Background: an optimization exercise with open tools, aiming at small area and a short achievable clock period. Do not read the settings as production practice. At most, simulation tests tie the RTL to the original design; equivalence was not proved. Some runs may be left out. An edit can pass the tests and still lose a function that they never use. The RTL of run 2 was laid out without a check of its function.

<file path="design/flow/run.sh">
#!/bin/bash
# synth_recipe.tcl (not shown) runs the flow's synth.tcl, then flattens the netlist and writes it again
# the make line also repeats each setting of config.mk as NAME=value (left out here)
make -C /OpenROAD-flow-scripts/flow DESIGN_CONFIG=/design/flow/config.mk WORK_HOME=/design/flow/orfs CLKGATE_MAP_FILE= SYNTH_SCRIPT=/design/flow/synth_recipe.tcl finish
</file>
<file path="design/flow/config.mk">
export PLATFORM = sky130hd
export DESIGN_NAME = data_path
export DESIGN_NICKNAME = data_path
export VERILOG_FILES = /design/flow/design.v
export SDC_FILE = /design/flow/constraint.sdc
export NUM_CORES = 4
export LEC_CHECK = 0
export CAP_MARGIN = 20
export CELL_PAD_IN_SITES_DETAIL_PLACEMENT = 1
export CELL_PAD_IN_SITES_GLOBAL_PLACEMENT = 2
export CORE_MARGIN = 2
export CORE_UTILIZATION = 35
export PLACE_DENSITY = 0.42
export SLEW_MARGIN = 20
</file>
<file path="design/flow/constraint.sdc">
create_clock -name core_clock -period 15.0 [get_ports {clk}]
set_input_delay 3.0000 -clock core_clock [delete_from_list [all_inputs] [get_ports {clk}]]
set_output_delay 3.0000 -clock core_clock [all_outputs]
set_load 0.01 [all_outputs]
</file>
<file path="design/flow/design.v">
`default_nettype none
module alu(
    input  wire [31:0] src_ina,
    input  wire [31:0] src_inb,
    input  wire [2:0]  alu_control,
    input  wire        swap,
    output reg  [31:0] alu_result,
    output wire [3:0]  alu_flags
);
    wire [31:0] a = swap ? src_inb : src_ina;
    wire [31:0] b = swap ? src_ina : src_inb;
    wire        sub = alu_control[0];
    wire [32:0] sum = {1'b0, a} + {1'b0, b ^ {32{sub}}} + {32'd0, sub};
    wire        cout = sum[32] ^ sub;
    always @(*) begin
        case (alu_control)
            3'b000, 3'b001, 3'b100, 3'b101: alu_result = sum[31:0];
            3'b010: alu_result = a & b;
            3'b011: alu_result = a | b;
            3'b111: alu_result = a ^ b;
            default: alu_result = 32'b0;
        endcase
    end
    wire zero     = (alu_result == 32'b0);
    wire neg      = alu_result[31];
    wire overflow = ~alu_control[1] & ((a[31] ^ b[31]) == sub) & (a[31] ^ alu_result[31]);
    wire carry    = ~alu_control[1] & cout;
    assign alu_flags = {neg, zero, carry, overflow};
endmodule
`default_nettype none
module cond_check(
    input  wire [3:0] cond,
    input  wire [3:0] flags,
    output reg        cond_ex
);
    wire neg, zero, carry, overflow;
    assign {neg, zero, carry, overflow} = flags;
    always @(*) begin
        case (cond)
            4'b0000: cond_ex = zero;
            4'b0001: cond_ex = ~zero;
            4'b0010: cond_ex = carry;
            4'b0011: cond_ex = ~carry;
            4'b0100: cond_ex = neg;
            4'b0101: cond_ex = ~neg;
            4'b0110: cond_ex = overflow;
            4'b0111: cond_ex = ~overflow;
            4'b1000: cond_ex = ~zero & carry;
            4'b1001: cond_ex = zero | ~carry;
            4'b1010: cond_ex = ~(neg ^ overflow);
            4'b1011: cond_ex = neg ^ overflow;
            4'b1100: cond_ex = ~zero & ~(neg ^ overflow);
            4'b1101: cond_ex = zero | (neg ^ overflow);
            4'b1110: cond_ex = 1'b1;
            default: cond_ex = 1'b0;
        endcase
    end
endmodule
`default_nettype none
module decoder(
    input  wire [31:0] instr_d,
    output wire        pcs,
    output wire        reg_w,
    output wire        mem_w,
    output wire        mem_to_reg,
    output wire        alu_src,
    output wire [1:0]  imm_src,
    output wire [1:0]  reg_src,
    output reg  [2:0]  alu_control,
    output wire [1:0]  flag_w,
    output wire        shift_flag,
    output wire        swap,
    output wire        branch,
    output wire        link,
    output wire        interrupt_svc,
    output wire        mul_flag,
    output wire        mul_control
);
    wire [1:0] op    = instr_d[27:26];
    wire [5:0] funct = instr_d[25:20];
    wire [3:0] cmd   = funct[4:1];
    wire is_bx  = (funct == 6'b010010);
    wire is_mul = (funct == 6'b000000) && (instr_d[7:4] == 4'b1001);
    wire is_psr = (funct == 6'b010000) || (funct == 6'b010100) || (funct == 6'b010110);
    reg [9:0] control;
    always @(*) begin
        case (op)
            2'd0:
                if (funct[5])     control = 10'b0001001001;
                else if (is_bx)   control = 10'b1000000010;
                else if (is_mul)  control = 10'b0001001001;
                else if (is_psr)  control = 10'b0000000000;
                else              control = 10'b0000001001;
            2'd1:
                if (funct[0])     control = 10'b0101011000;
                else              control = 10'b0011010100;
            2'd2:                 control = 10'b1001100010;
            default:
                if (funct[5])     control = 10'b1001100010;
                else              control = 10'b0001001001;
        endcase
    end
    wire alu_op;
    assign {branch, mem_to_reg, mem_w, alu_src, imm_src, reg_w, reg_src, alu_op} = control;
    always @(*) begin
        alu_control = 3'b000;
        if (alu_op)
            case (cmd)
                4'b0010, 4'b1010, 4'b0011: alu_control = 3'b001;
                4'b0000, 4'b1000:          alu_control = 3'b010;
                4'b1100:                   alu_control = 3'b011;
                4'b0101:                   alu_control = 3'b100;
                4'b0001, 4'b1001:          alu_control = 3'b111;
                default:                   alu_control = 3'b000;
            endcase
    end
    assign mul_flag      = is_mul;
    assign mul_control   = instr_d[21];
    assign interrupt_svc = (op == 2'd3);
    assign link          = (branch & (funct[5:4] == 2'b11)) | (op == 2'd3);
    assign flag_w[1]     = alu_op & funct[0];
    assign flag_w[0]     = alu_op & funct[0] & (alu_control[2:1] == 2'b00);
    assign shift_flag    = (cmd == 4'b1101) | (branch & is_bx);
    assign swap          = (cmd == 4'b0011) | (branch & is_bx);
    assign pcs           = ((instr_d[15:12] == 4'd15) & reg_w) | branch;
endmodule
`default_nettype none
module data_path (
    input  wire        clk,
    input  wire        reset,
    input  wire [31:0] instr,
    input  wire [31:0] read_data,
    input  wire        irq,
    input  wire        firq,
    output wire [31:0] pc,
    output wire [31:0] addr_data,
    output wire [31:0] write_data,
    output wire        we
);
    genvar g;
    reg  [31:0] pc_f;
    reg  [31:0] instr_d;
    reg         pc_src_e, reg_write_e, mem_to_reg_e, mem_write_e;
    reg  [2:0]  alu_control_e;
    reg         branch_e, alu_src_e, shift_flag_e, swap_e;
    reg  [1:0]  flag_write_e;
    reg  [3:0]  cond_e;
    reg  [31:0] rd1_e, rd2_e, rs_e;
    reg  [25:0] ext_imm_e;
    reg  [3:0]  wa3_e;
    reg  [1:0]  int_req_e;
    reg         mul_control_e;
    reg  [1:0]  sh_kind_e;
    reg  [4:0]  sh_amt_e;
    reg         sh_big_e;
    reg         fam, faw, fbm, fbw;
    reg  [3:0]  flags;
    reg         pc_src_m, reg_write_m, mem_to_reg_m, mem_write_m;
    reg  [31:0] alu_result_m, write_data_m;
    reg  [3:0]  wa3_m;
    reg         pc_src_w, reg_write_w, mem_to_reg_w;
    reg  [31:0] read_draw_w, alu_out_w;
    reg  [3:0]  wa3_w;
    wire [31:0] result_w = mem_to_reg_w ? read_draw_w : alu_out_w;
    wire        pc_src_d, reg_write_d, mem_to_reg_d, mem_write_d, alu_src_d;
    wire [1:0]  imm_src_d, reg_src_d, flag_write_d;
    wire [2:0]  alu_control_d;
    wire        shift_flag_d, swap_d, branch_d, link_d, svc_d;
    wire        mul_flag_d, mul_control_d;
    decoder decoder_u(
        .instr_d(instr_d), .pcs(pc_src_d), .reg_w(reg_write_d),
        .mem_w(mem_write_d), .mem_to_reg(mem_to_reg_d), .alu_src(alu_src_d),
        .imm_src(imm_src_d), .reg_src(reg_src_d), .alu_control(alu_control_d),
        .flag_w(flag_write_d), .shift_flag(shift_flag_d), .swap(swap_d),
        .branch(branch_d), .link(link_d), .interrupt_svc(svc_d),
        .mul_flag(mul_flag_d), .mul_control(mul_control_d));
    wire [3:0] ra1_d = reg_src_d[0] ? 4'd15 :
                       mul_flag_d   ? instr_d[15:12] : instr_d[19:16];
    wire [3:0] ra2_d = reg_src_d[1] ? instr_d[15:12] : instr_d[3:0];
    wire [3:0] ra4_d = instr_d[11:8];
    wire [3:0] wa3_d = mul_flag_d ? instr_d[19:16] : instr_d[15:12];
    wire m_fiq = firq;
    wire m_irq = ~firq & irq;
    wire m_svc = ~firq & ~irq & svc_d;
    wire m_usr = ~firq & ~irq & ~svc_d;
    wire ldr_stall = ((ra1_d == wa3_e) | (ra2_d == wa3_e)) & mem_to_reg_e;
    wire [31:0] pc_plus4 = pc_f + 32'd4;
    wire [31:0] pc_plus8 = pc_f + 32'd8;
    wire        we3      = reg_write_w;
    wire        link_w   = ~we3 & link_d & m_usr;
    wire        clear_rf = reset & ~we3 & ~link_d;
    wire [31:0] wdata    = we3 ? result_w : link_d ? pc_plus4 : 32'd0;
    wire        whz      = |wdata[31:5];
    wire [25:0] rf_en;
    wire [32:0] rf_q [0:25];
    generate
        for (g = 0; g < 26; g = g + 1) begin : g_rf
            localparam integer LR = (g < 15) ? g : (g < 22) ? g - 7 :
                                    (g < 24) ? g - 9 : g - 11;
            wire hit = we3 & (wa3_w == LR);
            wire sel = (g < 8)  ? 1'b1 :
                       (g < 13) ? ~m_fiq :
                       (g < 15) ? m_usr :
                       (g < 22) ? m_fiq :
                       (g < 24) ? m_irq : m_svc;
            assign rf_en[g] = (hit & sel) | clear_rf | ((g == 14) ? link_w : 1'b0);
            reg [32:0] q;
            always @(posedge clk)
                if (rf_en[g]) q <= {whz, wdata};
            assign rf_q[g] = q;
        end
    endgenerate
    wire [32:0] lr [0:15];
    generate
        for (g = 0; g < 8; g = g + 1) begin : g_lo
            assign lr[g] = rf_q[g];
        end
        for (g = 8; g < 13; g = g + 1) begin : g_mid
            assign lr[g] = m_fiq ? rf_q[g + 7] : rf_q[g];
        end
        for (g = 13; g < 15; g = g + 1) begin : g_hi
            assign lr[g] = m_fiq ? rf_q[g + 7] :
                           m_irq ? rf_q[g + 9] :
                           m_svc ? rf_q[g + 11] : rf_q[g];
        end
    endgenerate
    assign lr[15] = {|pc_plus8[31:5], pc_plus8};
    wire [32:0] rd1_x = lr[ra1_d];
    wire [32:0] rd2_x = lr[ra2_d];
    wire [32:0] rs_x  = lr[ra4_d];
    wire [32:0] rd3_x = lr[wa3_w];
    wire [31:0] rd1_d = rd1_x[31:0];
    wire [31:0] rd2_d = rd2_x[31:0];
    wire [31:0] rs_d  = rs_x[31:0];
    wire [25:0] ext_imm_d = (imm_src_d == 2'b00) ? {18'b0, instr_d[7:0]} :
                            (imm_src_d == 2'b01) ? {14'b0, instr_d[11:0]} :
                            (imm_src_d == 2'b10) ? {instr_d[23:0], 2'b00} : 26'b0;
    localparam [1:0] SK_LSL = 2'd0, SK_LSR = 2'd1, SK_ROR = 2'd2, SK_IMM = 2'd3;
    wire        i11_4_zero = (instr_d[11:4] == 8'b0);
    wire        regsh      = instr_d[4];
    wire [4:0]  amt        = regsh ? rd3_x[4:0] : instr_d[11:7];
    wire        big        = regsh & rd3_x[32];
    reg  [1:0]  sh_kind_d;
    reg  [4:0]  sh_amt_d;
    reg         sh_big_d;
    always @(*) begin
        sh_kind_d = SK_ROR;
        sh_amt_d  = 5'd0;
        sh_big_d  = 1'b0;
        if (alu_src_d) begin
            if (i11_4_zero) sh_kind_d = SK_IMM;
            else begin sh_kind_d = SK_LSR; sh_big_d = 1'b1; end
        end else if (instr_d[7:4] == 4'b0001) begin
            sh_kind_d = SK_ROR;
        end else case (instr_d[6:5])
            2'b00: if (i11_4_zero) begin sh_kind_d = SK_LSR; sh_big_d = 1'b1; end
                   else begin sh_kind_d = SK_LSL; sh_amt_d = amt; sh_big_d = big; end
            2'b11: begin sh_kind_d = SK_ROR; sh_amt_d = amt; end
            default: begin sh_kind_d = SK_LSR; sh_amt_d = amt; sh_big_d = big; end
        endcase
    end
    wire [31:0] instr_n = (reset | ldr_stall) ? 32'b0 : instr;
    wire [1:0]  reg_src_n;
    wire        mul_flag_n;
    decoder decoder_n(
        .instr_d(instr_n), .pcs(), .reg_w(), .mem_w(), .mem_to_reg(),
        .alu_src(), .imm_src(), .reg_src(reg_src_n), .alu_control(),
        .flag_w(), .shift_flag(), .swap(), .branch(), .link(),
        .interrupt_svc(), .mul_flag(mul_flag_n), .mul_control());
    wire [3:0] ra1_n = reg_src_n[0] ? 4'd15 :
                       mul_flag_n   ? instr_n[15:12] : instr_n[19:16];
    wire [3:0] ra2_n = reg_src_n[1] ? instr_n[15:12] : instr_n[3:0];
    always @(posedge clk) begin
        fam <= ~reset & reg_write_e & (ra1_n == wa3_e);
        faw <= ~reset & reg_write_m & (ra1_n == wa3_m);
        fbm <= ~reset & reg_write_e & (ra2_n == wa3_e);
        fbw <= ~reset & reg_write_m & (ra2_n == wa3_m);
    end
    wire        cond_ex;
    cond_check cond_check_u(.cond(cond_e), .flags(flags), .cond_ex(cond_ex));
    wire        branch_take_e = branch_e & cond_ex;
    wire        flush_e = reset | ldr_stall | branch_take_e;
    always @(posedge clk) begin
        if (flush_e) begin
            pc_src_e      <= 1'b0;
            reg_write_e   <= 1'b0;
            mem_to_reg_e  <= 1'b0;
            mem_write_e   <= 1'b0;
            alu_control_e <= 3'b0;
            branch_e      <= 1'b0;
            alu_src_e     <= 1'b0;
            flag_write_e  <= 2'b0;
            rd1_e         <= 32'b0;
            rd2_e         <= 32'b0;
            rs_e          <= 32'b0;
            wa3_e         <= 4'b0;
            shift_flag_e  <= 1'b0;
            swap_e        <= 1'b0;
            int_req_e     <= 2'b0;
        end else begin
            pc_src_e      <= pc_src_d;
            reg_write_e   <= reg_write_d;
            mem_to_reg_e  <= mem_to_reg_d;
            mem_write_e   <= mem_write_d;
            alu_control_e <= alu_control_d;
            branch_e      <= branch_d;
            alu_src_e     <= alu_src_d;
            flag_write_e  <= flag_write_d;
            rd1_e         <= rd1_d;
            rd2_e         <= rd2_d;
            rs_e          <= rs_d;
            wa3_e         <= wa3_d;
            shift_flag_e  <= shift_flag_d;
            swap_e        <= swap_d;
            int_req_e     <= {m_irq | m_svc, m_fiq | m_svc};
        end
    end
    always @(posedge clk) begin
        cond_e        <= instr_d[31:28];
        ext_imm_e     <= ext_imm_d;
        mul_control_e <= mul_control_d;
        sh_kind_e     <= sh_kind_d;
        sh_amt_e      <= sh_amt_d;
        sh_big_e      <= sh_big_d;
    end
    wire [31:0] ext_imm_x = {{6{ext_imm_e[25]}}, ext_imm_e};
    wire [31:0] src_a = fam ? alu_result_m : faw ? result_w : rd1_e;
    wire [31:0] src_b = fbm ? alu_result_m : fbw ? result_w : rd2_e;
    wire [31:0] src_bi = alu_src_e ? ext_imm_x : src_b;
    wire [31:0] alu_result;
    wire [3:0]  alu_flags;
    alu alu_u(.src_ina(src_a), .src_inb(src_bi), .alu_control(alu_control_e),
              .swap(swap_e), .alu_result(alu_result), .alu_flags(alu_flags));
    wire [31:0] mul_out = rd1_e * rs_e + (mul_control_e ? rd2_e : 32'd0);
    wire [4:0]  rot_amt = (sh_kind_e == SK_LSL) ? (5'd0 - sh_amt_e) : sh_amt_e;
    wire [31:0] rot_s0 = rot_amt[0] ? {rd2_e[0],     rd2_e[31:1]}  : rd2_e;
    wire [31:0] rot_s1 = rot_amt[1] ? {rot_s0[1:0],  rot_s0[31:2]} : rot_s0;
    wire [31:0] rot_s2 = rot_amt[2] ? {rot_s1[3:0],  rot_s1[31:4]} : rot_s1;
    wire [31:0] rot_s3 = rot_amt[3] ? {rot_s2[7:0],  rot_s2[31:8]} : rot_s2;
    wire [31:0] rot    = rot_amt[4] ? {rot_s3[15:0], rot_s3[31:16]} : rot_s3;
    wire [31:0] sh_mask;
    generate
        for (g = 0; g < 32; g = g + 1) begin : g_mask
            assign sh_mask[g] = ~sh_big_e &
                ((sh_kind_e == SK_LSL) ? (sh_amt_e <= g) :
                 (sh_kind_e == SK_LSR) ? (sh_amt_e <= 31 - g) : 1'b1);
        end
    endgenerate
    wire [31:0] shift_out = (sh_kind_e == SK_IMM) ? ext_imm_x : (rot & sh_mask);
    wire [31:0] alu_result_e = shift_flag_e ? shift_out :
                               mul_flag_d   ? mul_out : alu_result;
    always @(posedge clk or posedge reset) begin
        if (reset) flags <= 4'b0;
        else begin
            if (flag_write_e[1]) flags[3:2] <= alu_flags[3:2];
            if (flag_write_e[0]) flags[1:0] <= alu_flags[1:0];
        end
    end
    wire        interrupt_e = |int_req_e;
    wire [31:0] interrupt_vector_e = (int_req_e == 2'd1) ? 32'h1c :
                                     (int_req_e == 2'd2) ? 32'h18 :
                                     (int_req_e == 2'd3) ? 32'h08 : 32'h0;
    always @(posedge clk) begin
        if (reset) begin
            pc_src_m     <= 1'b0;
            reg_write_m  <= 1'b0;
            mem_to_reg_m <= 1'b0;
            mem_write_m  <= 1'b0;
            write_data_m <= 32'b0;
            wa3_m        <= 4'b0;
            alu_result_m <= 32'b0;
        end else begin
            pc_src_m     <= pc_src_e;
            reg_write_m  <= reg_write_e;
            mem_to_reg_m <= mem_to_reg_e;
            mem_write_m  <= mem_write_e;
            write_data_m <= src_b;
            wa3_m        <= wa3_e;
            alu_result_m <= alu_result_e;
        end
    end
    always @(posedge clk) begin
        if (reset) begin
            pc_src_w     <= 1'b0;
            reg_write_w  <= 1'b0;
            mem_to_reg_w <= 1'b0;
            wa3_w        <= 4'b0;
        end else begin
            pc_src_w     <= pc_src_m;
            reg_write_w  <= reg_write_m;
            mem_to_reg_w <= mem_to_reg_m;
            wa3_w        <= wa3_m;
        end
    end
    always @(posedge clk) begin
        read_draw_w <= read_data;
        alu_out_w   <= alu_result_m;
    end
    wire stall_f = ldr_stall | pc_src_d | pc_src_e | pc_src_m;
    wire [31:0] pc_alt  = interrupt_e ? interrupt_vector_e :
                          pc_src_w    ? result_w : pc_plus4;
    wire [31:0] pc_next = branch_take_e ? alu_result_e : pc_alt;
    always @(posedge clk or posedge reset) begin
        if (reset) pc_f <= 32'b0;
        else if (!stall_f) pc_f <= pc_next;
    end
    always @(posedge clk) begin
        if (reset | ldr_stall) instr_d <= 32'b0;
        else instr_d <= instr;
    end
    assign pc         = pc_f;
    assign addr_data  = alu_result_m;
    assign write_data = write_data_m;
    assign we         = mem_write_m;
endmodule
</file>
==> key figures, run 1 <==
STA
  – Maximum operating frequency: 115 MHz
  – Post-route minimum period: 8.71 ns
  – Setup violations, final: 0
  – Worst setup margin: 6.29 ns
  – Min Hold Slack: 0.335 ns
  – Relative slew slack: 11.4%
  – Post-route setup TNS: 0 ns
  – Final period util: 58.0%
  – Final Max Tran Viols: 0
  – RSZ-0062 raised after global routing: no
  – Final-report hold violation count: 0
  – Worst slew pin tran: 1.29 ns
  – Worst Skew: 0.0934 ns

Detailed routing
  – Initial DRC Count: 7744
  – M1 WL: 172000 um
  – Avg WL per Cell: 38.3 um
  – Wire length on met2: 192000 um
  – DR pass1 iterations: 9
  – Vias per inst: 6.17
  – Met3 wire len: 32000 um
  – Detailed-route DRC error count: 0
  – Post-route ant nets: 0
  – Top sig layer: met5

Critical path
  – Worst Path Buf+Inv: 7
  – Maximum fanout along the worst path: 17
  – R2R Setup Slk: 6.29 ns
  – FF-to-FF path depth: 27
  – Reg2Reg Launch Point: rd1_e[16]$_SDFF_PP0_
  – RR Endpoint: pc_f[28]$_DFFE_PP0P_
  – Slowest stage cell, crit path: dfxtp_1
  – CP Launch Type: flop
  – CP max stage delay: 0.93 ns
  – Setup crit start: rd1_e[16]$_SDFF_PP0_
  – Crit Path Category: flop to flop
  – WP depth: 27
  – Family with the most delay on the worst path: adder cells
  – CP endpoint kind: flop
  – Critical path arrival: 9.40 ns
  – Crit path capture: pc_f[28]$_DFFE_PP0P_
  – Critical path's most frequent cell: fa_1
  – Data required, critical path: 15.70 ns

Synthesis
  – Synth top area share: 32.4%
  – Synth Area in Compound Gates: 15.4%
  – Seq cells post-synth: 1230
  – Netlist cell types: 101
  – Largest family of logic cells by synthesized area: compound AO/OA/AOI/OAI gates
  – Synthesized netlist cell count: 7766
  – Seq/Total Area, Yosys: 42.0%
  – Area contributors post-synth: edfxtp_1 32%, fa_1 11%, dfxtp_1 8.5%
  – Leading area contributor after synthesis: edfxtp_1
  – Number of enable flip-flop cells after synthesis: 858
  – Synth Area in Adders: 14.8%
  – Main synth FF type: edfxtp_1
  – Most frequent cells after synthesis: 858 x edfxtp_1, 774 x nand2_1, 607 x inv_1
  – Most common cell in the netlist: edfxtp_1
  – Synthesized area: 79600 sq um
  – Yosys warning total: 4
  – Post-synth ARST share: 2.93%
  – Syn_nets: 8512
  – Synth Area in Simple Gates: 13.3%
  – Syn avg cell area: 10.2 sq um
  – Mux share of post-synthesis cell area: 6.77%
  – Synth Area in XOR/XNOR: 2.40%

Final layout
  – Most frequent cells in the layout: 858 x edfxtp_1, 768 x nand2_1, 606 x inv_1
  – Ant diodes: 17
  – Fillers: 24700
  – Layout area overhead: 14.8%
  – Clock buf/inv share: 5.78%
  – Multi-input logic area: 42700 sq um
  – Final net count: 8602
  – Non-Clock Buffer Count: 442
  – Register with the most flip-flops: g_rf.q
  – Seq Cell Count: 1230
  – #MultiIn Comb: 5416
  – Final Cell Area: 91300 sq um
  – Leading cell kind: multi-input combinational cells
  – Clock buffers: 185
  – Share of cells above drive strength 1: 10.9%
  – Data buffer area share: 4.10%
  – Max reg flops: 858
  – Non-CTS inverters: 615
  – Fraction of area in multi-input gates: 46.8%

Hold path
  – Hold path cells: 0
  – Worst Hold Launch: instr_d[29]$_SDFF_PP0_
  – Worst Hold Endpoint: cond_e[1]$_DFF_P_
  – Hold Crit Class: flop to flop

Placement
  – Place WS: 6.24 ns
  – Final Wtd Congestion: 0.970
  – Dpl cells: 10700
  – DP Wirelength: 296000 um
  – IO Port Bufs: 164
  – Placed inst area: 86000 sq um

Floorplan
  – Num rows: 175
  – DIE AREA: 231000 sq um
  – Die width: 481 um
  – Ports: 165
  – Starting density of the core: 35.1%
  – Tapcells: 3009
  – CORE AREA: 227000 sq um
  – DIE HEIGHT: 481 um

Global route
  – GR peak layer: met2
  – Met2 GRT Util: 56.9%
  – Vias in the first global route: 68400
  – Global Route met1 Usage: 47.1%
  – First-pass GRT wire length: 580000 um
  – Total gr overflow: 0
  – Initial antenna violation count: 32
  – Largest net degree at the start of global routing: 123
  – Total track usage: 36.0%

Clock tree
  – Hold Buf Count CTS: 0
  – PostCTS Resize Cnt: 0
  – Setup Buffers After CTS: 0
  – TritonCTS Buffers: 151
  – Clock sinks: 1230
  – Clock Path Buffers: 3
  – CTS tree: done
  – H-tree Lvls: 4
  – Worst-Skew Late Latency: 0.87 ns
  – Clk pin slew, worst setup/hold paths: 0.06 ns
  – CTS Root Cell: clkbuf_16

Job
  – Max-cap viol count: 0

Status
  – Outcome: timing/DRC/antenna clean
**Run 1: selected gate families**

Scale: 1.5 px per um.
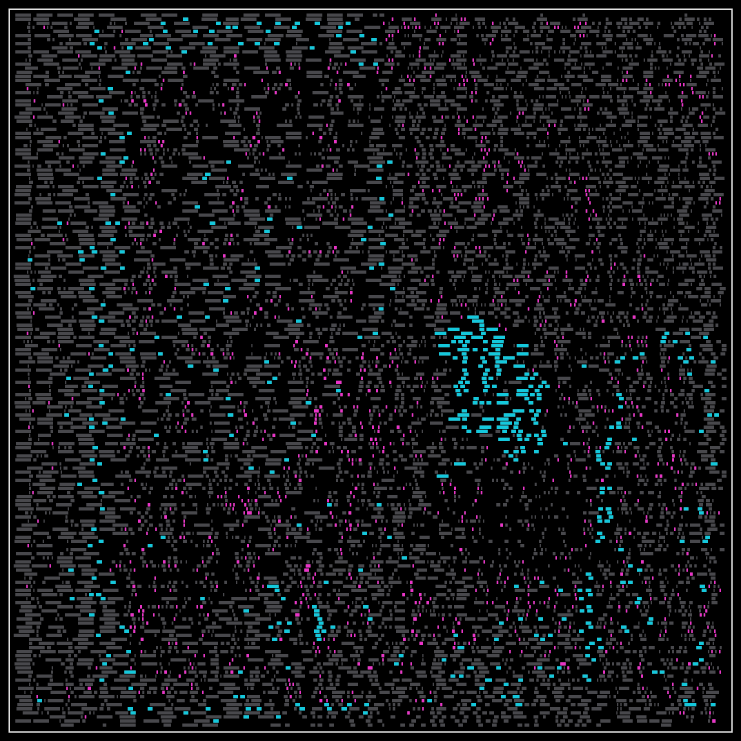
| family | colour | cells | where |
|---|---|---|---|
| NAND gates | magenta | 1003 | all over the die |
| multiplexers | cyan | 473 | all over the die |
commonest non-fill, non-tap cell in the layout: edfxtp_1
Cell Count, Final, Fillers Out: 11000

**Run 1: the metal 3 layer**

Scale: 1.5 px per um.
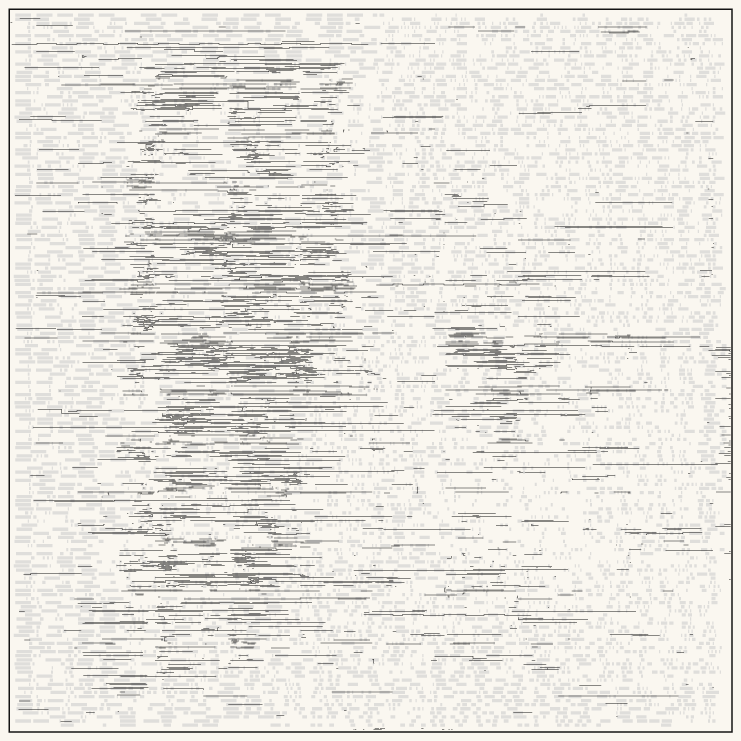
share of all routed wire: 7.6%
wire length on this layer: 32.0 mm
main direction: horizontal
longest straight run: 181 um
nets with wire on the layer: 796
met3 usage: 6.41%
Post-Route WL: 421000 um
DR vias: 67900

**Run 1: where the registers sit**

Scale: 1 px per um.
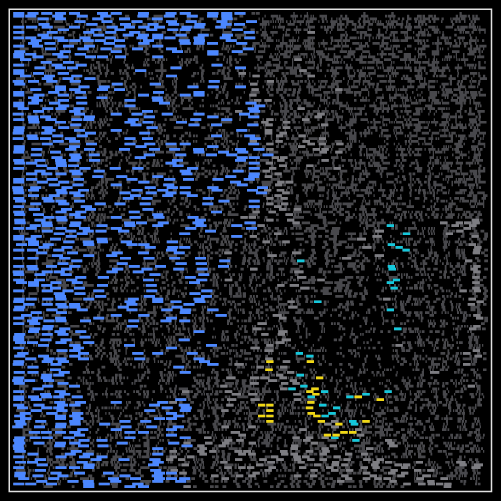
| name in the netlist | colour | sequential cells |
|---|---|---|
| `g_rf.q` | blue | 858 |
| `alu_result_m` | cyan | 32 |
| `ext_imm_e` | yellow | 26 |
not coloured: 314
final core occ: 40.3%
register area: 33400 sq um
sequential share of cell area: 36.6%

**Run 1: clock wires, drivers and flops**

Scale: 1 px per um.
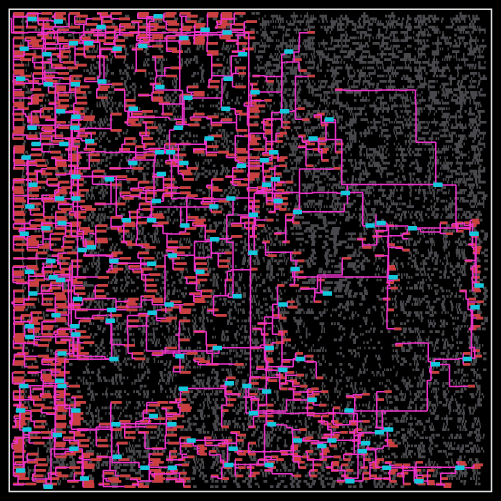

--- run 2 (changed files replaced; the others as in run 1) ---
==> design/flow/design.v <==
`default_nettype none
module alu(src_ina,
           src_inb,
           alu_control,
           alu_result,
           alu_flags,
           swap);
    input [31:0] src_ina;
    input [31:0] src_inb;
    input [2:0] alu_control;
    output reg  [31:0] alu_result;
    output [3:0] alu_flags;
    input swap;
    wire zero,overflow,carry,neg;
    reg cout;
    wire [31:0] src_a,src_b;
    assign src_a = swap? src_inb: src_ina;
    assign src_b = swap? src_ina: src_inb;
    wire carry_in = 1'b0;
    always @(*) begin
        cout <= 1'b0;
        alu_result <= 32'b0;
        case (alu_control)
            3'b000: {cout,alu_result} <=  src_a + src_b;
            3'b001: {cout,alu_result} <=  src_a - src_b;
            3'b010: alu_result <=  src_a & src_b;
            3'b011: alu_result <=  src_a | src_b;
            3'b100: {cout,alu_result} <= src_a + src_b + carry_in;
            3'b101: {cout,alu_result} <= src_a - src_b - carry_in;
            3'b111: alu_result <=  src_a ^ src_b;
        endcase
    end
    assign zero = (alu_result==0)? 1 : 0;
    assign neg = alu_result[31]? 1 : 0;
    assign overflow = ((~(alu_control[0]) & (src_a[31] ~^ src_b[31]) || 
                         (alu_control[0]) & (src_a[31] ^ src_b[31])) &&
                        (src_a[31] ^ alu_result[31]) &&
                       ~(alu_control[1])) ?1:0;
    assign carry = (~alu_control[1]&cout);
    assign alu_flags = {neg,zero,carry,overflow};    
endmodule
`default_nettype none
module cond_logic(clk,reset,pcs,reg_w,mem_w,flag_w,cond,alu_flag,
                 branch,
                 pc_src,reg_write,mem_write,no_write,
                 branch_take);
    input clk,reset,pcs,reg_w,mem_w;
    input [1:0] flag_w;
    input [3:0] alu_flag,cond;
    input branch;
    output pc_src,reg_write,mem_write;
    input no_write;
    output branch_take;
    wire cond_ex;
    wire [3:0] flags;
    wire [1:0] flag_write;
    ff  #(2)ff_h(.clk(clk),
        .reset(reset),
        .en(flag_write[1]),
        .d(alu_flag[3:2]),
        .q(flags[3:2]));
    ff  #(2)ff_l(.clk(clk),
        .reset(reset),
        .en(flag_write[0]),
        .d(alu_flag[1:0]),
        .q(flags[1:0]));
    cond_check cond_check_u(.cond(cond),.flags(flags),.cond_ex(cond_ex));
    assign flag_write = flag_w;
    assign pc_src = pcs & cond_ex;
    assign reg_write = reg_w & cond_ex & ~no_write;
    assign mem_write = (mem_w & cond_ex)?1:0;
    assign branch_take = branch & cond_ex;
endmodule
module cond_check(cond,flags,cond_ex);
    input [3:0] cond,flags;
    output reg cond_ex;
    wire neg,zero,carry,overflow;
    assign {neg,zero,carry,overflow} = flags;
    always @(*) begin
        case (cond)
            4'b0000: cond_ex <= zero;
            4'b0001: cond_ex <= ~zero;
            4'b0010: cond_ex <= carry;
            4'b0011: cond_ex <= ~carry;
            4'b0100: cond_ex <= neg;
            4'b0101: cond_ex <= ~neg;
            4'b0110: cond_ex <= overflow;
            4'b0111: cond_ex <= ~overflow;
            4'b1000: cond_ex <= ~zero & carry;
            4'b1001: cond_ex <= zero | ~carry;
            4'b1010: cond_ex <= ~(neg ^ overflow);
            4'b1011: cond_ex <= neg ^ overflow;
            4'b1100: cond_ex <= ~zero & ~(neg ^ overflow);
            4'b1101: cond_ex <= zero | (neg ^ overflow);
            4'b1110: cond_ex <= 1'b1;
            default: cond_ex <= 1'b0;
        endcase
    end
endmodule
module ff #(parameter W = 8)
          (clk,reset,en,d,q);
 input clk,reset,en;
 input [W-1:0] d;
 output reg [W-1:0] q;
    always @(posedge clk or posedge reset) begin
        if (reset) q<=0;
        else if (en) q<=d;
    end
endmodule
`default_nettype none
module decoder(
               instr_d,
               pcs,
               reg_w,
               mem_w,
               mem_to_reg,
               alu_src,
               imm_src,
               reg_src,
               alu_control,
               flag_w,
               no_write,
               shift_flag,
               swap,
               branch,
               link,
               interrupt_svc,
               cop_src,
               cop_w,
               mul_flag,
               mul_control,
               psr_w,
               psr_select,
               psr_src
               );
    input [31:0] instr_d;
    output pcs,reg_w,mem_w,mem_to_reg,alu_src;
    output [1:0] imm_src,reg_src,flag_w;
    output reg [2:0] alu_control;
    output no_write;
    output shift_flag;
    output swap;
    output branch;
    output link;
    output interrupt_svc;
    output cop_src;
    output cop_w;
    output mul_flag;
    output mul_control;
     output reg psr_w;
     output reg psr_select;
     output reg psr_src;
    wire [1:0] op;
    wire [5:0] funct;
    wire [3:0] rd;
    assign op = instr_d[27:26];
    assign funct = instr_d[25:20];
    assign rd = instr_d[15:12];
    reg [9:0] control;
    wire alu_op;
    always @(*) begin
        psr_src <= 0;
        psr_w <= 0;
        psr_select <= 0;
        case (op)
            2'd0:
                if (funct[5]) begin
                    control <= 10'b0001001001;
                end
                else if (funct==6'b010010) begin
                    control <= 10'b1000000010;    
                end
                else if (funct == 6'b0 && instr_d[7:4]==4'b1001) begin
                    control <= 10'b0001001001;
                end
                else if (funct == 6'b010000) begin
                    psr_src <= 1;
                    psr_w <= 0;
                    psr_select <= 0;
                    control <= 10'b0000000000;
                end
                else if (funct == 6'b010100) begin
                    psr_src <= 1;
                    psr_w <= 0;
                    psr_select <= 1;
                    control <= 10'b0000000000;
                end
                else if (funct == 6'b010100) begin
                    psr_src <= 0;
                    psr_w <= 1;
                    psr_select <= 0;
                    control <= 10'b0000000000;
                end
                else if (funct == 6'b010110) begin
                    psr_src <= 0;
                    psr_w <= 1;
                    psr_select <= 1;
                    control <= 10'b0000000000;
                end
                else if (funct == 6'b110010) begin
                    psr_src <= 0;
                    psr_w <= 1;
                    psr_select <= 0;
                    control <= 10'b0001100000;
                end
                else if (funct == 6'b110110) begin
                    psr_src <= 0;
                    psr_w <= 1;
                    psr_select <= 1;
                    control <= 10'b0001100000;
                end
                else begin
                    control <= 10'b0000001001; 
                end 
            2'd1:
                if (funct[0]) begin
                    control <= 10'b0101011000;                   
                end else begin
                    control <= 10'b0011010100;
                end
            2'd2:
                control <= 10'b1001100010;
            2'd3:
                if (funct[5]) 
                    control <= 10'b1001100010;
                else
                    control <= 10'b0001001001;
        endcase
    end
    assign mul_flag = (funct == 6'b0 && instr_d[7:4]==4'b1001)?1:0;
    assign mul_control = (instr_d[21] == 1)? 1 : 0;
    assign interrupt_svc = (op==2'd3) ? 1'b1 : 1'b0;
   assign cop_src = ({op,funct[5:4],funct[0]} == 5'b11100)?1:0;
   assign cop_w = ({op,funct[5:4],funct[0]} == 5'b11101)?1:0;
    assign link = (branch & (funct[5:4]==2'b11))||(op==2'd3)? 1'b1 : 1'b0;
    assign {branch,mem_to_reg,mem_w,alu_src,imm_src, reg_w,reg_src,alu_op} = control;
    wire [3:0] cmd;
    assign cmd = funct[4:1];
    always @(*) begin
        if (alu_op) begin
            case (cmd) 
                4'b0100: alu_control <= 3'b000;
                4'b0010: alu_control <= 3'b001;
                4'b0000: alu_control <= 3'b010;
                4'b1100: alu_control <= 3'b011;
                4'b1010: alu_control <= 3'b001;
                4'b1000: alu_control <= 3'b010;
                4'b1101: alu_control <= 3'b000;
                4'b1011: alu_control <= 3'b000;
                4'b0101: alu_control <= 3'b100;
                4'b0001: alu_control <=  3'b111;
                4'b0001: alu_control <=  3'b000;
                4'b1001: alu_control <= 3'b111;
                4'b0011: alu_control <= 3'b001;
                default: alu_control <= 3'b000;
            endcase
        end 
        else begin
            alu_control <= 2'b00;
        end
    end
    assign flag_w[1] = alu_op & funct[0];
    assign flag_w[0] = alu_op & funct[0] & 
                            (alu_control == 3'b00 || 
                             alu_control == 3'b01);
    assign no_write = (cmd == 4'b1010 || 
                       cmd == 4'b1011 || 
                       cmd == 4'b1001 ||
                       cmd == 4'b111) && alu_op 
                      ? 1'b1 : 1'b0;
    assign shift_flag = (cmd==4'b1101)||(branch && funct==6'b010010)? 1'b1 : 1'b0;
    assign pcs = ((rd==4'd15)&reg_w)|branch;
    assign swap = (cmd==4'b0011)||(branch && funct==6'b010010)? 1 : 0;
endmodule
`default_nettype none
module extend(instr,imm_src,
              ext_imm);
    input [23:0]instr ;
    input [1:0] imm_src;
    output reg [31:0]ext_imm;
    always @(*) begin
        case (imm_src) 
            2'b00: ext_imm <= {24'b0,instr[7:0]};
            2'b01: ext_imm <= {20'b0,instr[11:0]};
            2'b10: ext_imm <= {{6{instr[23]}},instr[23:0],2'b00};
            default: ext_imm <= 32'b0;
        endcase      
    end        
endmodule
module reg_file(clk,
                reset,
                we3,
                link,
                a1,
                a2,
                a3,
                a4,
                wd3,
                r15,
                mode,
                rd1,
                rd2,
                rd3,
                rd4);
    input clk,reset,we3,link;
    input [3:0] a1,a2,a3,a4;
    input [31:0] wd3,r15;
    input [2:0] mode;
    output [31:0] rd1,rd2,rd3,rd4;
    wire [31:0] r14;
    reg [31:0] cpsr;
    integer i;
    always @(posedge clk) begin
      if (we3) begin 
        if (ra3_sel != 15)
            reg_bank[ra3_sel] <= wd3;
      end
      else if (link) begin
            if (mode==0) 
                reg_bank[14] <= r15-4;
        end
      else if (reset) begin
        for(i=0;i<30;i++) begin
            reg_bank[i] = 32'b0;
        end
      end
    end
    wire [6:0] ra1_sel;
    wire [6:0] ra2_sel;
    wire [6:0] ra3_sel;
    wire [6:0] ra4_sel;
    assign ra1_sel = reg_select(mode,a1);
    assign ra2_sel = reg_select(mode,a2);
    assign ra3_sel = reg_select(mode,a3);
    assign ra4_sel = reg_select(mode,a4);
    assign rd1 = (a1==4'b1111)? r15 : reg_bank[ra1_sel];
    assign rd2 = (a2==4'b1111)? r15 : reg_bank[ra2_sel];
    assign rd3 = (a3==4'b1111)? r15 : reg_bank[ra3_sel];
    assign rd4 = (a4==4'b1111)? r15 : reg_bank[ra4_sel];
    reg [31:0] reg_bank [29:0];
function [4:0] reg_select;
    input [2:0] mode;
    input [3:0] select;
    begin
        casez ({mode,select})
            7'b???0???: reg_select = {2'b0,select}; 
            7'b0001???: reg_select= {2'b0,select};
            7'b0011???: reg_select = select+14;
            7'b0101101: reg_select = 14+4;
            7'b0101110: reg_select = 14+4+1;
            7'b0111101: reg_select = 14+4+2;
            7'b0111110: reg_select = 14+4+3;
            7'b1001101: reg_select = 14+4+4;
            7'b1001110: reg_select = 4+4+5;
            7'b1011101: reg_select = 14+4+6;
            7'b1011110: reg_select = 14+4+7;
            default: reg_select = {1'b0,select};
        endcase
    end
endfunction 
    wire [31:0] r0,r1,r2,r3,r4,r5,r6,r7,r8,r9,r10,r11,r12,r13;
    wire [31:0] r8_fiq,r9_fiq ,r10_fiq,r11_fiq,r12_fiq,r13_fiq,r14_fiq;
    wire [31:0] r13_irq,r14_irq;
    wire [31:0] r13_svc,r14_svc;
    assign r0 = reg_bank[0];
    assign r1 = reg_bank[1];
    assign r2 = reg_bank[2];
    assign r3 = reg_bank[3];
    assign r4 = reg_bank[4];
    assign r5 = reg_bank[5];
    assign r6 = reg_bank[6];
    assign r7 = reg_bank[7];
    assign r8 = reg_bank[8];
    assign r9 = reg_bank[9];
    assign r10 = reg_bank[10];
    assign r11 = reg_bank[11];
    assign r12 = reg_bank[12];
    assign r13 = reg_bank[13];
    assign r14 = reg_bank[14];
    assign r8_fiq = reg_bank[15];
    assign r9_fiq = reg_bank[16];
    assign r10_fiq = reg_bank[17];
    assign r11_fiq = reg_bank[18];
    assign r12_fiq = reg_bank[19];
    assign r13_fiq = reg_bank[20];
    assign r14_fiq = reg_bank[15];
    wire [31:0]spsr_fiq;
    wire [31:0]spsr_irq;
    wire [31:0]spsr_svc;
    wire [31:0]spsr_undef;
    wire [31:0]spsr_abt;
endmodule
module shift(alu_src, instr, rd2, rd3, imm, shift_result);
    input  alu_src;
    input [11:0] instr;
    input [31:0] rd2;
    input [31:0] rd3;
    input [31:0] imm;
    output reg [31:0] shift_result;
    wire [1:0] sh;
    wire [5:0] shamt;
    wire flag;
    assign {shamt,sh,flag} = instr[11:4];
    wire [31:0] src;
    assign src = alu_src ? imm :
                 (instr[7:4]==4'b0001) ? rd2:
                 instr[4] ? rd3 :
                 shamt;
    wire [31:0] ror_out;
    wire carry=1'b0;
    always @(*) begin
        shift_result <= 32'b0;
        if (alu_src==1'b1) begin
            if (instr[11:4]==8'b0) begin
                shift_result <= src;
            end
        end
        else if(instr[7:4]==4'b0001) begin 
                shift_result <= src;
        end
        else
            case (sh)
                2'b00: if (instr[11:4]!=0) 
                        shift_result <= rd2 << src;
                2'b01: shift_result <= rd2 >> src;
                2'b10:
                    shift_result <= rd2 >> src;
                2'b11:
                    if (instr[11:4]==0) begin
                        shift_result <= ror_out;
                    end 
                    else begin
                        shift_result <= ror_out;
                    end 
             endcase 
    end 
assign ror_out = 
                 src[7:0] == 8'd 0  ? {carry, rd2                  } :   
                 src[4:0] == 5'd 0  ? {rd2[31], rd2                    } :   
                 src[4:0] == 5'd 1  ? {rd2[ 0], rd2[    0], rd2[31: 1]} :
                 src[4:0] == 5'd 2  ? {rd2[ 1], rd2[ 1: 0], rd2[31: 2]} :
                 src[4:0] == 5'd 3  ? {rd2[ 2], rd2[ 2: 0], rd2[31: 3]} :
                 src[4:0] == 5'd 4  ? {rd2[ 3], rd2[ 3: 0], rd2[31: 4]} :
                 src[4:0] == 5'd 5  ? {rd2[ 4], rd2[ 4: 0], rd2[31: 5]} :
                 src[4:0] == 5'd 6  ? {rd2[ 5], rd2[ 5: 0], rd2[31: 6]} :
                 src[4:0] == 5'd 7  ? {rd2[ 6], rd2[ 6: 0], rd2[31: 7]} :
                 src[4:0] == 5'd 8  ? {rd2[ 7], rd2[ 7: 0], rd2[31: 8]} :
                 src[4:0] == 5'd 9  ? {rd2[ 8], rd2[ 8: 0], rd2[31: 9]} :
                 src[4:0] == 5'd10  ? {rd2[ 9], rd2[ 9: 0], rd2[31:10]} :
                 src[4:0] == 5'd11  ? {rd2[10], rd2[10: 0], rd2[31:11]} :
                 src[4:0] == 5'd12  ? {rd2[11], rd2[11: 0], rd2[31:12]} :
                 src[4:0] == 5'd13  ? {rd2[12], rd2[12: 0], rd2[31:13]} :
                 src[4:0] == 5'd14  ? {rd2[13], rd2[13: 0], rd2[31:14]} :
                 src[4:0] == 5'd15  ? {rd2[14], rd2[14: 0], rd2[31:15]} :
                 src[4:0] == 5'd16  ? {rd2[15], rd2[15: 0], rd2[31:16]} :
                 src[4:0] == 5'd17  ? {rd2[16], rd2[16: 0], rd2[31:17]} :
                 src[4:0] == 5'd18  ? {rd2[17], rd2[17: 0], rd2[31:18]} :
                 src[4:0] == 5'd19  ? {rd2[18], rd2[18: 0], rd2[31:19]} :
                 src[4:0] == 5'd20  ? {rd2[19], rd2[19: 0], rd2[31:20]} :
                 src[4:0] == 5'd21  ? {rd2[20], rd2[20: 0], rd2[31:21]} :
                 src[4:0] == 5'd22  ? {rd2[21], rd2[21: 0], rd2[31:22]} :
                 src[4:0] == 5'd23  ? {rd2[22], rd2[22: 0], rd2[31:23]} :
                 src[4:0] == 5'd24  ? {rd2[23], rd2[23: 0], rd2[31:24]} :
                 src[4:0] == 5'd25  ? {rd2[24], rd2[24: 0], rd2[31:25]} :
                 src[4:0] == 5'd26  ? {rd2[25], rd2[25: 0], rd2[31:26]} :
                 src[4:0] == 5'd27  ? {rd2[26], rd2[26: 0], rd2[31:27]} :
                 src[4:0] == 5'd28  ? {rd2[27], rd2[27: 0], rd2[31:28]} :
                 src[4:0] == 5'd29  ? {rd2[28], rd2[28: 0], rd2[31:29]} :
                 src[4:0] == 5'd30  ? {rd2[29], rd2[29: 0], rd2[31:30]} :
                                                 {rd2[30], rd2[30: 0], rd2[31:31]} ;
endmodule
module multiply(
    input clk,
    input reset,
    input [31:0] in_a,
    input [31:0] in_b,
    input [31:0] in_c,
    input funct,
    output zero,
    output neg,
    output [31:0] mul_out
);
    wire [63:0] product;
    assign product = funct ? in_a * in_b + in_c :in_a * in_b;
    assign mul_out = product[31:0];
    assign neg = product[32];
    assign zero = product[31:0]==32'b0;
endmodule
module fetch(
    input clk,
    input reset, 
    input [31:0] result_w,
    input pc_src_w,
    input [31:0] instr,
    input stall_f,
    input branch_take_e,
    input [31:0]alu_result_e,
    input interrupt_e,
    input [31:0] interrupt_vector_e,
    output  [31:0] instr_f,
    output reg [31:0] pc_f,
    output [31:0] pc_plus4_f    
);
    wire [31:0] pc_next;
    wire [31:0] pc;
   assign pc_next = interrupt_e? interrupt_vector_e :
                    (pc_src_w)? result_w : 
                    pc_plus4_f;
   assign pc = branch_take_e ? alu_result_e : pc_next;
   assign pc_plus4_f = pc_f + 4;
   always @(posedge clk or posedge reset) begin
         if (reset) begin 
             pc_f <= 32'b0;
         end
         else if (stall_f) begin
            pc_f<=pc_f;
         end
         else begin 
            pc_f <= pc;
         end
   end
    assign instr_f = instr;
endmodule
module decode(
    input clk,
    input reset,
    input [31:0] instr_f,
    input [31:0] pc_plus4_f,
    input we3,
    input [3:0] wa3_w,
    input stall_d,
    input flush_d,
    input [31:0] alu_out_m,
    input irq,
    input firq,
    input irq_mask_e,
    input firq_mask_e,
    output [3:0] ra1_d,
    output [3:0] ra2_d,
    output pc_src_d,
    output reg_write_d,
    output mem_to_reg_d,
    output mem_write_d,
    output [2:0] alu_control_d,
    output branch_d,
    output alu_src_d,
    output [1:0] flag_write_d,
    output [1:0] imm_src_d,
    output [1:0] reg_src_d,
    output [3:0] cond_d,
    output [31:0] rd1_d,
    output [31:0] rd2_d,
    output [31:0] rs_d,
    output swap_d,
    output [31:0] ext_imm_d,
    output shift_flag_d,
    output [31:0] shift_result_d,
    output [3:0] wa3_d,
    output [3:0] interrupt_request_d,
    output  irq_mask_d,
    output  firq_mask_d,
    output mul_flag_d,
    output mul_control_d
);
    wire [2:0] mode;
    reg firq_mask;
    reg irq_mask;
    reg [31:0] instr_d;
    always @(posedge clk) begin
        if (reset) begin
            instr_d <=32'b0;
            firq_mask <= 1'b0;
            irq_mask <= 1'b0;
        end
        else if (stall_d) 
            instr_d<=32'b0;
        else  begin
            instr_d <= instr_f;
            firq_mask <= firq_mask_e;
            irq_mask <= irq_mask_e;
        end
    end
    assign interrupt_request_d =  firq ? 1 :
                                  irq ? 2 :
                                  interrupt_svc? 3 :
                                  0;
    wire [1:0] op;
    wire [5:0] funct;
    wire [3:0] rd;
    wire [3:0] ra1;
    wire [3:0] ra2;
    wire [3:0] ra4;
    wire [31:0] rd4;
    assign cond_d = instr_d[31:28];
    assign op = instr_d[27:26];
    assign funct = instr_d[25:20];
    assign wa3_d = (mul_flag_d==1'b1)? instr_d[19:16] : instr_d[15:12];
    assign rd = instr_d[15:12];
    assign ra1 = (reg_src_d[0]) ? 4'd15 : 
                 (mul_flag_d==1'b1) ? instr_d[15:12] 
                 : instr_d[19:16];
    assign ra2 = (reg_src_d[1]) ? instr_d[15:12] : instr_d[3:0];
    assign ra4 = instr_d[11:8];
    wire [31:0] rd3;
    assign rs_d = rd4;
   wire [31:0] ext_imm;
   extend extend_u(.instr(instr_d[23:0]),.imm_src(imm_src_d),
              .ext_imm(ext_imm_d));
    assign ra1_d = ra1;
    assign ra2_d = ra2;
    wire [31:0] pc_plus8_d;
    assign pc_plus8_d = pc_plus4_f + 4;
    wire [31:0] src_a,src_b;
    reg_file reg_file_u(.clk(clk),
                        .reset(reset),
                        .we3(we3),
                        .link(link),
                        .a1(ra1),
                        .a2(ra2),
                        .a3(wa3_w),
                        .a4(ra4),
                        .wd3(alu_out_m),
                        .r15(pc_plus8_d),
                        .mode(mode),
                        .rd1(rd1_d),
                        .rd2(rd2_d),
                        .rd3(rd3),
                        .rd4(rd4));
    wire no_write_d;
    wire [31:0] psr_out;
    wire [31:0] psr_in;
    wire psr_w;
    wire psr_src;
    assign psr_in = (alu_src_d) ? ext_imm_d : rd2_d;
    psr psr_u(
        .clk(clk),
        .reset(reset),
        .we(psr_w),
        .mode(mode),
        .psr_select(psr_select),
        .write(psr_in),
        .read(psr_out));
    wire [31:0] shift_result;
    shift shift_u(.alu_src(alu_src_d), 
                .instr(instr_d[11:0]), 
                .rd2(rd2_d), 
                .rd3(rd3), 
                .imm(ext_imm_d), 
                .shift_result(shift_result_d));
    wire link;
    wire interrupt_svc;
    wire cop_src;
    wire cop_w;
    assign mode = firq ? 1 :
                  irq ? 2 :
                  interrupt_svc ? 3 :                  
                  0;
    assign firq_mask_d = firq;
    assign irq_mask_d = irq | firq | interrupt_svc;
    wire psr_select;
    decoder decoder_u(
                .instr_d(instr_d),
                .pcs(pc_src_d),
                .reg_w(reg_write_d),
                .mem_w(mem_write_d),
                .mem_to_reg(mem_to_reg_d),
                .alu_src(alu_src_d),
                .imm_src(imm_src_d),
                .reg_src(reg_src_d),
                .alu_control(alu_control_d),
                .flag_w(flag_write_d),
                .no_write(no_write_d),
                .shift_flag(shift_flag_d),
                .swap(swap_d),
                .branch(branch_d),
                .link(link),
                .interrupt_svc(interrupt_svc),
                .cop_src(cop_src),
                .cop_w(cop_w),
                .mul_flag(mul_flag_d),
                .mul_control(mul_control_d),
                .psr_w(psr_w),
                .psr_select(psr_select),
                .psr_src(psr_src)
                );
wire [31:0] coprocessor_data;
coprocessor coprocessor_u(
     .clk(clk),
     .reset(reset),
     .write_enable(instr_d[20]),
     .opcode1(instr_d[23:21]),
     .opcode2(instr_d[7:5]),
     .cp_num(instr_d[11:8]),
     .crn(instr_d[19:16]),
     .crm(instr_d[3:0]),
     .rd(rd3),
     .read_data(coprocessor_data)
);
endmodule
module coprocessor(
    input clk,
    input reset,
    input write_enable,
    input [2:0] opcode1,
    input [2:0] opcode2,
    input [3:0] cp_num,
    input [3:0] crn,
    input [3:0] crm,
    input [31:0] rd,
    output reg [31:0] read_data
);
    reg [2:0] cache_control;
    reg [31:0] cacheable_area;
    always @(posedge clk) begin
        if (reset) begin
            cache_control = 2'b0;
            cacheable_area = 32'b0;
        end
        else if (write_enable)
            case (crn) 
                2: cache_control <= rd[1:0];
                3: cacheable_area <= rd;
            endcase
        else
            case (crn)
                2: read_data <= {30'b0,cache_control};
                3: read_data <= cacheable_area;
                default read_data <= 32'b0;
            endcase
    end
endmodule
module psr(
    input clk,
    input reset,
    input we,
    input [2:0]mode,
    input psr_select,
    input [31:0] write,
    output reg [31:0] read
);
    reg [31:0] r[2:0];
    wire reg_select;
    assign reg_select = psr_select ? mode : 0;
    integer i;
    always @(posedge clk) begin
        if (reset) begin
            for (i=0;i<5;i++) begin
                r[i] <= 31'b0;
            end
        end
        else if (we) 
            r[reg_select] <= write;
        else       
            read <= r[reg_select];
    end
endmodule
module execute(
    input clk,
    input reset,
    input pc_src_d,
    input reg_write_d,
    input mem_to_reg_d,
    input mem_write_d,
    input branch_d,
    input [1:0] flag_write_d,
    input [3:0] cond_d,
    input [2:0] alu_control_d,
    input swap_d,
    input alu_src_d,
    input [1:0] imm_src_d,
    input [31:0] result_w,
    input [31:0] alu_out_m,
    input [3:0] wa3_w,
    input [1:0] forward_a_e,
    input [1:0] forward_b_e,
    input [31:0] rd1_d,
    input [31:0] rd2_d,
    input [31:0] rs_d,
    input [31:0] ext_imm_d,
    input shift_flag_d,
    input [31:0] shift_result_d,
    input flush_e,
    input [3:0] wa3_d,
    input [3:0] interrupt_request_d,
    input irq_mask_d,
    input firq_mask_d,
    input mul_flag_d,
    input mul_control_d,
    output reg pc_src_e,
    output reg reg_write_e,
    output reg mem_to_reg_e,
    output reg mem_write_e,
    output [31:0] alu_result_e,
    output [31:0] write_data_e,
    output reg [3:0] wa3_e,
    output branch_take_e,
    output [31:0] interrupt_vector_e,
    output interrupt_e,
    output reg irq_mask_e,
    output reg firq_mask_e
);
    wire [31:0] src_a_e;
    wire [31:0] src_b_e;
    reg branch_e;
    reg flag_wirte_e;
    reg alu_src_e;
    reg [31:0] ext_imm_e;
    reg [2:0] alu_control_e;
    reg [3:0] cond_e;
    reg [1:0] flag_write_e;
    reg [31:0] rd1_e;
    reg [31:0] rd2_e;
    reg [31:0] rs_e;
    reg flag_e;
    wire flags = 1'b0;
    reg shift_flag_e;
    reg [31:0] shift_result_e;
    reg swap_e;
    reg [3:0] interrupt_request_e;
    reg mul_control_e;
    always @(posedge clk) begin
        if (reset || flush_e) begin
            pc_src_e <=1'b0;
            reg_write_e <=1'b0;
            mem_to_reg_e<=1'b0;
            mem_write_e<=1'b0;
            alu_control_e<=3'b0;
            branch_e<=1'b0;
            alu_src_e<=1'b0;
            flag_write_e<=2'b0;
            cond_e<=4'b0;
            flag_e<=2'b0;
            rd1_e<=32'b0;
            rd2_e<=32'b0;
            ext_imm_e<=32'b0;
            cond_e<=4'b0;
            wa3_e <= 4'b0;
            shift_flag_e <=0;
            shift_result_e <= 32'b0;
            swap_e <= 1'b0;
            interrupt_request_e <= 4'b0;
            irq_mask_e <= 1'b0;
            firq_mask_e <= 1'b0;
            rs_e <= 32'b0;
            mul_control_e <= 32'b0;
        end
        else begin
            pc_src_e <=pc_src_d;
            reg_write_e <=reg_write_d;
            mem_to_reg_e<=mem_to_reg_d;
            mem_write_e<=mem_write_d;
            alu_control_e<=alu_control_d;
            branch_e<=branch_d;
            alu_src_e<=alu_src_d;
            flag_write_e<=flag_write_d;
            cond_e<=cond_d;
            flag_e<=flags;
            rd1_e<=rd1_d;
            rd2_e<=rd2_d;
            ext_imm_e<=ext_imm_d;
            wa3_e <= wa3_d;
            shift_flag_e <= shift_flag_d;
            shift_result_e <= shift_result_d;
            swap_e <= swap_d;
            interrupt_request_e <= interrupt_request_d;
            irq_mask_e <= irq_mask_d;
            firq_mask_e <= firq_mask_d;
            rs_e <= rs_d;
            mul_control_e <= mul_control_d;
        end
    end
    assign interrupt_vector_e = (interrupt_request_e == 4'd1) ? 32'h0000001c : 
                                (interrupt_request_e == 4'd2) ? 32'h00000018 :
                                (interrupt_request_e == 4'd3) ? 32'h00000008 : 
                                32'h0;
    assign interrupt_e = interrupt_request_e? 1'b1 : 1'b0;
    wire [3:0] alu_flags;
    wire [31:0] src_b;
    assign src_a_e = (forward_a_e == 2'b00) ? rd1_e :
                     (forward_a_e == 2'b01) ? result_w :
                     (forward_a_e == 2'b10) ? alu_out_m :
                     rd1_d;
    assign src_b = (forward_b_e == 2'b00) ? rd2_e :
                   (forward_b_e == 2'b01) ? result_w :
                   (forward_b_e == 2'b10) ? alu_out_m :
                   rd2_d;
   assign write_data_e = src_b;
   assign src_b_e = alu_src_e ? ext_imm_e : src_b;
    wire [31:0] alu_result;
    alu alu_u(
    .src_ina(src_a_e),
    .src_inb(src_b_e),
    .alu_control(alu_control_e),
    .alu_result(alu_result),
    .alu_flags(alu_flags),
    .swap(swap_e));
    wire [31:0] mul_out;
    wire mul_neg;
    wire mul_zero;
    multiply multiply_u(
        .clk(clk),
        .reset(reset),
        .in_a(rd1_e),
        .in_b(rs_e),
        .in_c(rd2_e),
        .funct(mul_control_e),
        .neg(mul_neg),
        .zero(mul_zero),
        .mul_out(mul_out)
    );
    assign alu_result_e = shift_flag_e ? shift_result_e : 
                          mul_flag_d ? mul_out : 
                          alu_result;
wire pc_src;
wire reg_write;
wire mem_write;
wire no_write = 1'b0;
cond_logic cond_logic_u(
    .clk(clk),
    .reset(reset),
    .pcs(pc_src_e),
    .reg_w(reg_write_e),
    .mem_w(mem_write_e),
    .flag_w(flag_write_e),
    .cond(cond_e),
    .branch(branch_e),
    .alu_flag(alu_flags),
    .pc_src(pc_src),
    .reg_write(reg_write),
    .mem_write(mem_write),
    .no_write(no_write),
    .branch_take(branch_take_e));
endmodule
module mem(
    input clk,
    input reset,
    input pc_src_e,
    input reg_write_e,
    input mem_to_reg_e,
    input mem_write_e,
    input [31:0] alu_result_e,
    input [31:0] write_data_e,
    input [3:0] wa3_e,
    output reg pc_src_m,
    output reg reg_write_m,
    output reg mem_to_reg_m,
    output reg mem_write_m,
    output [31:0] alu_out_m,
    output reg [31:0] write_data_m,
    output reg [3:0] wa3_m
);
    reg [31:0] alu_result_m;
    always @(posedge clk) begin
        if (reset) begin
            pc_src_m<=1'b0;
            reg_write_m<=1'b0;
            mem_to_reg_m<=1'b0;
            mem_write_m<=1'b0;
            write_data_m<=32'b0;
            wa3_m<=32'b0;
            alu_result_m=32'b0;
        end
        else begin
            pc_src_m <= pc_src_e;
            reg_write_m <= reg_write_e;
            mem_to_reg_m <= mem_to_reg_e;
            mem_write_m <= mem_write_e;
            write_data_m <= write_data_e;
            wa3_m <= wa3_e;
            alu_result_m <= alu_result_e;
        end
    end
    assign alu_out_m = alu_result_m;
endmodule
module wb(
    input clk,
    input reset,
    input pc_src_m,
    input reg_write_m,
    input mem_to_reg_m,
    input [31:0] rd_m,
    input [31:0] alu_out_m,
    input [3:0] wa3_m,
    output reg pc_src_w,
    output reg reg_write_w,
    output [31:0] result_w,
    output reg [3:0] wa3_w
);
reg [31:0] read_draw_w;
reg [31:0] alu_out_w;
reg mem_to_reg_w;
    always @(posedge clk) begin
        if (reset) begin
            pc_src_w<=1'b0;
            reg_write_w<=1'b0;
            mem_to_reg_w<=1'b0;
            read_draw_w<=0;
            alu_out_w<=32'b0;
            wa3_w <=4'b0;
        end
        else begin
            pc_src_w<=pc_src_m;
            reg_write_w<=reg_write_m;
            mem_to_reg_w<=mem_to_reg_m;
            read_draw_w<=rd_m;
            alu_out_w<=alu_out_m;
            wa3_w <=wa3_m;
        end
    end
    assign result_w = mem_to_reg_w ? read_draw_w : alu_out_w;
endmodule
module data_path (
    input clk,
    input reset,
    input [31:0] instr,
    input [31:0] read_data,
    input irq,
    input firq,
    output [31:0] pc,
    output [31:0] addr_data,
    output [31:0] write_data,
    output we
    );
localparam [3:0] USER_MODE = 4'd0,
                 SYSTEM_MODE = 4'd1,
                 SVC_MODE = 4'd2,
                 IRQ_MODE = 4'd6;
    wire [31:0] result_w;
    wire [31:0] alu_out_m;
    wire [31:0] alu_result_e;
    wire ldr_stall;
    wire pc_write_pending_f;
    wire mul_control_d;
    wire [31:0] rs_d;
    wire [31:0] alu_result;
    wire pc_src_w;
    wire [31:0] instr_f;
    wire [31:0] pc_f;
    wire [31:0] pc_plus4_f;
    assign pc = pc_f;
    wire branch_take_e;
    wire interrupt_e;
    wire [31:0] interrupt_vector_e;
    wire irq_mask_e;
    wire firq_mask_e;
    wire irq_mask_d;
    wire firq_mask_d;
    fetch fetch_u(
     .clk(clk),
     .reset(reset), 
    .result_w(result_w),
     .pc_src_w(pc_src_w),
     .instr(instr),
     .stall_f(ldr_stall | pc_write_pending_f),
     .branch_take_e(branch_take_e),
     .alu_result_e(alu_result_e),
     .interrupt_e(interrupt_e),
     .interrupt_vector_e(interrupt_vector_e),
     .instr_f(instr_f),
      .pc_f(pc_f),
      .pc_plus4_f(pc_plus4_f)
    );
    wire pc_src_d;
    wire reg_write_d;
    wire mem_to_reg_d;
    wire mem_write_d;
    wire [2:0] alu_control_d;
    wire branch_d;
    wire [1:0] flag_write_d;
    wire [1:0] imm_src_d;
    wire [1:0] reg_src_d;
    wire [3:0] cond_d;
    wire [31:0] instr_d;
    wire [31:0] rd1_d;
    wire [31:0] rd2_d;
    wire [31:0] ext_imm_d;
    wire [3:0] wa3_w;
    wire reg_write_w;
    wire alu_src_d;
    wire [31:0] shift_result;
    wire shift_flag;
    wire [3:0] wa3_d;
    wire [3:0] ra1_d;
    wire [3:0] ra2_d;
    wire swap_d;
    wire [3:0] interrupt_request_d;
    wire mul_flag_d;
    wire [31:0] mul_out_d;
    decode decode_u(
        .clk(clk),
        .reset(reset),
         .instr_f(instr_f),
        .pc_plus4_f(pc_plus4_f),
        .we3(reg_write_w),
        .wa3_w(wa3_w),
        .stall_d(ldr_stall),
        .flush_d(pc_write_pending_f | pc_src_w | branch_take_e),
        .irq(irq),
        .firq(firq),
        .irq_mask_e(irq_mask_e),
        .firq_mask_e(firq_mask_e),
        .alu_out_m(result_w),
        .ra1_d(ra1_d),
        .ra2_d(ra2_d),
        .pc_src_d(pc_src_d),
        .reg_write_d(reg_write_d),
        .mem_to_reg_d(mem_to_reg_d),
        .mem_write_d(mem_write_d),
        .alu_control_d(alu_control_d),
        .branch_d(branch_d),
        .alu_src_d(alu_src_d),
        .flag_write_d(flag_write_d),
        .imm_src_d(imm_src_d),
        .reg_src_d(reg_src_d),
        .cond_d(cond_d),
        .rd1_d(rd1_d),
        .rd2_d(rd2_d),
        .swap_d(swap_d),
        .ext_imm_d(ext_imm_d),
        .shift_flag_d(shift_flag),
        .shift_result_d(shift_result),
        .wa3_d(wa3_d),
        .interrupt_request_d(interrupt_request_d),
        .irq_mask_d(irq_mask_d),
        .firq_mask_d(firq_mask_d),
        .mul_flag_d(mul_flag_d),
        .mul_control_d(mul_control_d),
        .rs_d(rs_d)
    );
     wire pc_src_e;
     wire reg_write_e;
     wire mem_to_reg_e;
     wire mem_write_e;
     wire [31:0] write_data_e;
     wire [3:0] wa3_e;
     wire [1:0] forward_a_e;
     wire [1:0] forward_b_e;
    execute execute_u(
        .clk(clk),
        .reset(reset),
        .pc_src_d(pc_src_d),
        .reg_write_d(reg_write_d),
        .mem_to_reg_d(mem_to_reg_d),
        .mem_write_d(mem_write_d),
        .branch_d(branch_d),
        .flag_write_d(flag_write_d),
        .cond_d(cond_d),
        .alu_control_d(alu_control_d),
        .swap_d(swap_d),
        .alu_src_d(alu_src_d),
        .imm_src_d(imm_src_d),
        .result_w(result_w),
        .alu_out_m(alu_out_m),
        .wa3_w(wa3_w),
        .forward_a_e(forward_a_e),
        .forward_b_e(forward_b_e),
        .rd1_d(rd1_d),
        .rd2_d(rd2_d),
        .ext_imm_d(ext_imm_d),
            .shift_flag_d(shift_flag),
            .shift_result_d(shift_result),
        .flush_e(ldr_stall | branch_take_e),
        .wa3_d(wa3_d),
        .interrupt_request_d(interrupt_request_d),
        .irq_mask_d(irq_mask_d),
        .firq_mask_d(firq_mask_d),
        .mul_flag_d(mul_flag_d),
        .mul_control_d(mul_control_d),
        .rs_d(rs_d),
        .pc_src_e(pc_src_e),
        .reg_write_e(reg_write_e),
        .mem_to_reg_e(mem_to_reg_e),
        .mem_write_e(mem_write_e),
        .alu_result_e(alu_result_e),
        .write_data_e(write_data_e),
        .wa3_e(wa3_e),
        .branch_take_e(branch_take_e),
        .interrupt_vector_e(interrupt_vector_e),
        .interrupt_e(interrupt_e),
        .irq_mask_e(irq_mask_e),
        .firq_mask_e(firq_mask_e)
    );
     wire pc_src_m;
     wire reg_write_m;
     wire mem_to_reg_m;
     wire  mem_write_m;
     wire [31:0] read_data_m;
     wire [31:0] write_data_m;
     wire [3:0] wa3_m;
    assign we = mem_write_m;
    assign addr_data = alu_out_m;
    assign write_data = write_data_m;
    mem mem_u(
        .clk(clk),
        .reset(reset),
        .pc_src_e(pc_src_e),
        .reg_write_e(reg_write_e),
        .mem_to_reg_e(mem_to_reg_e),
        .mem_write_e(mem_write_e),
        .alu_result_e(alu_result_e),
        .write_data_e(write_data_e),
        .wa3_e(wa3_e),
        .pc_src_m(pc_src_m),
        .reg_write_m(reg_write_m),
        .mem_to_reg_m(mem_to_reg_m),
        .mem_write_m(mem_write_m),
        .alu_out_m(alu_out_m),
        .write_data_m(write_data_m),
        .wa3_m(wa3_m)
    );
    wb wb_u(
        .clk(clk),
        .reset(reset),
        .pc_src_m(pc_src_m),
        .reg_write_m(reg_write_m),
        .mem_to_reg_m(mem_to_reg_m),
        .rd_m(read_data),
        .alu_out_m(alu_out_m),
        .wa3_m(wa3_m),
        .pc_src_w(pc_src_w),
        .reg_write_w(reg_write_w),
        .result_w(result_w),
        .wa3_w(wa3_w)
    );
    assign forward_a_e = ((wa3_m == ra1_d) & reg_write_m) ? 2'b10:
                         ((wa3_w == ra1_d) & reg_write_w) ? 2'b01:
                                                            2'b00;
    assign forward_b_e = (wa3_m == ra2_d) & (reg_write_m) ? 2'b10:
                         (wa3_w == ra2_d) & (reg_write_w) ? 2'b01:
                                                            2'b00;                                  
    wire stall_d;
    wire stall_f;
    wire flush_e;
    assign ldr_stall = ((ra1_d == wa3_e) | (ra2_d == wa3_e)) & mem_to_reg_e;
    assign pc_write_pending_f = pc_src_d | pc_src_e | pc_src_m;
endmodule
**Run 2: clock wires, drivers and flops**

Scale: 1 px per um.
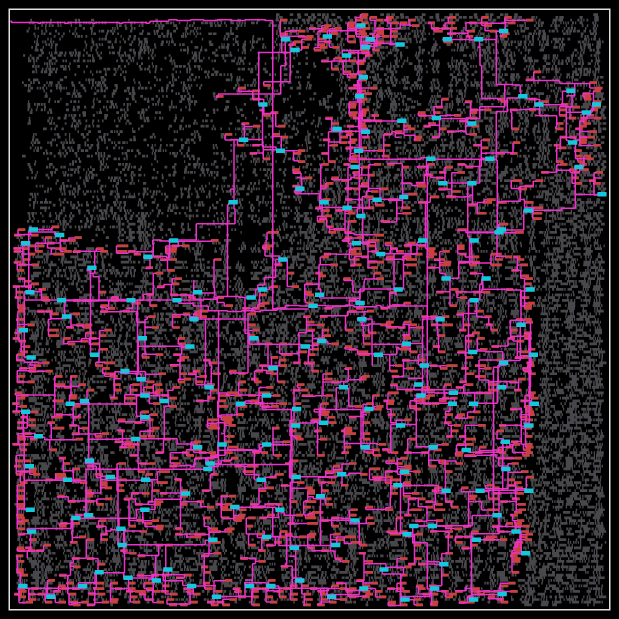
[clock wires] magenta | length: 25.9 mm
[flip-flops] red | count: 1416
[cells driving clock nets] cyan | count: 184
routed clock nets: 185
flops lie: all over the die
Worst Skew: 0.0973 ns

**Run 2: the metal 3 layer**

Scale: 1 px per um.
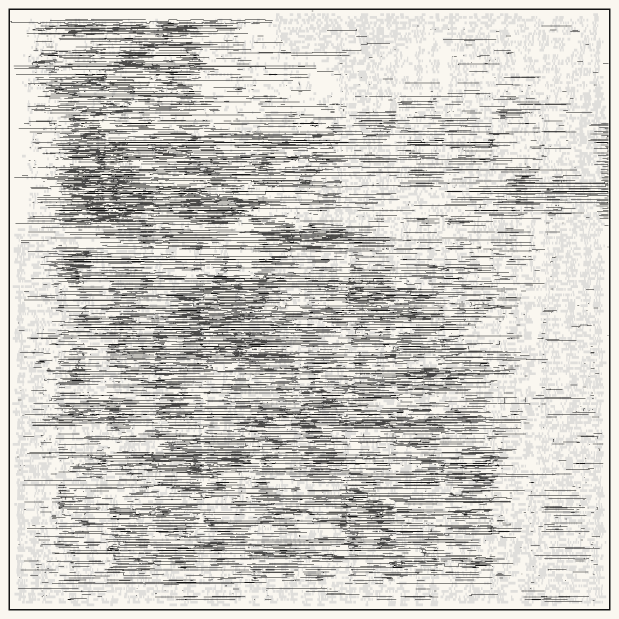
longest straight run: 344 um
wire length on this layer: 118 mm
share of all routed wire: 13%
main direction: horizontal
Post-Route WL: 880000 um
met3 usage: 18.0%
DR vias: 143000

**Run 2: the whole layout, all layers**

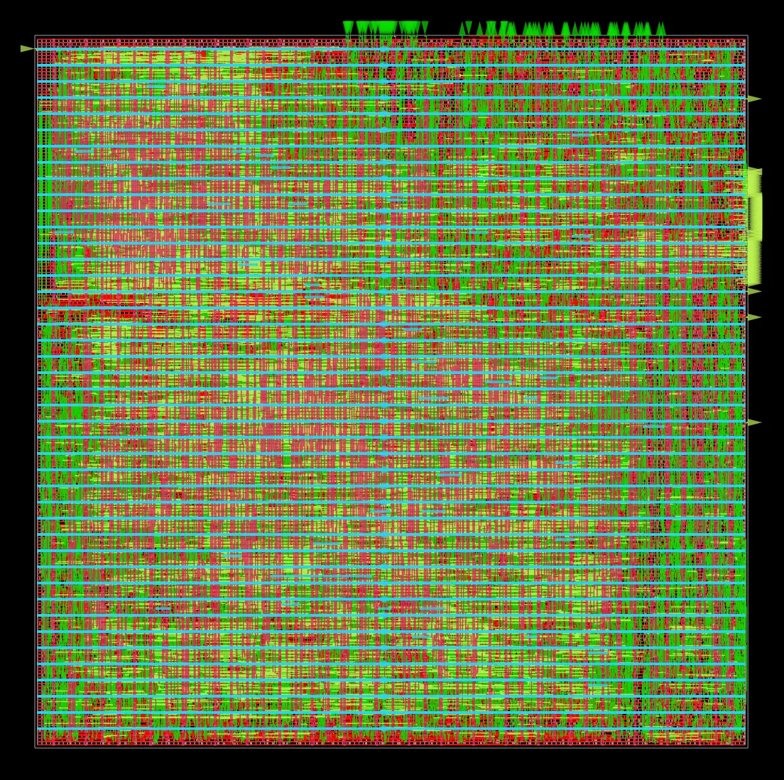
DIE AREA: 359000 sq um
Ports: 165
num rows: 218
Final Cell Area: 138000 sq um
DIE HEIGHT: 599 um

==> run 2 against run 1 <==
Still clean. Non-clock buffer count is 334 higher. Clock-buffer cell count is 75 higher. Critical path type is now input port to flop.
==> key figures, run 2 <==
Synthesis
  – Largest family of logic cells by synthesized area: compound AO/OA/AOI/OAI gates
  – Yosys warning total: 14 (+10)
  – Synth top area share: 20.7% (-12 points)
  – Most frequent cells after synthesis: 2777 x nand2_1, 1644 x nor2_1, 1333 x a211oi_1
  – Synth Area in Adders: 9.33% (-5.5 points)
  – Main synth FF type: dfxtp_1
  – Number of enable flip-flop cells after synthesis: 96 (-89%)
  – Synth Area in XOR/XNOR: 1.82% (-0.57 points)
  – Syn_nets: 16700 (+96%)
  – Seq/Total Area, Yosys: 23.8% (-18 points)
  – Area contributors post-synth: dfxtp_1 21%, mux4_2 9.7%, nand2_1 8.4%
  – Syn avg cell area: 7.77 sq um (-24%)
  – Seq cells post-synth: 1416 (+15%)
  – Synth Area in Compound Gates: 23.3% (+7.9 points)
  – Mux share of post-synthesis cell area: 12.5% (+5.8 points)
  – Post-synth ARST share: 2.54% (-0.38 points)
  – Synthesized netlist cell count: 16000 (+110%)
  – Synthesized area: 124000 sq um (+56%)
  – Synth Area in Simple Gates: 21.9% (+8.6 points)

Clock tree
  – Clock sinks: 1416 (+15%)
  – Worst-Skew Late Latency: 0.98 ns (+0.11 ns)
  – Clk pin slew, worst setup/hold paths: 0.06 ns (about the same)
  – Setup Buffers After CTS: 0 (unchanged)
  – Clock Path Buffers: 4 (+1)
  – Hold Buf Count CTS: 0 (unchanged)

STA
  – Worst setup margin: 2.64 ns (-3.66 ns)
  – Worst slew pin tran: 1.38 ns (+0.0893 ns)
  – Min Hold Slack: 0.411 ns (+0.0763 ns)
  – RSZ-0062 raised after global routing: no
  – Post-route setup TNS: 0 ns (unchanged)
  – Setup violations, final: 0 (unchanged)
  – Final period util: 82.4% (+24 points)
  – Relative slew slack: 7.96% (-3.5 points)
  – Final-report hold violation count: 0 (unchanged)
  – Final Max Tran Viols: 0 (unchanged)

Placement
  – IO Port Bufs: 164 (unchanged)
  – Final Wtd Congestion: 1.08 (+11%)
  – Place WS: 2.57 ns (-3.67 ns)

Critical path
  – CP max stage delay: 0.77 ns (-0.16 ns)
  – Critical path arrival: 13.16 ns (+3.76 ns)
  – Maximum fanout along the worst path: 88 (+71)
  – RR Endpoint: fetch_u.pc_f[31]$_DFFE_PP0P_
  – WP depth: 20 (-26%)
  – Reg2Reg Launch Point: decode_u.instr_d[26]$_SDFF_PP0_
  – Data required, critical path: 15.80 ns (+0.10 ns)
  – CP endpoint kind: flop
  – Setup crit start: irq
  – Worst Path Buf+Inv: 4 (-3)
  – R2R Setup Slk: 3.54 ns (-2.75 ns)
  – Family with the most delay on the worst path: simple AND/OR/NAND/NOR gates
  – FF-to-FF path depth: 30 (+11%)
  – Crit Path Category: input port to flop

Final layout
  – Commonest non-fill, non-tap cell in the layout: nand2_1
  – Most frequent cells in the layout: 2763 x nand2_1, 1593 x nor2_1, 1327 x a211oi_1
  – Sequential share of cell area: 21.4% (-15 points)
  – Non-CTS inverters: 715 (+16%)
  – Final core occ: 39.2% (-1.1 points)
  – Clock buf/inv share: 4.42% (-1.4 points)
  – Clock buffers: 260 (+41%)
  – Multi-input logic area: 86900 sq um (+100%)
  – #MultiIn Comb: 12200 (+130%)
  – Leading cell kind: multi-input combinational cells
  – Register with the most flip-flops: decode_u.reg_file_u.reg_bank
  – Fraction of area in multi-input gates: 63.0% (+16 points)
  – Layout area overhead: 11.4%
  – Seq Cell Count: 1416 (+15%)
  – Data buffer area share: 4.87% (+0.76 points)
  – Final net count: 16100 (+87%)

Global route
  – Total gr overflow: 0 (unchanged)
  – First-pass GRT wire length: 1190000 um (+110%)
  – Global Route met1 Usage: 58.7% (+12 points)
  – Vias in the first global route: 139000 (+100%)
  – Largest net degree at the start of global routing: 204 (+66%)
  – Met2 GRT Util: 66.6% (+9.7 points)
  – GR peak layer: met2

Hold path
  – Hold path cells: 1 (+1)
  – Hold Crit Class: flop to flop
  – Worst Hold Endpoint: execute_u.flag_write_e[0]$_SDFF_PP0_

Detailed routing
  – Vias per inst: 7.06 (+15%)
  – Initial DRC Count: 22300 (+190%)
  – M1 WL: 330000 um (+91%)
  – Wire length on met2: 353000 um (+84%)
  – Detailed-route DRC error count: 0 (unchanged)
  – Met3 wire len: 118000 um (+270%)

Status
  – Outcome: timing/DRC/antenna clean

Floorplan
  – Starting density of the core: 35.2% (+0.052 points)
  – Tapcells: 4730 (+57%)
  – Die width: 599 um (+25%)
  – CORE AREA: 352000 sq um (+56%)

Job
  – Max-cap viol count: 0 (unchanged)
**Run 2: where the registers sit**

Scale: 1 px per um.
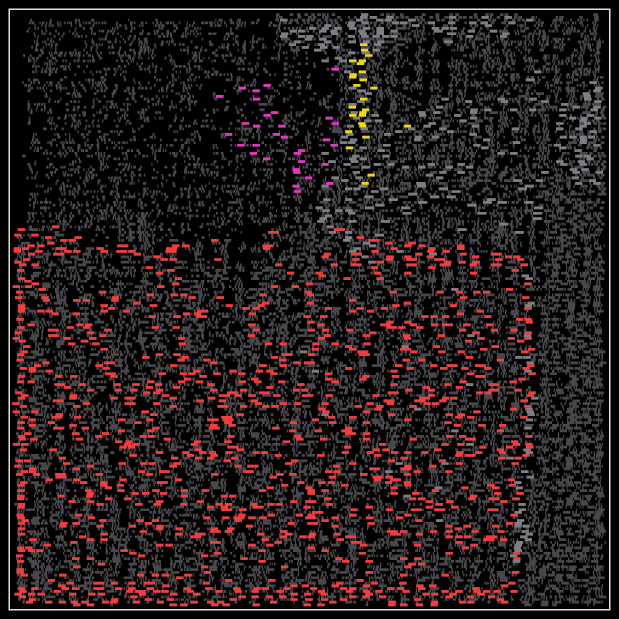

--- run 3: outline of the changes from run 2 ---
design/flow/design.v: 1236 -> 1321 lines; modules unchanged: 0
  alu: edited, 40 -> 28 lines
  mul32p: new, 892 lines
  cond_check: edited, 26 -> 28 lines
  decoder: edited, 164 -> 67 lines
  data_path: edited, 225 -> 302 lines
  removed: cond_logic, ff, extend, reg_file, shift, multiply, fetch, decode, coprocessor, psr, execute, mem, wb
==> module cond_check as of run 3 <==
module cond_check(
    input  wire [3:0] cond,
    input  wire [3:0] flags,
    output reg        cond_ex
);
    wire neg, zero, carry, overflow;
    assign {neg, zero, carry, overflow} = flags;
    always @(*) begin
        case (cond)
            4'b0000: cond_ex = zero;
            4'b0001: cond_ex = ~zero;
            4'b0010: cond_ex = carry;
            4'b0011: cond_ex = ~carry;
            4'b0100: cond_ex = neg;
            4'b0101: cond_ex = ~neg;
            4'b0110: cond_ex = overflow;
            4'b0111: cond_ex = ~overflow;
            4'b1000: cond_ex = ~zero & carry;
            4'b1001: cond_ex = zero | ~carry;
            4'b1010: cond_ex = ~(neg ^ overflow);
            4'b1011: cond_ex = neg ^ overflow;
            4'b1100: cond_ex = ~zero & ~(neg ^ overflow);
            4'b1101: cond_ex = zero | (neg ^ overflow);
            4'b1110: cond_ex = 1'b1;
            default: cond_ex = 1'b0;
        endcase
    end
endmodule
==> module alu as of run 3 <==
module alu(
    input  wire [31:0] src_ina,
    input  wire [31:0] src_inb,
    input  wire [2:0]  alu_control,
    input  wire        swap,
    output reg  [31:0] alu_result,
    output wire [3:0]  alu_flags
);
    wire [31:0] a = swap ? src_inb : src_ina;
    wire [31:0] b = swap ? src_ina : src_inb;
    wire        sub = alu_control[0];
    wire [32:0] sum = {1'b0, a} + {1'b0, b ^ {32{sub}}} + {32'd0, sub};
    wire        cout = sum[32] ^ sub;
    always @(*) begin
        case (alu_control)
            3'b000, 3'b001, 3'b100, 3'b101: alu_result = sum[31:0];
            3'b010: alu_result = a & b;
            3'b011: alu_result = a | b;
            3'b111: alu_result = a ^ b;
            default: alu_result = 32'b0;
        endcase
    end
    wire zero     = (alu_result == 32'b0);
    wire neg      = alu_result[31];
    wire overflow = ~alu_control[1] & ((a[31] ^ b[31]) == sub) & (a[31] ^ alu_result[31]);
    wire carry    = ~alu_control[1] & cout;
    assign alu_flags = {neg, zero, carry, overflow};
endmodule
==> module decoder as of run 3 <==
module decoder(
    input  wire [31:0] instr_d,
    output wire        pcs,
    output wire        reg_w,
    output wire        mem_w,
    output wire        mem_to_reg,
    output wire        alu_src,
    output wire [1:0]  imm_src,
    output wire [1:0]  reg_src,
    output reg  [2:0]  alu_control,
    output wire [1:0]  flag_w,
    output wire        shift_flag,
    output wire        swap,
    output wire        branch,
    output wire        link,
    output wire        interrupt_svc,
    output wire        mul_flag,
    output wire        mul_control
);
    wire [1:0] op    = instr_d[27:26];
    wire [5:0] funct = instr_d[25:20];
    wire [3:0] cmd   = funct[4:1];
    wire is_bx  = (funct == 6'b010010);
    wire is_mul = (funct == 6'b000000) && (instr_d[7:4] == 4'b1001);
    wire is_psr = (funct == 6'b010000) || (funct == 6'b010100) || (funct == 6'b010110);
    reg [9:0] control;
    always @(*) begin
        case (op)
            2'd0:
                if (funct[5])     control = 10'b0001001001;
                else if (is_bx)   control = 10'b1000000010;
                else if (is_mul)  control = 10'b0001001001;
                else if (is_psr)  control = 10'b0000000000;
                else              control = 10'b0000001001;
            2'd1:
                if (funct[0])     control = 10'b0101011000;
                else              control = 10'b0011010100;
            2'd2:                 control = 10'b1001100010;
            default:
                if (funct[5])     control = 10'b1001100010;
                else              control = 10'b0001001001;
        endcase
    end
    wire alu_op;
    assign {branch, mem_to_reg, mem_w, alu_src, imm_src, reg_w, reg_src, alu_op} = control;
    always @(*) begin
        alu_control = 3'b000;
        if (alu_op)
            case (cmd)
                4'b0010, 4'b1010, 4'b0011: alu_control = 3'b001;
                4'b0000, 4'b1000:          alu_control = 3'b010;
                4'b1100:                   alu_control = 3'b011;
                4'b0101:                   alu_control = 3'b100;
                4'b0001, 4'b1001:          alu_control = 3'b111;
                default:                   alu_control = 3'b000;
            endcase
    end
    assign mul_flag      = is_mul;
    assign mul_control   = instr_d[21];
    assign interrupt_svc = (op == 2'd3);
    assign link          = (branch & (funct[5:4] == 2'b11)) | (op == 2'd3);
    assign flag_w[1]     = alu_op & funct[0];
    assign flag_w[0]     = alu_op & funct[0] & (alu_control[2:1] == 2'b00);
    assign shift_flag    = (cmd == 4'b1101) | (branch & is_bx);
    assign swap          = (cmd == 4'b0011) | (branch & is_bx);
    assign pcs           = ((instr_d[15:12] == 4'd15) & reg_w) | branch;
endmodule
==> design/flow/flow/run.sh (new file) <==
#!/bin/bash
# Layout: the standard ORFS flow (standard.sh), unchanged except that
# timing repair (floorplan, CTS and global-route repair_timing) aims for a
# larger setup slack than the default, so that it sizes and buffers the
# critical paths instead of stopping once the 15 ns clock is met.  The SDC,
# clock period, synthesis and every other step are the standard ones.
set -euo pipefail
cd "$(dirname "$0")/.."
bash standard.sh SETUP_SLACK_MARGIN=8.5 finish > flow_make.log 2>&1
==> design/flow/standard.sh (new file) <==
#!/bin/bash
# synth_recipe.tcl (not shown) runs the flow's synth.tcl, then flattens the netlist and writes it again
# the make line also repeats each setting of config.mk as NAME=value (left out here)
make -C /OpenROAD-flow-scripts/flow DESIGN_CONFIG=/design/flow/config.mk WORK_HOME=/design/flow/orfs CLKGATE_MAP_FILE= SYNTH_SCRIPT=/design/flow/synth_recipe.tcl "${@:-finish}"
--- a/design/flow/config.mk
+++ b/design/flow/config.mk
@@ -6,5 +6,5 @@
 export NUM_CORES = 4
 export LEC_CHECK = 0
-export CAP_MARGIN = 20
+export CAP_MARGIN = 30
 export CELL_PAD_IN_SITES_DETAIL_PLACEMENT = 1
 export CELL_PAD_IN_SITES_GLOBAL_PLACEMENT = 2
@@ -12,3 +12,3 @@
 export CORE_UTILIZATION = 35
 export PLACE_DENSITY = 0.42
-export SLEW_MARGIN = 20
+export SLEW_MARGIN = 30
removed: design/flow/run.sh
**Run 3: where the registers sit**

Scale: 1 px per um.
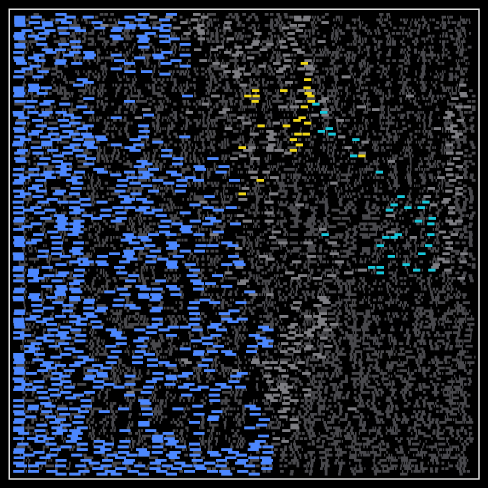
final core occ: 41.1%
sequential share of cell area: 37.7%
register area: 33200 sq um

**Run 3: the metal 3 layer**

Scale: 1.5 px per um.
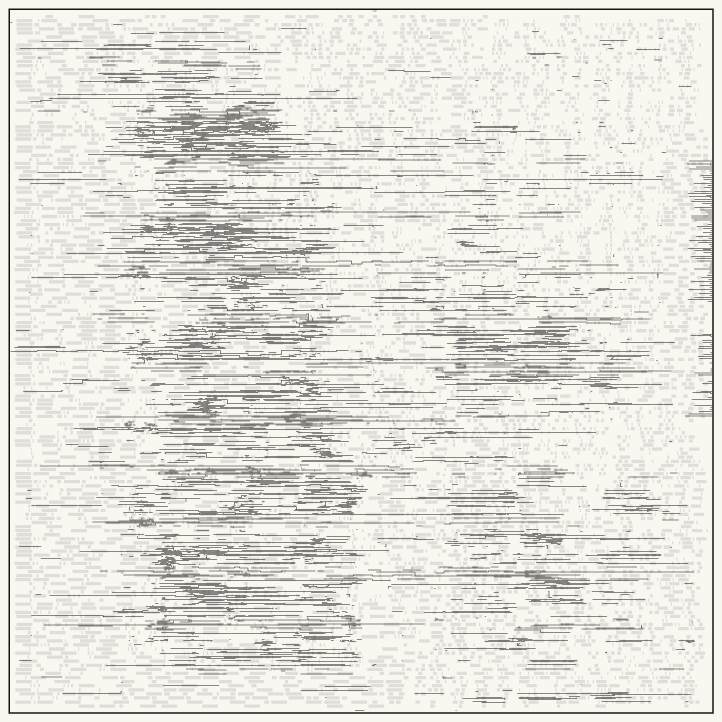
longest straight run: 203 um
wire length on this layer: 40.5 mm
met3 usage: 9.00%
DR vias: 67800

**Run 3: the whole layout, all layers**

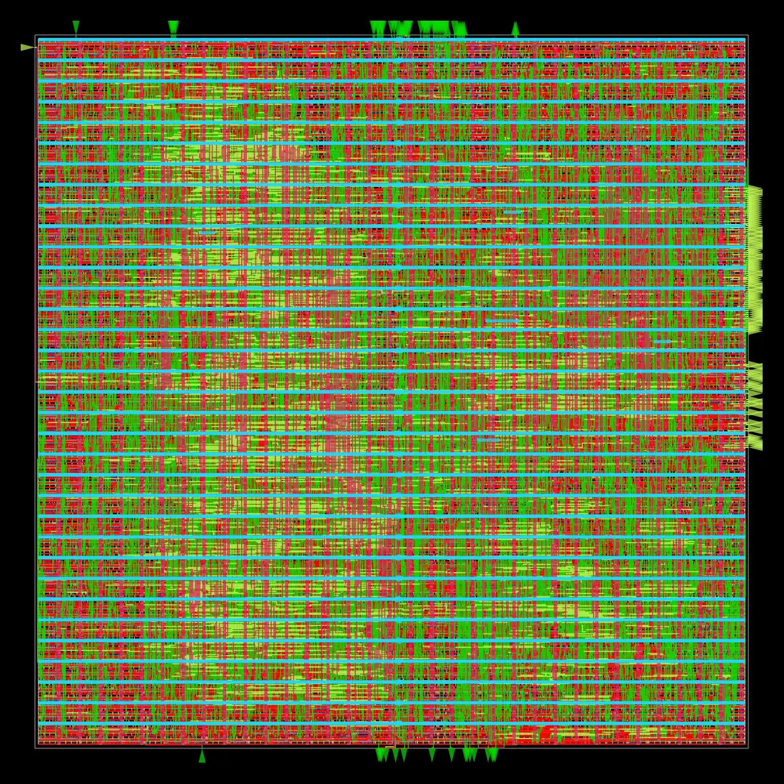
Cell Count, Final, Fillers Out: 10400
DIE HEIGHT: 468 um
DIE AREA: 219000 sq um
num rows: 170

==> run 3 against run 2 <==
Global-route usage is 9.6 points lower. Synthesized cell count is 54% lower. First-iteration DRC count is 60% lower. Critical path depth stayed put. Clock-buffer cell count is 74 lower. Clock skew is 0.032 ns lower. Via count is 53% lower. Final cell count is 48% lower. Setup slack better by 5.9 ns.
==> key figures, run 3 <==
Synthesis
  – Synth Area in Simple Gates: 10.5% (-11 points)
  – Largest family of logic cells by synthesized area: compound AO/OA/AOI/OAI gates
  – Synth top area share: 34.2% (+13 points)
  – Syn avg cell area: 10.2 sq um (+31%)
  – Syn_nets: 7855 (-53%)
  – Most common cell in the netlist: edfxtp_1
  – Synthesized netlist cell count: 7394 (-54%)
  – Seq cells post-synth: 1213 (-14%)
  – Synth Area in Compound Gates: 19.0% (-4.3 points)
  – Yosys warning total: 4 (-10)
  – Synthesized area: 75400 sq um (-39%)
  – Main synth FF type: edfxtp_1
  – Synth Area in Adders: 8.70% (-0.62 points)
  – Most frequent cells after synthesis: 858 x edfxtp_1, 644 x nor2_1, 543 x nand2_1
  – Synth Area in XOR/XNOR: 5.51% (+3.7 points)
  – Seq/Total Area, Yosys: 43.8% (+20 points)
  – Mux share of post-synthesis cell area: 7.81% (-4.7 points)

STA
  – Post-route setup TNS: 0 ns (unchanged)
  – Worst setup margin: 8.53 ns (+5.89 ns)
  – Min Hold Slack: 0.324 ns (-0.0874 ns)
  – Final Max Tran Viols: 0 (unchanged)
  – Setup violations, final: 0 (unchanged)
  – Worst Skew: 0.0650 ns (-0.0323 ns)
  – Relative slew slack: 21.1% (+13 points)
  – Worst slew pin tran: 1.17 ns (-0.209 ns)
  – RSZ-0062 raised after global routing: yes
  – Final-report hold violation count: 0 (unchanged)

Critical path
  – Data required, critical path: 15.74 ns (-0.06 ns)
  – Crit Path Category: flop to flop
  – WP depth: 20 (unchanged)
  – Family with the most delay on the worst path: adder cells
  – Critical path arrival: 7.22 ns (-5.94 ns)
  – Worst Path Buf+Inv: 3 (-1)
  – R2R Setup Slk: 8.53 ns (+4.99 ns)
  – Maximum fanout along the worst path: 16 (-82%)
  – CP endpoint kind: flop
  – FF-to-FF path depth: 20 (-33%)
  – CP max stage delay: 0.55 ns (-0.22 ns)
  – Reg2Reg Launch Point: m_one_e[0]$_SDFF_PP0_
  – RR Endpoint: pc_f[23]$_DFFE_PP0P_

Final layout
  – Leading cell kind: multi-input combinational cells
  – Most frequent cells in the layout: 858 x edfxtp_1, 615 x nor2_1, 536 x nand2_1
  – Register with the most flip-flops: g_rf.q
  – Clock buffers: 186 (-28%)
  – Seq Cell Count: 1213 (-14%)
  – Data buffer area share: 5.45% (+0.58 points)
  – Final net count: 7923 (-51%)
  – Fraction of area in multi-input gates: 45.4% (-18 points)
  – Clock buf/inv share: 5.90% (+1.5 points)
  – Layout area overhead: 16.8%
  – Non-CTS inverters: 353 (-51%)
  – Commonest non-fill, non-tap cell in the layout: edfxtp_1
  – #MultiIn Comb: 5251 (-57%)
  – Share of cells above drive strength 1: 13.4%

Global route
  – First-pass GRT wire length: 575000 um (-52%)
  – Global Route met1 Usage: 49.1% (-9.5 points)
  – Largest net degree at the start of global routing: 105 (-49%)
  – GR peak layer: met2
  – Total gr overflow: 0 (unchanged)
  – Vias in the first global route: 67400 (-51%)

Clock tree
  – Clock Path Buffers: 3 (-1)
  – Worst-Skew Late Latency: 0.87 ns (-0.11 ns)
  – Clk pin slew, worst setup/hold paths: 0.06 ns (about the same)
  – Clock sinks: 1213 (-14%)
  – TritonCTS Buffers: 150
  – Hold Buf Count CTS: 0 (unchanged)

Detailed routing
  – Met3 wire len: 40500 um (-66%)
  – M1 WL: 171000 um (-48%)
  – Wire length on met2: 191000 um (-46%)
  – Initial DRC Count: 8832 (-60%)

Floorplan
  – Tapcells: 2838 (-40%)
  – CORE AREA: 214000 sq um (-39%)
  – Ports: 165 (unchanged)

Hold path
  – Worst Hold Launch: instr_d[31]$_SDFF_PP0_
  – Worst Hold Endpoint: cond_e[3]$_DFF_P_
  – Hold path cells: 0 (-1)

Placement
  – IO Port Bufs: 164 (unchanged)
  – Final Wtd Congestion: 0.958 (-11%)
  – Place WS: 6.92 ns (+4.35 ns)

Status
  – Outcome: timing/DRC/antenna clean

Job
  – Max-cap viol count: 0 (unchanged)
**Run 3: selected gate families**

Scale: 1.5 px per um.
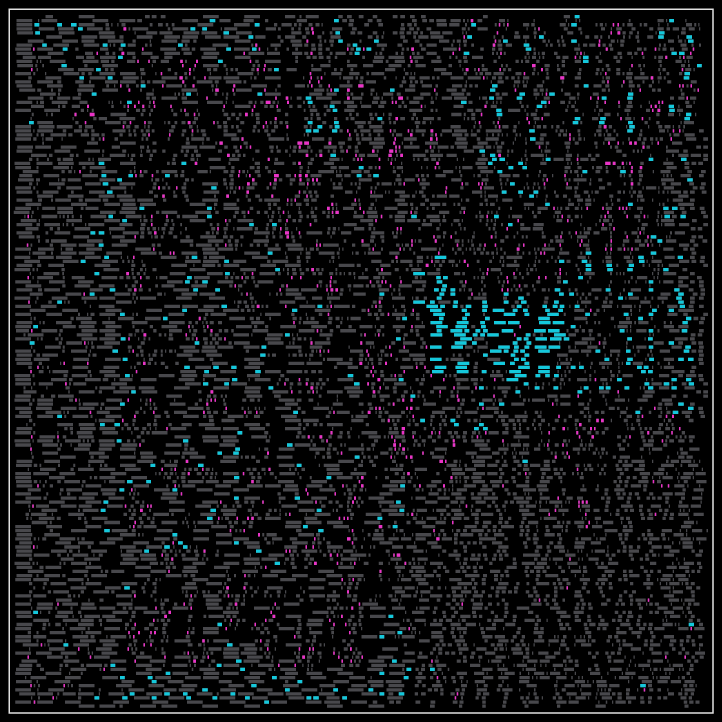

==> inputs of run 4 (changes only) <==
--- a/design/flow/flow/run.sh
+++ b/design/flow/flow/run.sh
@@ -6,4 +6,4 @@
 # clock period, synthesis and every other step are the standard ones.
 set -euo pipefail
 cd "$(dirname "$0")/.."
-bash standard.sh SETUP_SLACK_MARGIN=8.5 finish > flow_make.log 2>&1
+bash standard.sh SETUP_SLACK_MARGIN=9.5 finish > flow_make.log 2>&1
--- a/design/flow/config.mk
+++ b/design/flow/config.mk
@@ -9,6 +9,6 @@
 export CELL_PAD_IN_SITES_DETAIL_PLACEMENT = 1
 export CELL_PAD_IN_SITES_GLOBAL_PLACEMENT = 2
 export CORE_MARGIN = 2
-export CORE_UTILIZATION = 35
-export PLACE_DENSITY = 0.42
+export CORE_UTILIZATION = 45
+export PLACE_DENSITY = 0.55
 export SLEW_MARGIN = 30
**Run 4: selected gate families**

Scale: 1.5 px per um.
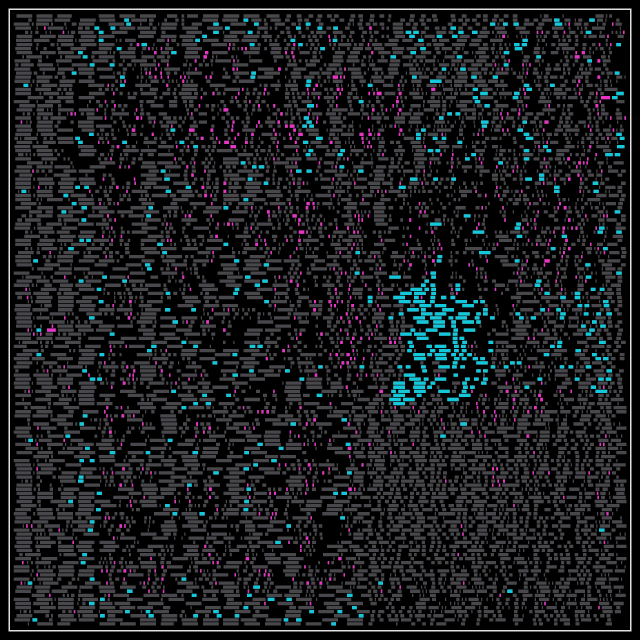
| family | colour | cells | where |
|---|---|---|---|
| NAND gates | magenta | 748 | all over the die |
| multiplexers | cyan | 509 | all over the die |
Cell Count, Final, Fillers Out: 9887
fraction of area in multi-input gates: 46.1%

**Run 4: the metal 3 layer**

Scale: 1.5 px per um.
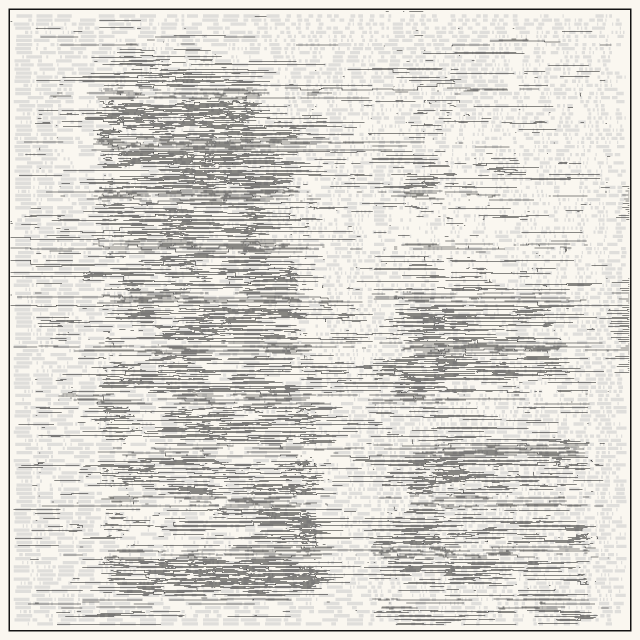
main direction: horizontal
longest straight run: 158 um
share of all routed wire: 13%
nets with wire on the layer: 1126
wire length on this layer: 55.3 mm
met3 usage: 16.4%
Post-Route WL: 416000 um

**Run 4: clock wires, drivers and flops**

Scale: 1 px per um.
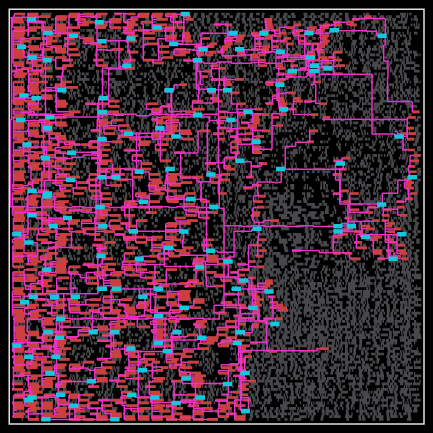
[cells driving clock nets] cyan | count: 139
[clock wires] magenta | length: 16800 um
[flip-flops] red | count: 1213
routed clock nets: 140
flops lie: all over the die
Worst Skew: 0.0791 ns
Worst-Skew Late Latency: 0.83 ns

==> run 4 against run 3 <==
Still clean on timing, DRC and antenna. Die area shrank 22%. Area after synthesis did not move. Synthesized cell count is the same. Critical endpoint is now pc_f[29]$_DFFE_PP0P_. Highest routed layer unchanged.
==> key figures, run 4 <==
Floorplan
  – DIE AREA: 171000 sq um (-22%)
  – Ports: 165 (unchanged)
  – Num rows: 150 (-12%)
  – DIE HEIGHT: 413 um (-12%)

Hold path
  – Hold path cells: 0 (unchanged)
  – Worst Hold Launch: instr_d[30]$_SDFF_PP0_

Global route
  – First-pass GRT wire length: 563000 um (-2.2%)
  – GR peak layer: met2
  – Vias in the first global route: 69300 (+2.8%)
  – Largest net degree at the start of global routing: 78 (-26%)
  – Total gr overflow: 0 (unchanged)
  – Global Route met1 Usage: 58.2% (+9.0 points)

Final layout
  – Register area: 33200 sq um (about the same)
  – Final core occ: 53.9% (+13 points)
  – Leading cell kind: multi-input combinational cells
  – Clock buffers: 177 (-4.8%)
  – Non-CTS inverters: 353 (unchanged)
  – Clock buf/inv share: 5.20% (-0.70 points)
  – Final net count: 8020 (+1.2%)
  – Layout area overhead: 19.3%
  – Commonest non-fill, non-tap cell in the layout: edfxtp_1
  – Sequential share of cell area: 36.9% (-0.83 points)
  – #MultiIn Comb: 5251 (unchanged)
  – Register with the most flip-flops: g_rf.q

Placement
  – IO Port Bufs: 164 (unchanged)
  – Place WS: 7.64 ns (+0.717 ns)

Detailed routing
  – M1 WL: 148000 um (-13%)
  – Initial DRC Count: 10400 (+18%)
  – Met3 wire len: 55300 um (+36%)

Clock tree
  – Hold Buf Count CTS: 0 (unchanged)
  – Clock Path Buffers: 3 (unchanged)
  – Clk pin slew, worst setup/hold paths: 0.06 ns (about the same)
  – Clock sinks: 1213 (unchanged)

Synthesis
  – Seq/Total Area, Yosys: 43.8% (unchanged)
  – Syn_nets: 7855 (unchanged)
  – Seq cells post-synth: 1213 (unchanged)
  – Yosys warning total: 4 (unchanged)
  – Most common cell in the netlist: edfxtp_1
  – Synth Area in Simple Gates: 10.5% (unchanged)
  – Synth Area in Compound Gates: 19.0% (unchanged)
  – Main synth FF type: edfxtp_1
  – Synthesized netlist cell count: 7394 (unchanged)
  – Synthesized area: 75400 sq um (unchanged)
  – Syn avg cell area: 10.2 sq um (unchanged)

STA
  – Min Hold Slack: 0.378 ns (+0.0543 ns)
  – RSZ-0062 raised after global routing: yes
  – Worst setup margin: 8.83 ns (+0.303 ns)
  – Final-report hold violation count: 0 (unchanged)
  – Relative slew slack: 23.2% (+2.2 points)

Status
  – Outcome: timing/DRC/antenna clean

Critical path
  – FF-to-FF path depth: 23 (+15%)
  – CP max stage delay: 0.59 ns (+0.04 ns)
  – Maximum fanout along the worst path: 5 (-11)
  – Family with the most delay on the worst path: adder cells
  – CP endpoint kind: flop
  – Crit Path Category: flop to flop
  – RR Endpoint: pc_f[29]$_DFFE_PP0P_
  – WP depth: 23 (+15%)
  – R2R Setup Slk: 8.83 ns (+0.30 ns)
  – Critical path arrival: 6.81 ns (-0.41 ns)
  – Reg2Reg Launch Point: m_one_e[0]$_SDFF_PP0_
**Run 4: the whole layout, all layers**

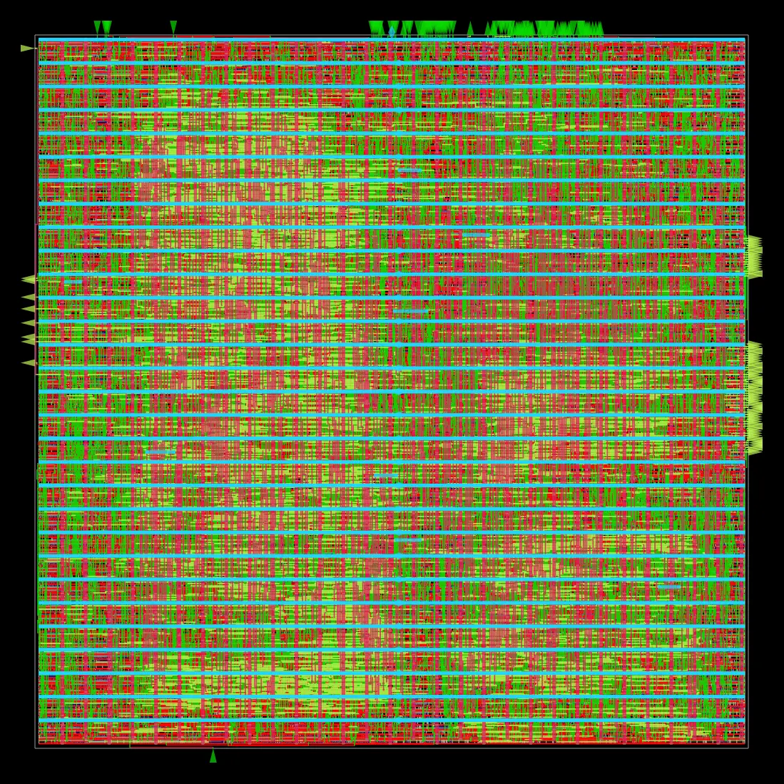

==> inputs of run 5 (changes only) <==
--- a/design/flow/config.mk
+++ b/design/flow/config.mk
@@ -10,5 +10,7 @@
 export CELL_PAD_IN_SITES_GLOBAL_PLACEMENT = 2
 export CORE_MARGIN = 2
 export CORE_UTILIZATION = 45
+export CTS_CLUSTER_DIAMETER = 100
+export CTS_CLUSTER_SIZE = 20
 export PLACE_DENSITY = 0.55
 export SLEW_MARGIN = 30
**Run 5: the whole layout, all layers**

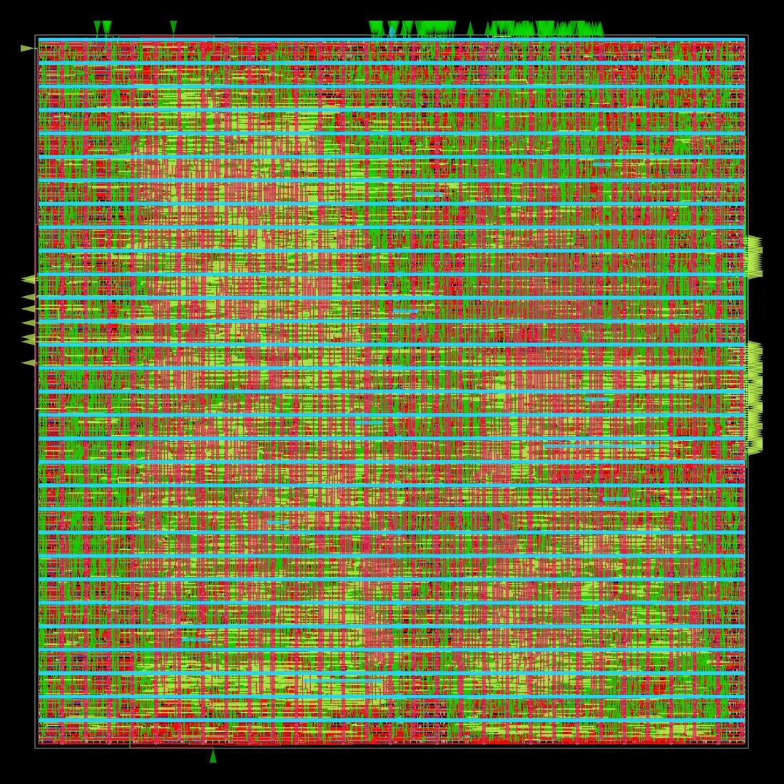
Post-Route WL: 415000 um
Final Cell Area: 88500 sq um
DIE HEIGHT: 413 um
num rows: 150

**Run 5: the metal 3 layer**

Scale: 1.5 px per um.
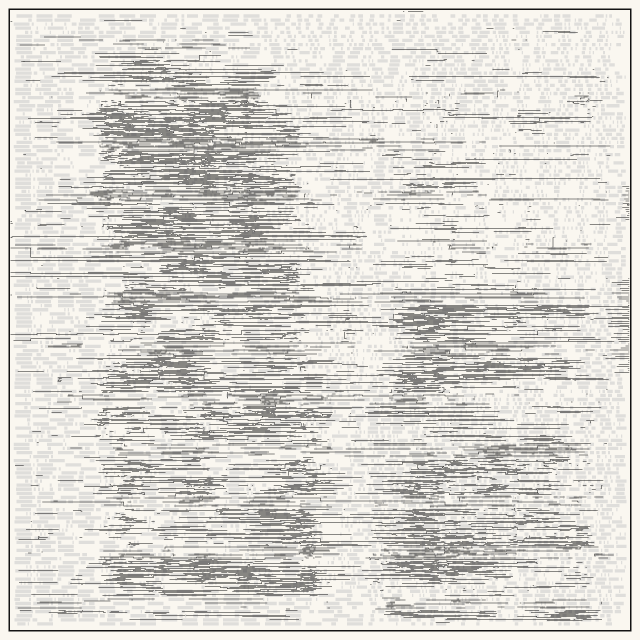
main direction: horizontal
wire length on this layer: 53.6 mm
DR vias: 70800
met3 usage: 16.3%

==> run 5 against run 4 <==
Still clean on timing, DRC and antenna. Register-to-register slack got worse by 0.10 ns. Critical path depth grew 2. Final cell count fell by 0.68%.
==> key figures, run 5 <==
STA
  – Final Max Tran Viols: 0
  – Maximum operating frequency: 159 MHz
  – Worst setup margin: 8.73 ns (-0.102 ns)
  – Final-report hold violation count: 0 (unchanged)
  – Setup violations, final: 0
  – Post-route setup TNS: 0 ns
  – Final period util: 41.8%
  – Min Hold Slack: 0.388 ns (+0.00972 ns)
  – RSZ-0062 raised after global routing: yes
  – Relative slew slack: 11.4% (-12 points)
  – Post-route minimum period: 6.27 ns
  – Worst slew pin tran: 1.31 ns
  – Worst Skew: 0.0590 ns (-0.0201 ns)

Final layout
  – Final net count: 8000 (-0.25%)
  – #MultiIn Comb: 5251 (unchanged)
  – Seq Cell Count: 1213
  – Register with the most flip-flops: g_rf.q
  – Cell Count, Final, Fillers Out: 9820 (-0.68%)
  – Fillers: 17700
  – Fraction of area in multi-input gates: 47.2% (+1.1 points)
  – Data buffer area share: 7.97%
  – Clock buffers: 116 (-34%)
  – Share of cells above drive strength 1: 17.4%
  – Leading cell kind: multi-input combinational cells
  – Commonest non-fill, non-tap cell in the layout: edfxtp_1
  – Clock buf/inv share: 2.63% (-2.6 points)
  – Most frequent cells in the layout: 858 x edfxtp_1, 601 x nor2_1, 530 x nand2_1
  – Layout area overhead: 17.4%
  – Final core occ: 53.0% (-0.88 points)
  – Non-Clock Buffer Count: 645
  – Multi-input logic area: 41800 sq um
  – Ant diodes: 24
  – Max reg flops: 858
  – Non-CTS inverters: 353 (unchanged)

Critical path
  – Reg2Reg Launch Point: m_one_e[0]$_SDFF_PP0_
  – RR Endpoint: pc_f[29]$_DFFE_PP0P_
  – Family with the most delay on the worst path: adder cells
  – CP Launch Type: flop
  – CP endpoint kind: flop
  – Setup crit start: m_one_e[0]$_SDFF_PP0_
  – Slowest stage cell, crit path: fa_1
  – Crit Path Category: flop to flop
  – R2R Setup Slk: 8.73 ns (-0.10 ns)
  – CP max stage delay: 0.53 ns (-0.06 ns)
  – FF-to-FF path depth: 25 (+8.7%)
  – Data required, critical path: 15.67 ns
  – Crit path capture: pc_f[29]$_DFFE_PP0P_
  – Critical path's most frequent cell: fa_1
  – WP depth: 25 (+8.7%)
  – Maximum fanout along the worst path: 4 (-1)
  – Worst Path Buf+Inv: 7
  – Critical path arrival: 6.94 ns (+0.13 ns)

Global route
  – Largest net degree at the start of global routing: 78 (unchanged)
  – Global Route met1 Usage: 57.6% (-0.52 points)
  – Total gr overflow: 0 (unchanged)
  – Total track usage: 47.0%
  – Initial antenna violation count: 33
  – Vias in the first global route: 68500 (-1.1%)
  – Met2 GRT Util: 69.1%
  – GR peak layer: met2
  – First-pass GRT wire length: 559000 um (-0.70%)

Synthesis
  – Post-synth ARST share: 2.97%
  – Synth Area in Adders: 8.70%
  – Main synth FF type: edfxtp_1
  – Area contributors post-synth: edfxtp_1 34%, dfxtp_1 8.5%, fa_1 5.8%
  – Synth top area share: 34.2%
  – Most common cell in the netlist: edfxtp_1
  – Netlist cell types: 89
  – Synth Area in Simple Gates: 10.5% (unchanged)
  – Synthesized area: 75400 sq um (unchanged)
  – Synthesized netlist cell count: 7394 (unchanged)
  – Largest family of logic cells by synthesized area: compound AO/OA/AOI/OAI gates
  – Syn avg cell area: 10.2 sq um (unchanged)
  – Syn_nets: 7855 (unchanged)
  – Seq cells post-synth: 1213 (unchanged)
  – Synth Area in XOR/XNOR: 5.51%
  – Mux share of post-synthesis cell area: 7.81%
  – Seq/Total Area, Yosys: 43.8% (unchanged)
  – Number of enable flip-flop cells after synthesis: 858
  – Most frequent cells after synthesis: 858 x edfxtp_1, 644 x nor2_1, 543 x nand2_1
  – Yosys warning total: 4 (unchanged)
  – Leading area contributor after synthesis: edfxtp_1
  – Synth Area in Compound Gates: 19.0% (unchanged)

Clock tree
  – PostCTS Resize Cnt: 471
  – TritonCTS Buffers: 75
  – H-tree Lvls: 3
  – CTS Root Cell: clkbuf_16
  – CTS tree: done
  – Setup Buffers After CTS: 106
  – Clock sinks: 1213 (unchanged)
  – Clock Path Buffers: 3 (unchanged)
  – Worst-Skew Late Latency: 0.77 ns (-0.06 ns)
  – Hold Buf Count CTS: 0 (unchanged)
  – Clk pin slew, worst setup/hold paths: 0.09 ns (+0.03 ns)

Placement
  – Place WS: 7.64 ns (unchanged)
  – Final Wtd Congestion: 1.03
  – Placed inst area: 80600 sq um
  – IO Port Bufs: 164 (unchanged)
  – DP Wirelength: 262000 um
  – Dpl cells: 9469

Detailed routing
  – DR pass1 iterations: 9
  – Top sig layer: met5
  – Wire length on met2: 174000 um
  – Post-route ant nets: 0
  – Vias per inst: 7.21
  – Met3 wire len: 53600 um (-3.1%)
  – M1 WL: 148000 um (about the same)
  – Initial DRC Count: 10500 (+1.6%)
  – Avg WL per Cell: 42.2 um
  – Detailed-route DRC error count: 0

Floorplan
  – Tapcells: 2204
  – DIE AREA: 171000 sq um (unchanged)
  – Starting density of the core: 45.2%
  – CORE AREA: 167000 sq um
  – Die width: 413 um
  – Ports: 165 (unchanged)

Hold path
  – Hold Crit Class: flop to flop
  – Hold path cells: 0 (unchanged)
  – Worst Hold Launch: instr_d[31]$_SDFF_PP0_
  – Worst Hold Endpoint: cond_e[3]$_DFF_P_

Status
  – Outcome: timing/DRC/antenna clean

Job
  – Max-cap viol count: 0
**Run 5: where the registers sit**

Scale: 1 px per um.
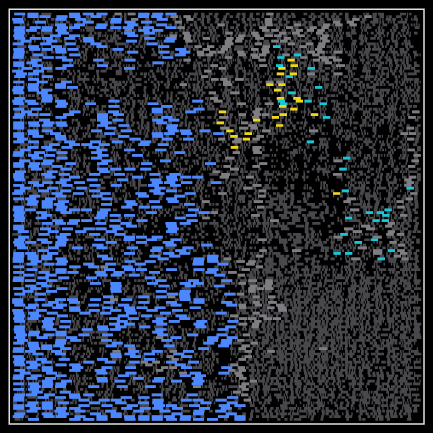
sequential share of cell area: 37.5%
register area: 33200 sq um

**Run 5: clock wires, drivers and flops**

Scale: 1 px per um.
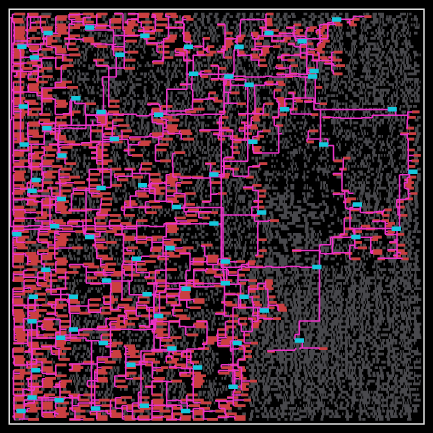

==> inputs of run 6 (changes only) <==
--- a/design/flow/config.mk
+++ b/design/flow/config.mk
@@ -5,6 +5,7 @@
 export SDC_FILE = /design/flow/constraint.sdc
 export NUM_CORES = 4
 export LEC_CHECK = 0
+export ABC_AREA = 1
 export CAP_MARGIN = 30
 export CELL_PAD_IN_SITES_DETAIL_PLACEMENT = 1
 export CELL_PAD_IN_SITES_GLOBAL_PLACEMENT = 2
**Run 6: clock wires, drivers and flops**

Scale: 1 px per um.
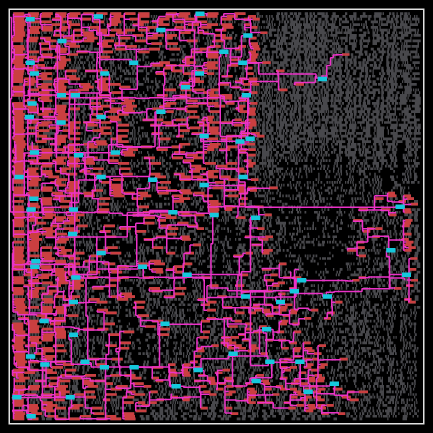
Worst-Skew Late Latency: 0.79 ns
Worst Skew: 0.0577 ns

**Run 6: the whole layout, all layers**

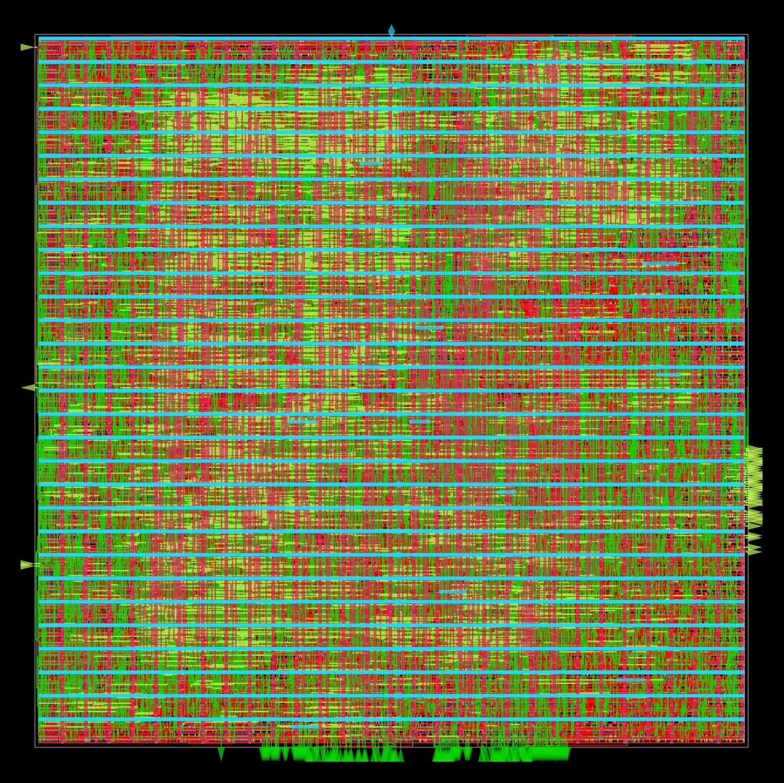
Post-Route WL: 411000 um
DIE HEIGHT: 413 um
DIE AREA: 171000 sq um
Final Cell Area: 87200 sq um

==> run 6 against run 5 <==
Hold slack lost 0.063 ns. Non-clock buffer count shrank 52. Synthesized cell count grew 19%. Wire length shrank 0.85%. Flip-flop and latch count is the same. Highest routed layer unchanged. Area after synthesis shrank 0.14%. Critical endpoint is now pc_f[31]$_DFFE_PP0P_. Clock skew shrank 0.0012 ns. Register-to-register slack gained 0.07 ns. Setup slack gained 0.073 ns.
==> key figures, run 6 <==
Floorplan
  – CORE AREA: 167000 sq um (-0.11%)
  – Ports: 165 (unchanged)
  – Num rows: 150 (unchanged)

Final layout
  – Sequential share of cell area: 38.0% (+0.52 points)
  – Most frequent cells in the layout: 1916 x nand2_1, 1039 x inv_1, 858 x edfxtp_1
  – Clock buffers: 112 (-3.4%)
  – Clock buf/inv share: 2.64% (+0.012 points)
  – Register area: 33200 sq um (about the same)
  – Non-Clock Buffer Count: 593 (-8.1%)
  – Share of cells above drive strength 1: 12.7% (-4.7 points)
  – Commonest non-fill, non-tap cell in the layout: nand2_1
  – #MultiIn Comb: 5983 (+14%)
  – Data buffer area share: 6.48% (-1.5 points)
  – Final core occ: 52.3% (-0.70 points)

Global route
  – GR peak layer: met2
  – Vias in the first global route: 72900 (+6.3%)
  – Initial antenna violation count: 26 (-21%)
  – Global Route met1 Usage: 58.2% (+0.53 points)
  – Met2 GRT Util: 69.4% (+0.28 points)
  – First-pass GRT wire length: 561000 um (+0.38%)
  – Total track usage: 46.6% (-0.40 points)

STA
  – Worst setup margin: 8.80 ns (+0.0726 ns)
  – Relative slew slack: 21.4% (+10 points)
  – Min Hold Slack: 0.324 ns (-0.0633 ns)
  – Final Max Tran Viols: 0 (unchanged)
  – RSZ-0062 raised after global routing: yes
  – Final-report hold violation count: 0 (unchanged)
  – Post-route setup TNS: 0 ns (unchanged)
  – Worst slew pin tran: 1.18 ns (-0.134 ns)
  – Final period util: 41.3% (-0.48 points)
  – Post-route minimum period: 6.20 ns (-0.0726 ns)

Placement
  – Final Wtd Congestion: 1.07 (+3.1%)
  – Dpl cells: 10900 (+15%)
  – IO Port Bufs: 164 (unchanged)
  – Place WS: 7.64 ns (-0.00192 ns)
  – DP Wirelength: 290000 um (+11%)

Synthesis
  – Synth Area in Compound Gates: 17.6% (-1.3 points)
  – Most frequent cells after synthesis: 1949 x nand2_1, 1080 x inv_1, 858 x edfxtp_1
  – Synth Area in Adders: 8.71% (+0.012 points)
  – Mux share of post-synthesis cell area: 0.658% (-7.2 points)
  – Leading area contributor after synthesis: edfxtp_1
  – Synthesized netlist cell count: 8788 (+19%)
  – Main synth FF type: edfxtp_1
  – Post-synth ARST share: 2.97% (unchanged)
  – Syn avg cell area: 8.57 sq um (-16%)
  – Most common cell in the netlist: nand2_1
  – Seq/Total Area, Yosys: 43.9% (+0.060 points)
  – Number of enable flip-flop cells after synthesis: 858 (unchanged)
  – Synth Area in Simple Gates: 16.5% (+6.0 points)
  – Netlist cell types: 80 (-10%)

Critical path
  – CP max stage delay: 0.59 ns (+0.06 ns)
  – R2R Setup Slk: 8.80 ns (+0.07 ns)
  – RR Endpoint: pc_f[31]$_DFFE_PP0P_
  – Reg2Reg Launch Point: rd1_e[16]$_SDFF_PP0_
  – Maximum fanout along the worst path: 13 (+9)
  – CP Launch Type: flop
  – Crit Path Category: flop to flop
  – Critical path arrival: 6.87 ns (-0.07 ns)
  – Critical path's most frequent cell: fa_1
  – Slowest stage cell, crit path: fa_2

Detailed routing
  – Detailed-route DRC error count: 0 (unchanged)
  – Wire length on met2: 174000 um (about the same)
  – Initial DRC Count: 10100 (-3.7%)
  – DR pass1 iterations: 8 (-1)
  – Met3 wire len: 47800 um (-11%)
  – Top sig layer: met5
  – Post-route ant nets: 0 (unchanged)

Clock tree
  – CTS tree: done
  – Clock sinks: 1213 (unchanged)
  – CTS Root Cell: clkbuf_16
  – Clk pin slew, worst setup/hold paths: 0.09 ns (about the same)
  – PostCTS Resize Cnt: 447 (-5.1%)

Hold path
  – Worst Hold Launch: instr_d[29]$_SDFF_PP0_
  – Hold path cells: 0 (unchanged)

Status
  – Outcome: timing/DRC/antenna clean
**Run 6: the metal 3 layer**

Scale: 1.5 px per um.
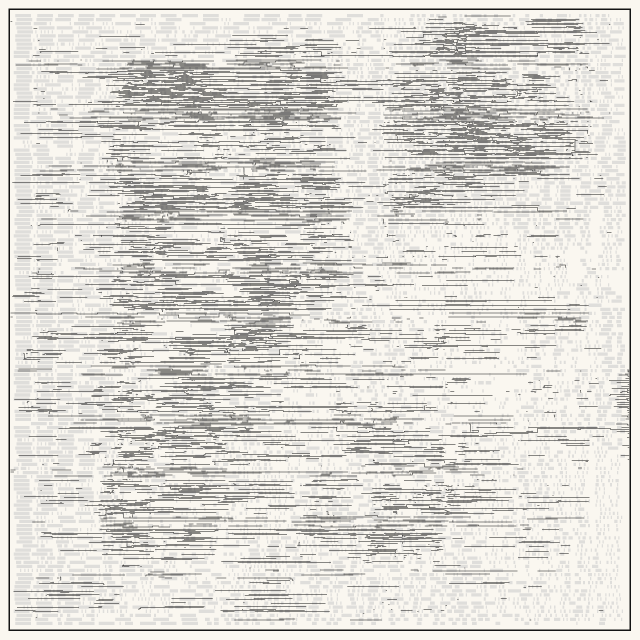
share of all routed wire: 12%
main direction: horizontal
longest straight run: 151 um
nets with wire on the layer: 1311
met3 usage: 12.4%
DR vias: 74800

**Run 6: selected gate families**

Scale: 1.5 px per um.
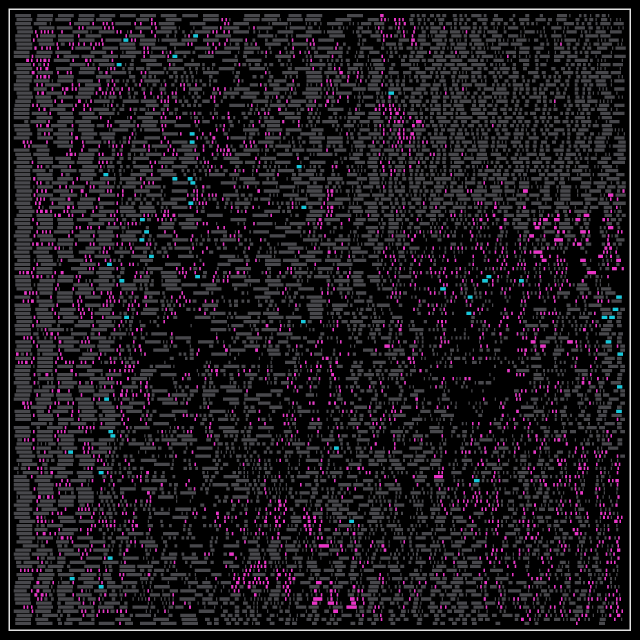

==> inputs of run 7 (changes only) <==
--- a/design/flow/flow/run.sh
+++ b/design/flow/flow/run.sh
@@ -6,4 +6,4 @@
 # clock period, synthesis and every other step are the standard ones.
 set -euo pipefail
 cd "$(dirname "$0")/.."
-bash standard.sh SETUP_SLACK_MARGIN=9.5 finish > flow_make.log 2>&1
+bash standard.sh SETUP_SLACK_MARGIN=10 finish > flow_make.log 2>&1
**Run 7: selected gate families**

Scale: 1.5 px per um.
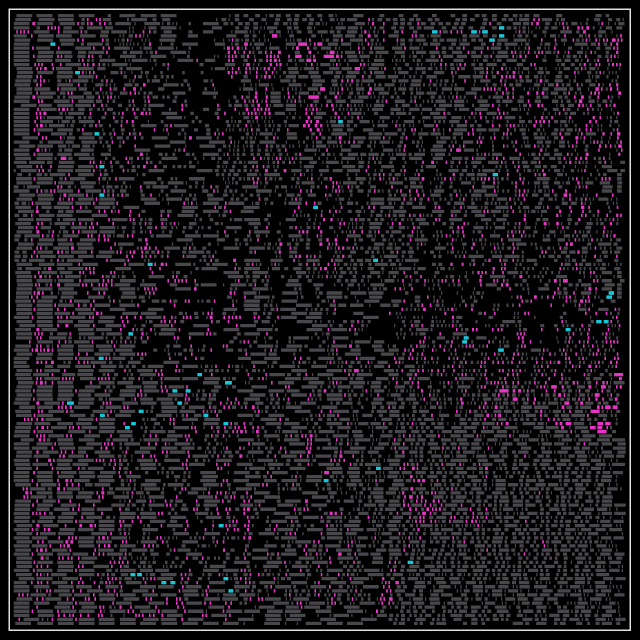
| family | colour | cells | where |
|---|---|---|---|
| NAND gates | magenta | 2256 | all over the die |
| multiplexers | cyan | 48 | all over the die |
Cell Count, Final, Fillers Out: 11300
commonest non-fill, non-tap cell in the layout: nand2_1
fraction of area in multi-input gates: 44.7%

**Run 7: the metal 3 layer**

Scale: 1.5 px per um.
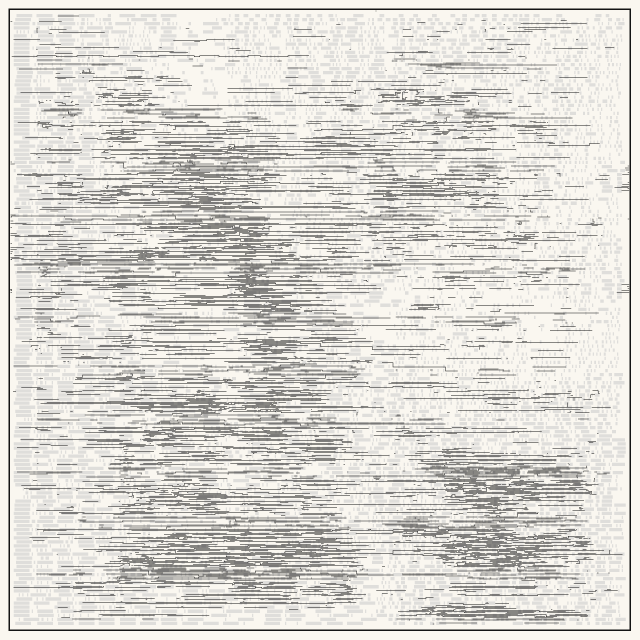
nets with wire on the layer: 1308
longest straight run: 203 um
share of all routed wire: 12%
wire length on this layer: 51.6 mm
main direction: horizontal
met3 usage: 14.0%
Post-Route WL: 419000 um
DR vias: 75100

==> run 7 against run 6 <==
Die area unchanged. Sequential share of layout area decreased by 0.43 points. Register-to-register slack about the same. Final cell count about the same. Design area increased by 1.3%. Highest routed layer unchanged.
==> key figures, run 7 <==
Final layout
  – Sequential share of cell area: 37.6% (-0.43 points)
  – Final Cell Area: 88400 sq um (+1.3%)
  – Most frequent cells in the layout: 1906 x nand2_1, 1037 x inv_1, 858 x edfxtp_1
  – Clock buffers: 100 (-11%)
  – Non-Clock Buffer Count: 597 (+0.67%)
  – #MultiIn Comb: 5982 (-0.017%)
  – Multi-input logic area: 39500 sq um
  – Ant diodes: 8
  – Share of cells above drive strength 1: 14.7% (+2.0 points)
  – Final core occ: 53.0% (+0.67 points)
  – Register area: 33200 sq um (+0.14%)
  – Clock buf/inv share: 2.66% (+0.023 points)
  – Data buffer area share: 6.69% (+0.21 points)

Clock tree
  – CTS Root Cell: clkbuf_16
  – TritonCTS Buffers: 77
  – Clk pin slew, worst setup/hold paths: 0.09 ns (about the same)
  – CTS tree: done
  – PostCTS Resize Cnt: 469 (+4.9%)
  – Clock sinks: 1213 (unchanged)

Hold path
  – Hold Crit Class: flop to flop
  – Worst Hold Launch: instr_d[28]$_SDFF_PP0_
  – Hold path cells: 0 (unchanged)

Synthesis
  – Main synth FF type: edfxtp_1
  – Netlist cell types: 80 (unchanged)
  – Synth Area in Compound Gates: 17.6% (unchanged)
  – Post-synth ARST share: 2.97% (unchanged)
  – Syn avg cell area: 8.57 sq um (unchanged)
  – Most frequent cells after synthesis: 1949 x nand2_1, 1080 x inv_1, 858 x edfxtp_1
  – Number of enable flip-flop cells after synthesis: 858 (unchanged)
  – Synth Area in Simple Gates: 16.5% (unchanged)
  – Seq cells post-synth: 1213
  – Mux share of post-synthesis cell area: 0.658% (unchanged)
  – Synthesized netlist cell count: 8788 (unchanged)
  – Synth Area in Adders: 8.71% (unchanged)
  – Most common cell in the netlist: nand2_1
  – Leading area contributor after synthesis: edfxtp_1
  – Seq/Total Area, Yosys: 43.9% (unchanged)

Placement
  – Final Wtd Congestion: 1.04 (-2.6%)
  – DP Wirelength: 295000 um (+1.8%)
  – Dpl cells: 10900 (unchanged)
  – Place WS: 8.04 ns (+0.399 ns)
  – IO Port Bufs: 164 (unchanged)

Detailed routing
  – Top sig layer: met5
  – Met3 wire len: 51600 um (+8.0%)
  – Detailed-route DRC error count: 0 (unchanged)
  – Wire length on met2: 174000 um (-0.17%)
  – Initial DRC Count: 10800 (+6.1%)
  – DR pass1 iterations: 7 (-1)
  – Post-route ant nets: 0 (unchanged)
  – Vias per inst: 6.67
  – M1 WL: 154000 um

Global route
  – Total track usage: 47.2% (+0.60 points)
  – Vias in the first global route: 73000 (+0.19%)
  – First-pass GRT wire length: 568000 um (+1.2%)
  – Met2 GRT Util: 68.9% (-0.47 points)
  – Global Route met1 Usage: 59.5% (+1.3 points)
  – Total gr overflow: 0
  – GR peak layer: met2
  – Initial antenna violation count: 31 (+19%)

Critical path
  – Slowest stage cell, crit path: fa_2
  – Crit Path Category: flop to flop
  – CP Launch Type: flop
  – RR Endpoint: pc_f[30]$_DFFE_PP0P_
  – Crit path capture: pc_f[30]$_DFFE_PP0P_
  – CP max stage delay: 0.61 ns (+0.02 ns)
  – Critical path arrival: 6.86 ns (about the same)
  – R2R Setup Slk: 8.80 ns (about the same)
  – Maximum fanout along the worst path: 4 (-9)
  – Critical path's most frequent cell: fa_1
  – Reg2Reg Launch Point: m_one_e[7]$_SDFF_PP0_

STA
  – Final Max Tran Viols: 0 (unchanged)
  – Worst slew pin tran: 1.14 ns (-0.0341 ns)
  – Post-route setup TNS: 0 ns (unchanged)
  – Min Hold Slack: 0.334 ns (+0.00938 ns)
  – Final period util: 41.3% (about the same)
  – Worst setup margin: 8.80 ns (+0.00233 ns)
  – Relative slew slack: 23.4% (+2.0 points)
  – Final-report hold violation count: 0 (unchanged)
  – RSZ-0062 raised after global routing: yes
  – Post-route minimum period: 6.20 ns (-0.00233 ns)
  – Maximum operating frequency: 161 MHz

Status
  – Outcome: timing/DRC/antenna clean

Floorplan
  – Num rows: 150 (unchanged)
  – Ports: 165 (unchanged)
  – CORE AREA: 167000 sq um (unchanged)
  – DIE HEIGHT: 413 um (unchanged)
  – DIE AREA: 171000 sq um (unchanged)
**Run 7: clock wires, drivers and flops**

Scale: 1 px per um.
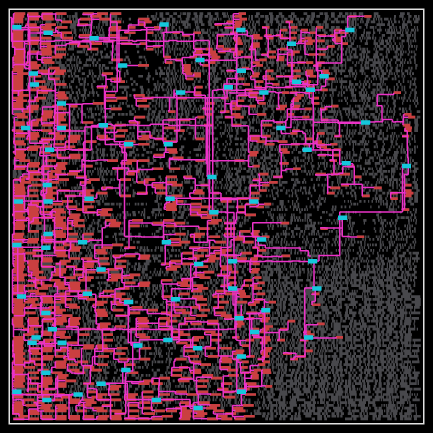
[clock wires] magenta | length: 15900 um
[cells driving clock nets] cyan | count: 77
[flip-flops] red | count: 1213
flops lie: all over the die
routed clock nets: 78
Worst Skew: 0.0978 ns
Worst-Skew Late Latency: 0.81 ns

port drivers added, routing unchanged:
Ports are ideal in the flow. The routed layouts listed here were re-timed in OpenROAD.
Step 1 assumes that a clkbuf_16 drives the clock port and a buf_2 every other input.
Step 2, shift: input delay + t, output delay - t, t = (earliest + latest rising clock arrival at the registers) / 2. This alone moves slack from input paths to output paths.
a / b / c = no drivers / after step 1 / after step 2; a / b = the first two.
| run | t, ns | slack for setup (ns) | clock arrival spread, ns |
|---|---|---|---|
| run 1 | 0.928 | 6.294 / 6.294 / 6.294 | 0.095 / 0.095 |
| run 2 | 1.058 | 2.638 / 2.535 / 1.477 | 0.106 / 0.106 |
| run 3 | 0.933 | 8.526 / 8.526 / 7.687 | 0.076 / 0.075 |
| run 4 | 0.883 | 8.829 / 8.829 / 8.525 | 0.081 / 0.081 |
| run 5 | 0.834 | 8.727 / 8.727 / 8.601 | 0.063 / 0.064 |
| run 6 | 0.862 | 8.799 / 8.799 / 8.573 | 0.058 / 0.058 |
| run 7 | 0.846 | 8.802 / 8.802 / 8.802 | 0.105 / 0.105 |
After both steps setup and hold are still met in every run listed. The setup slack of run 2, which loses most, moves by -0.103 ns with the drivers and by -1.161 ns with both steps.
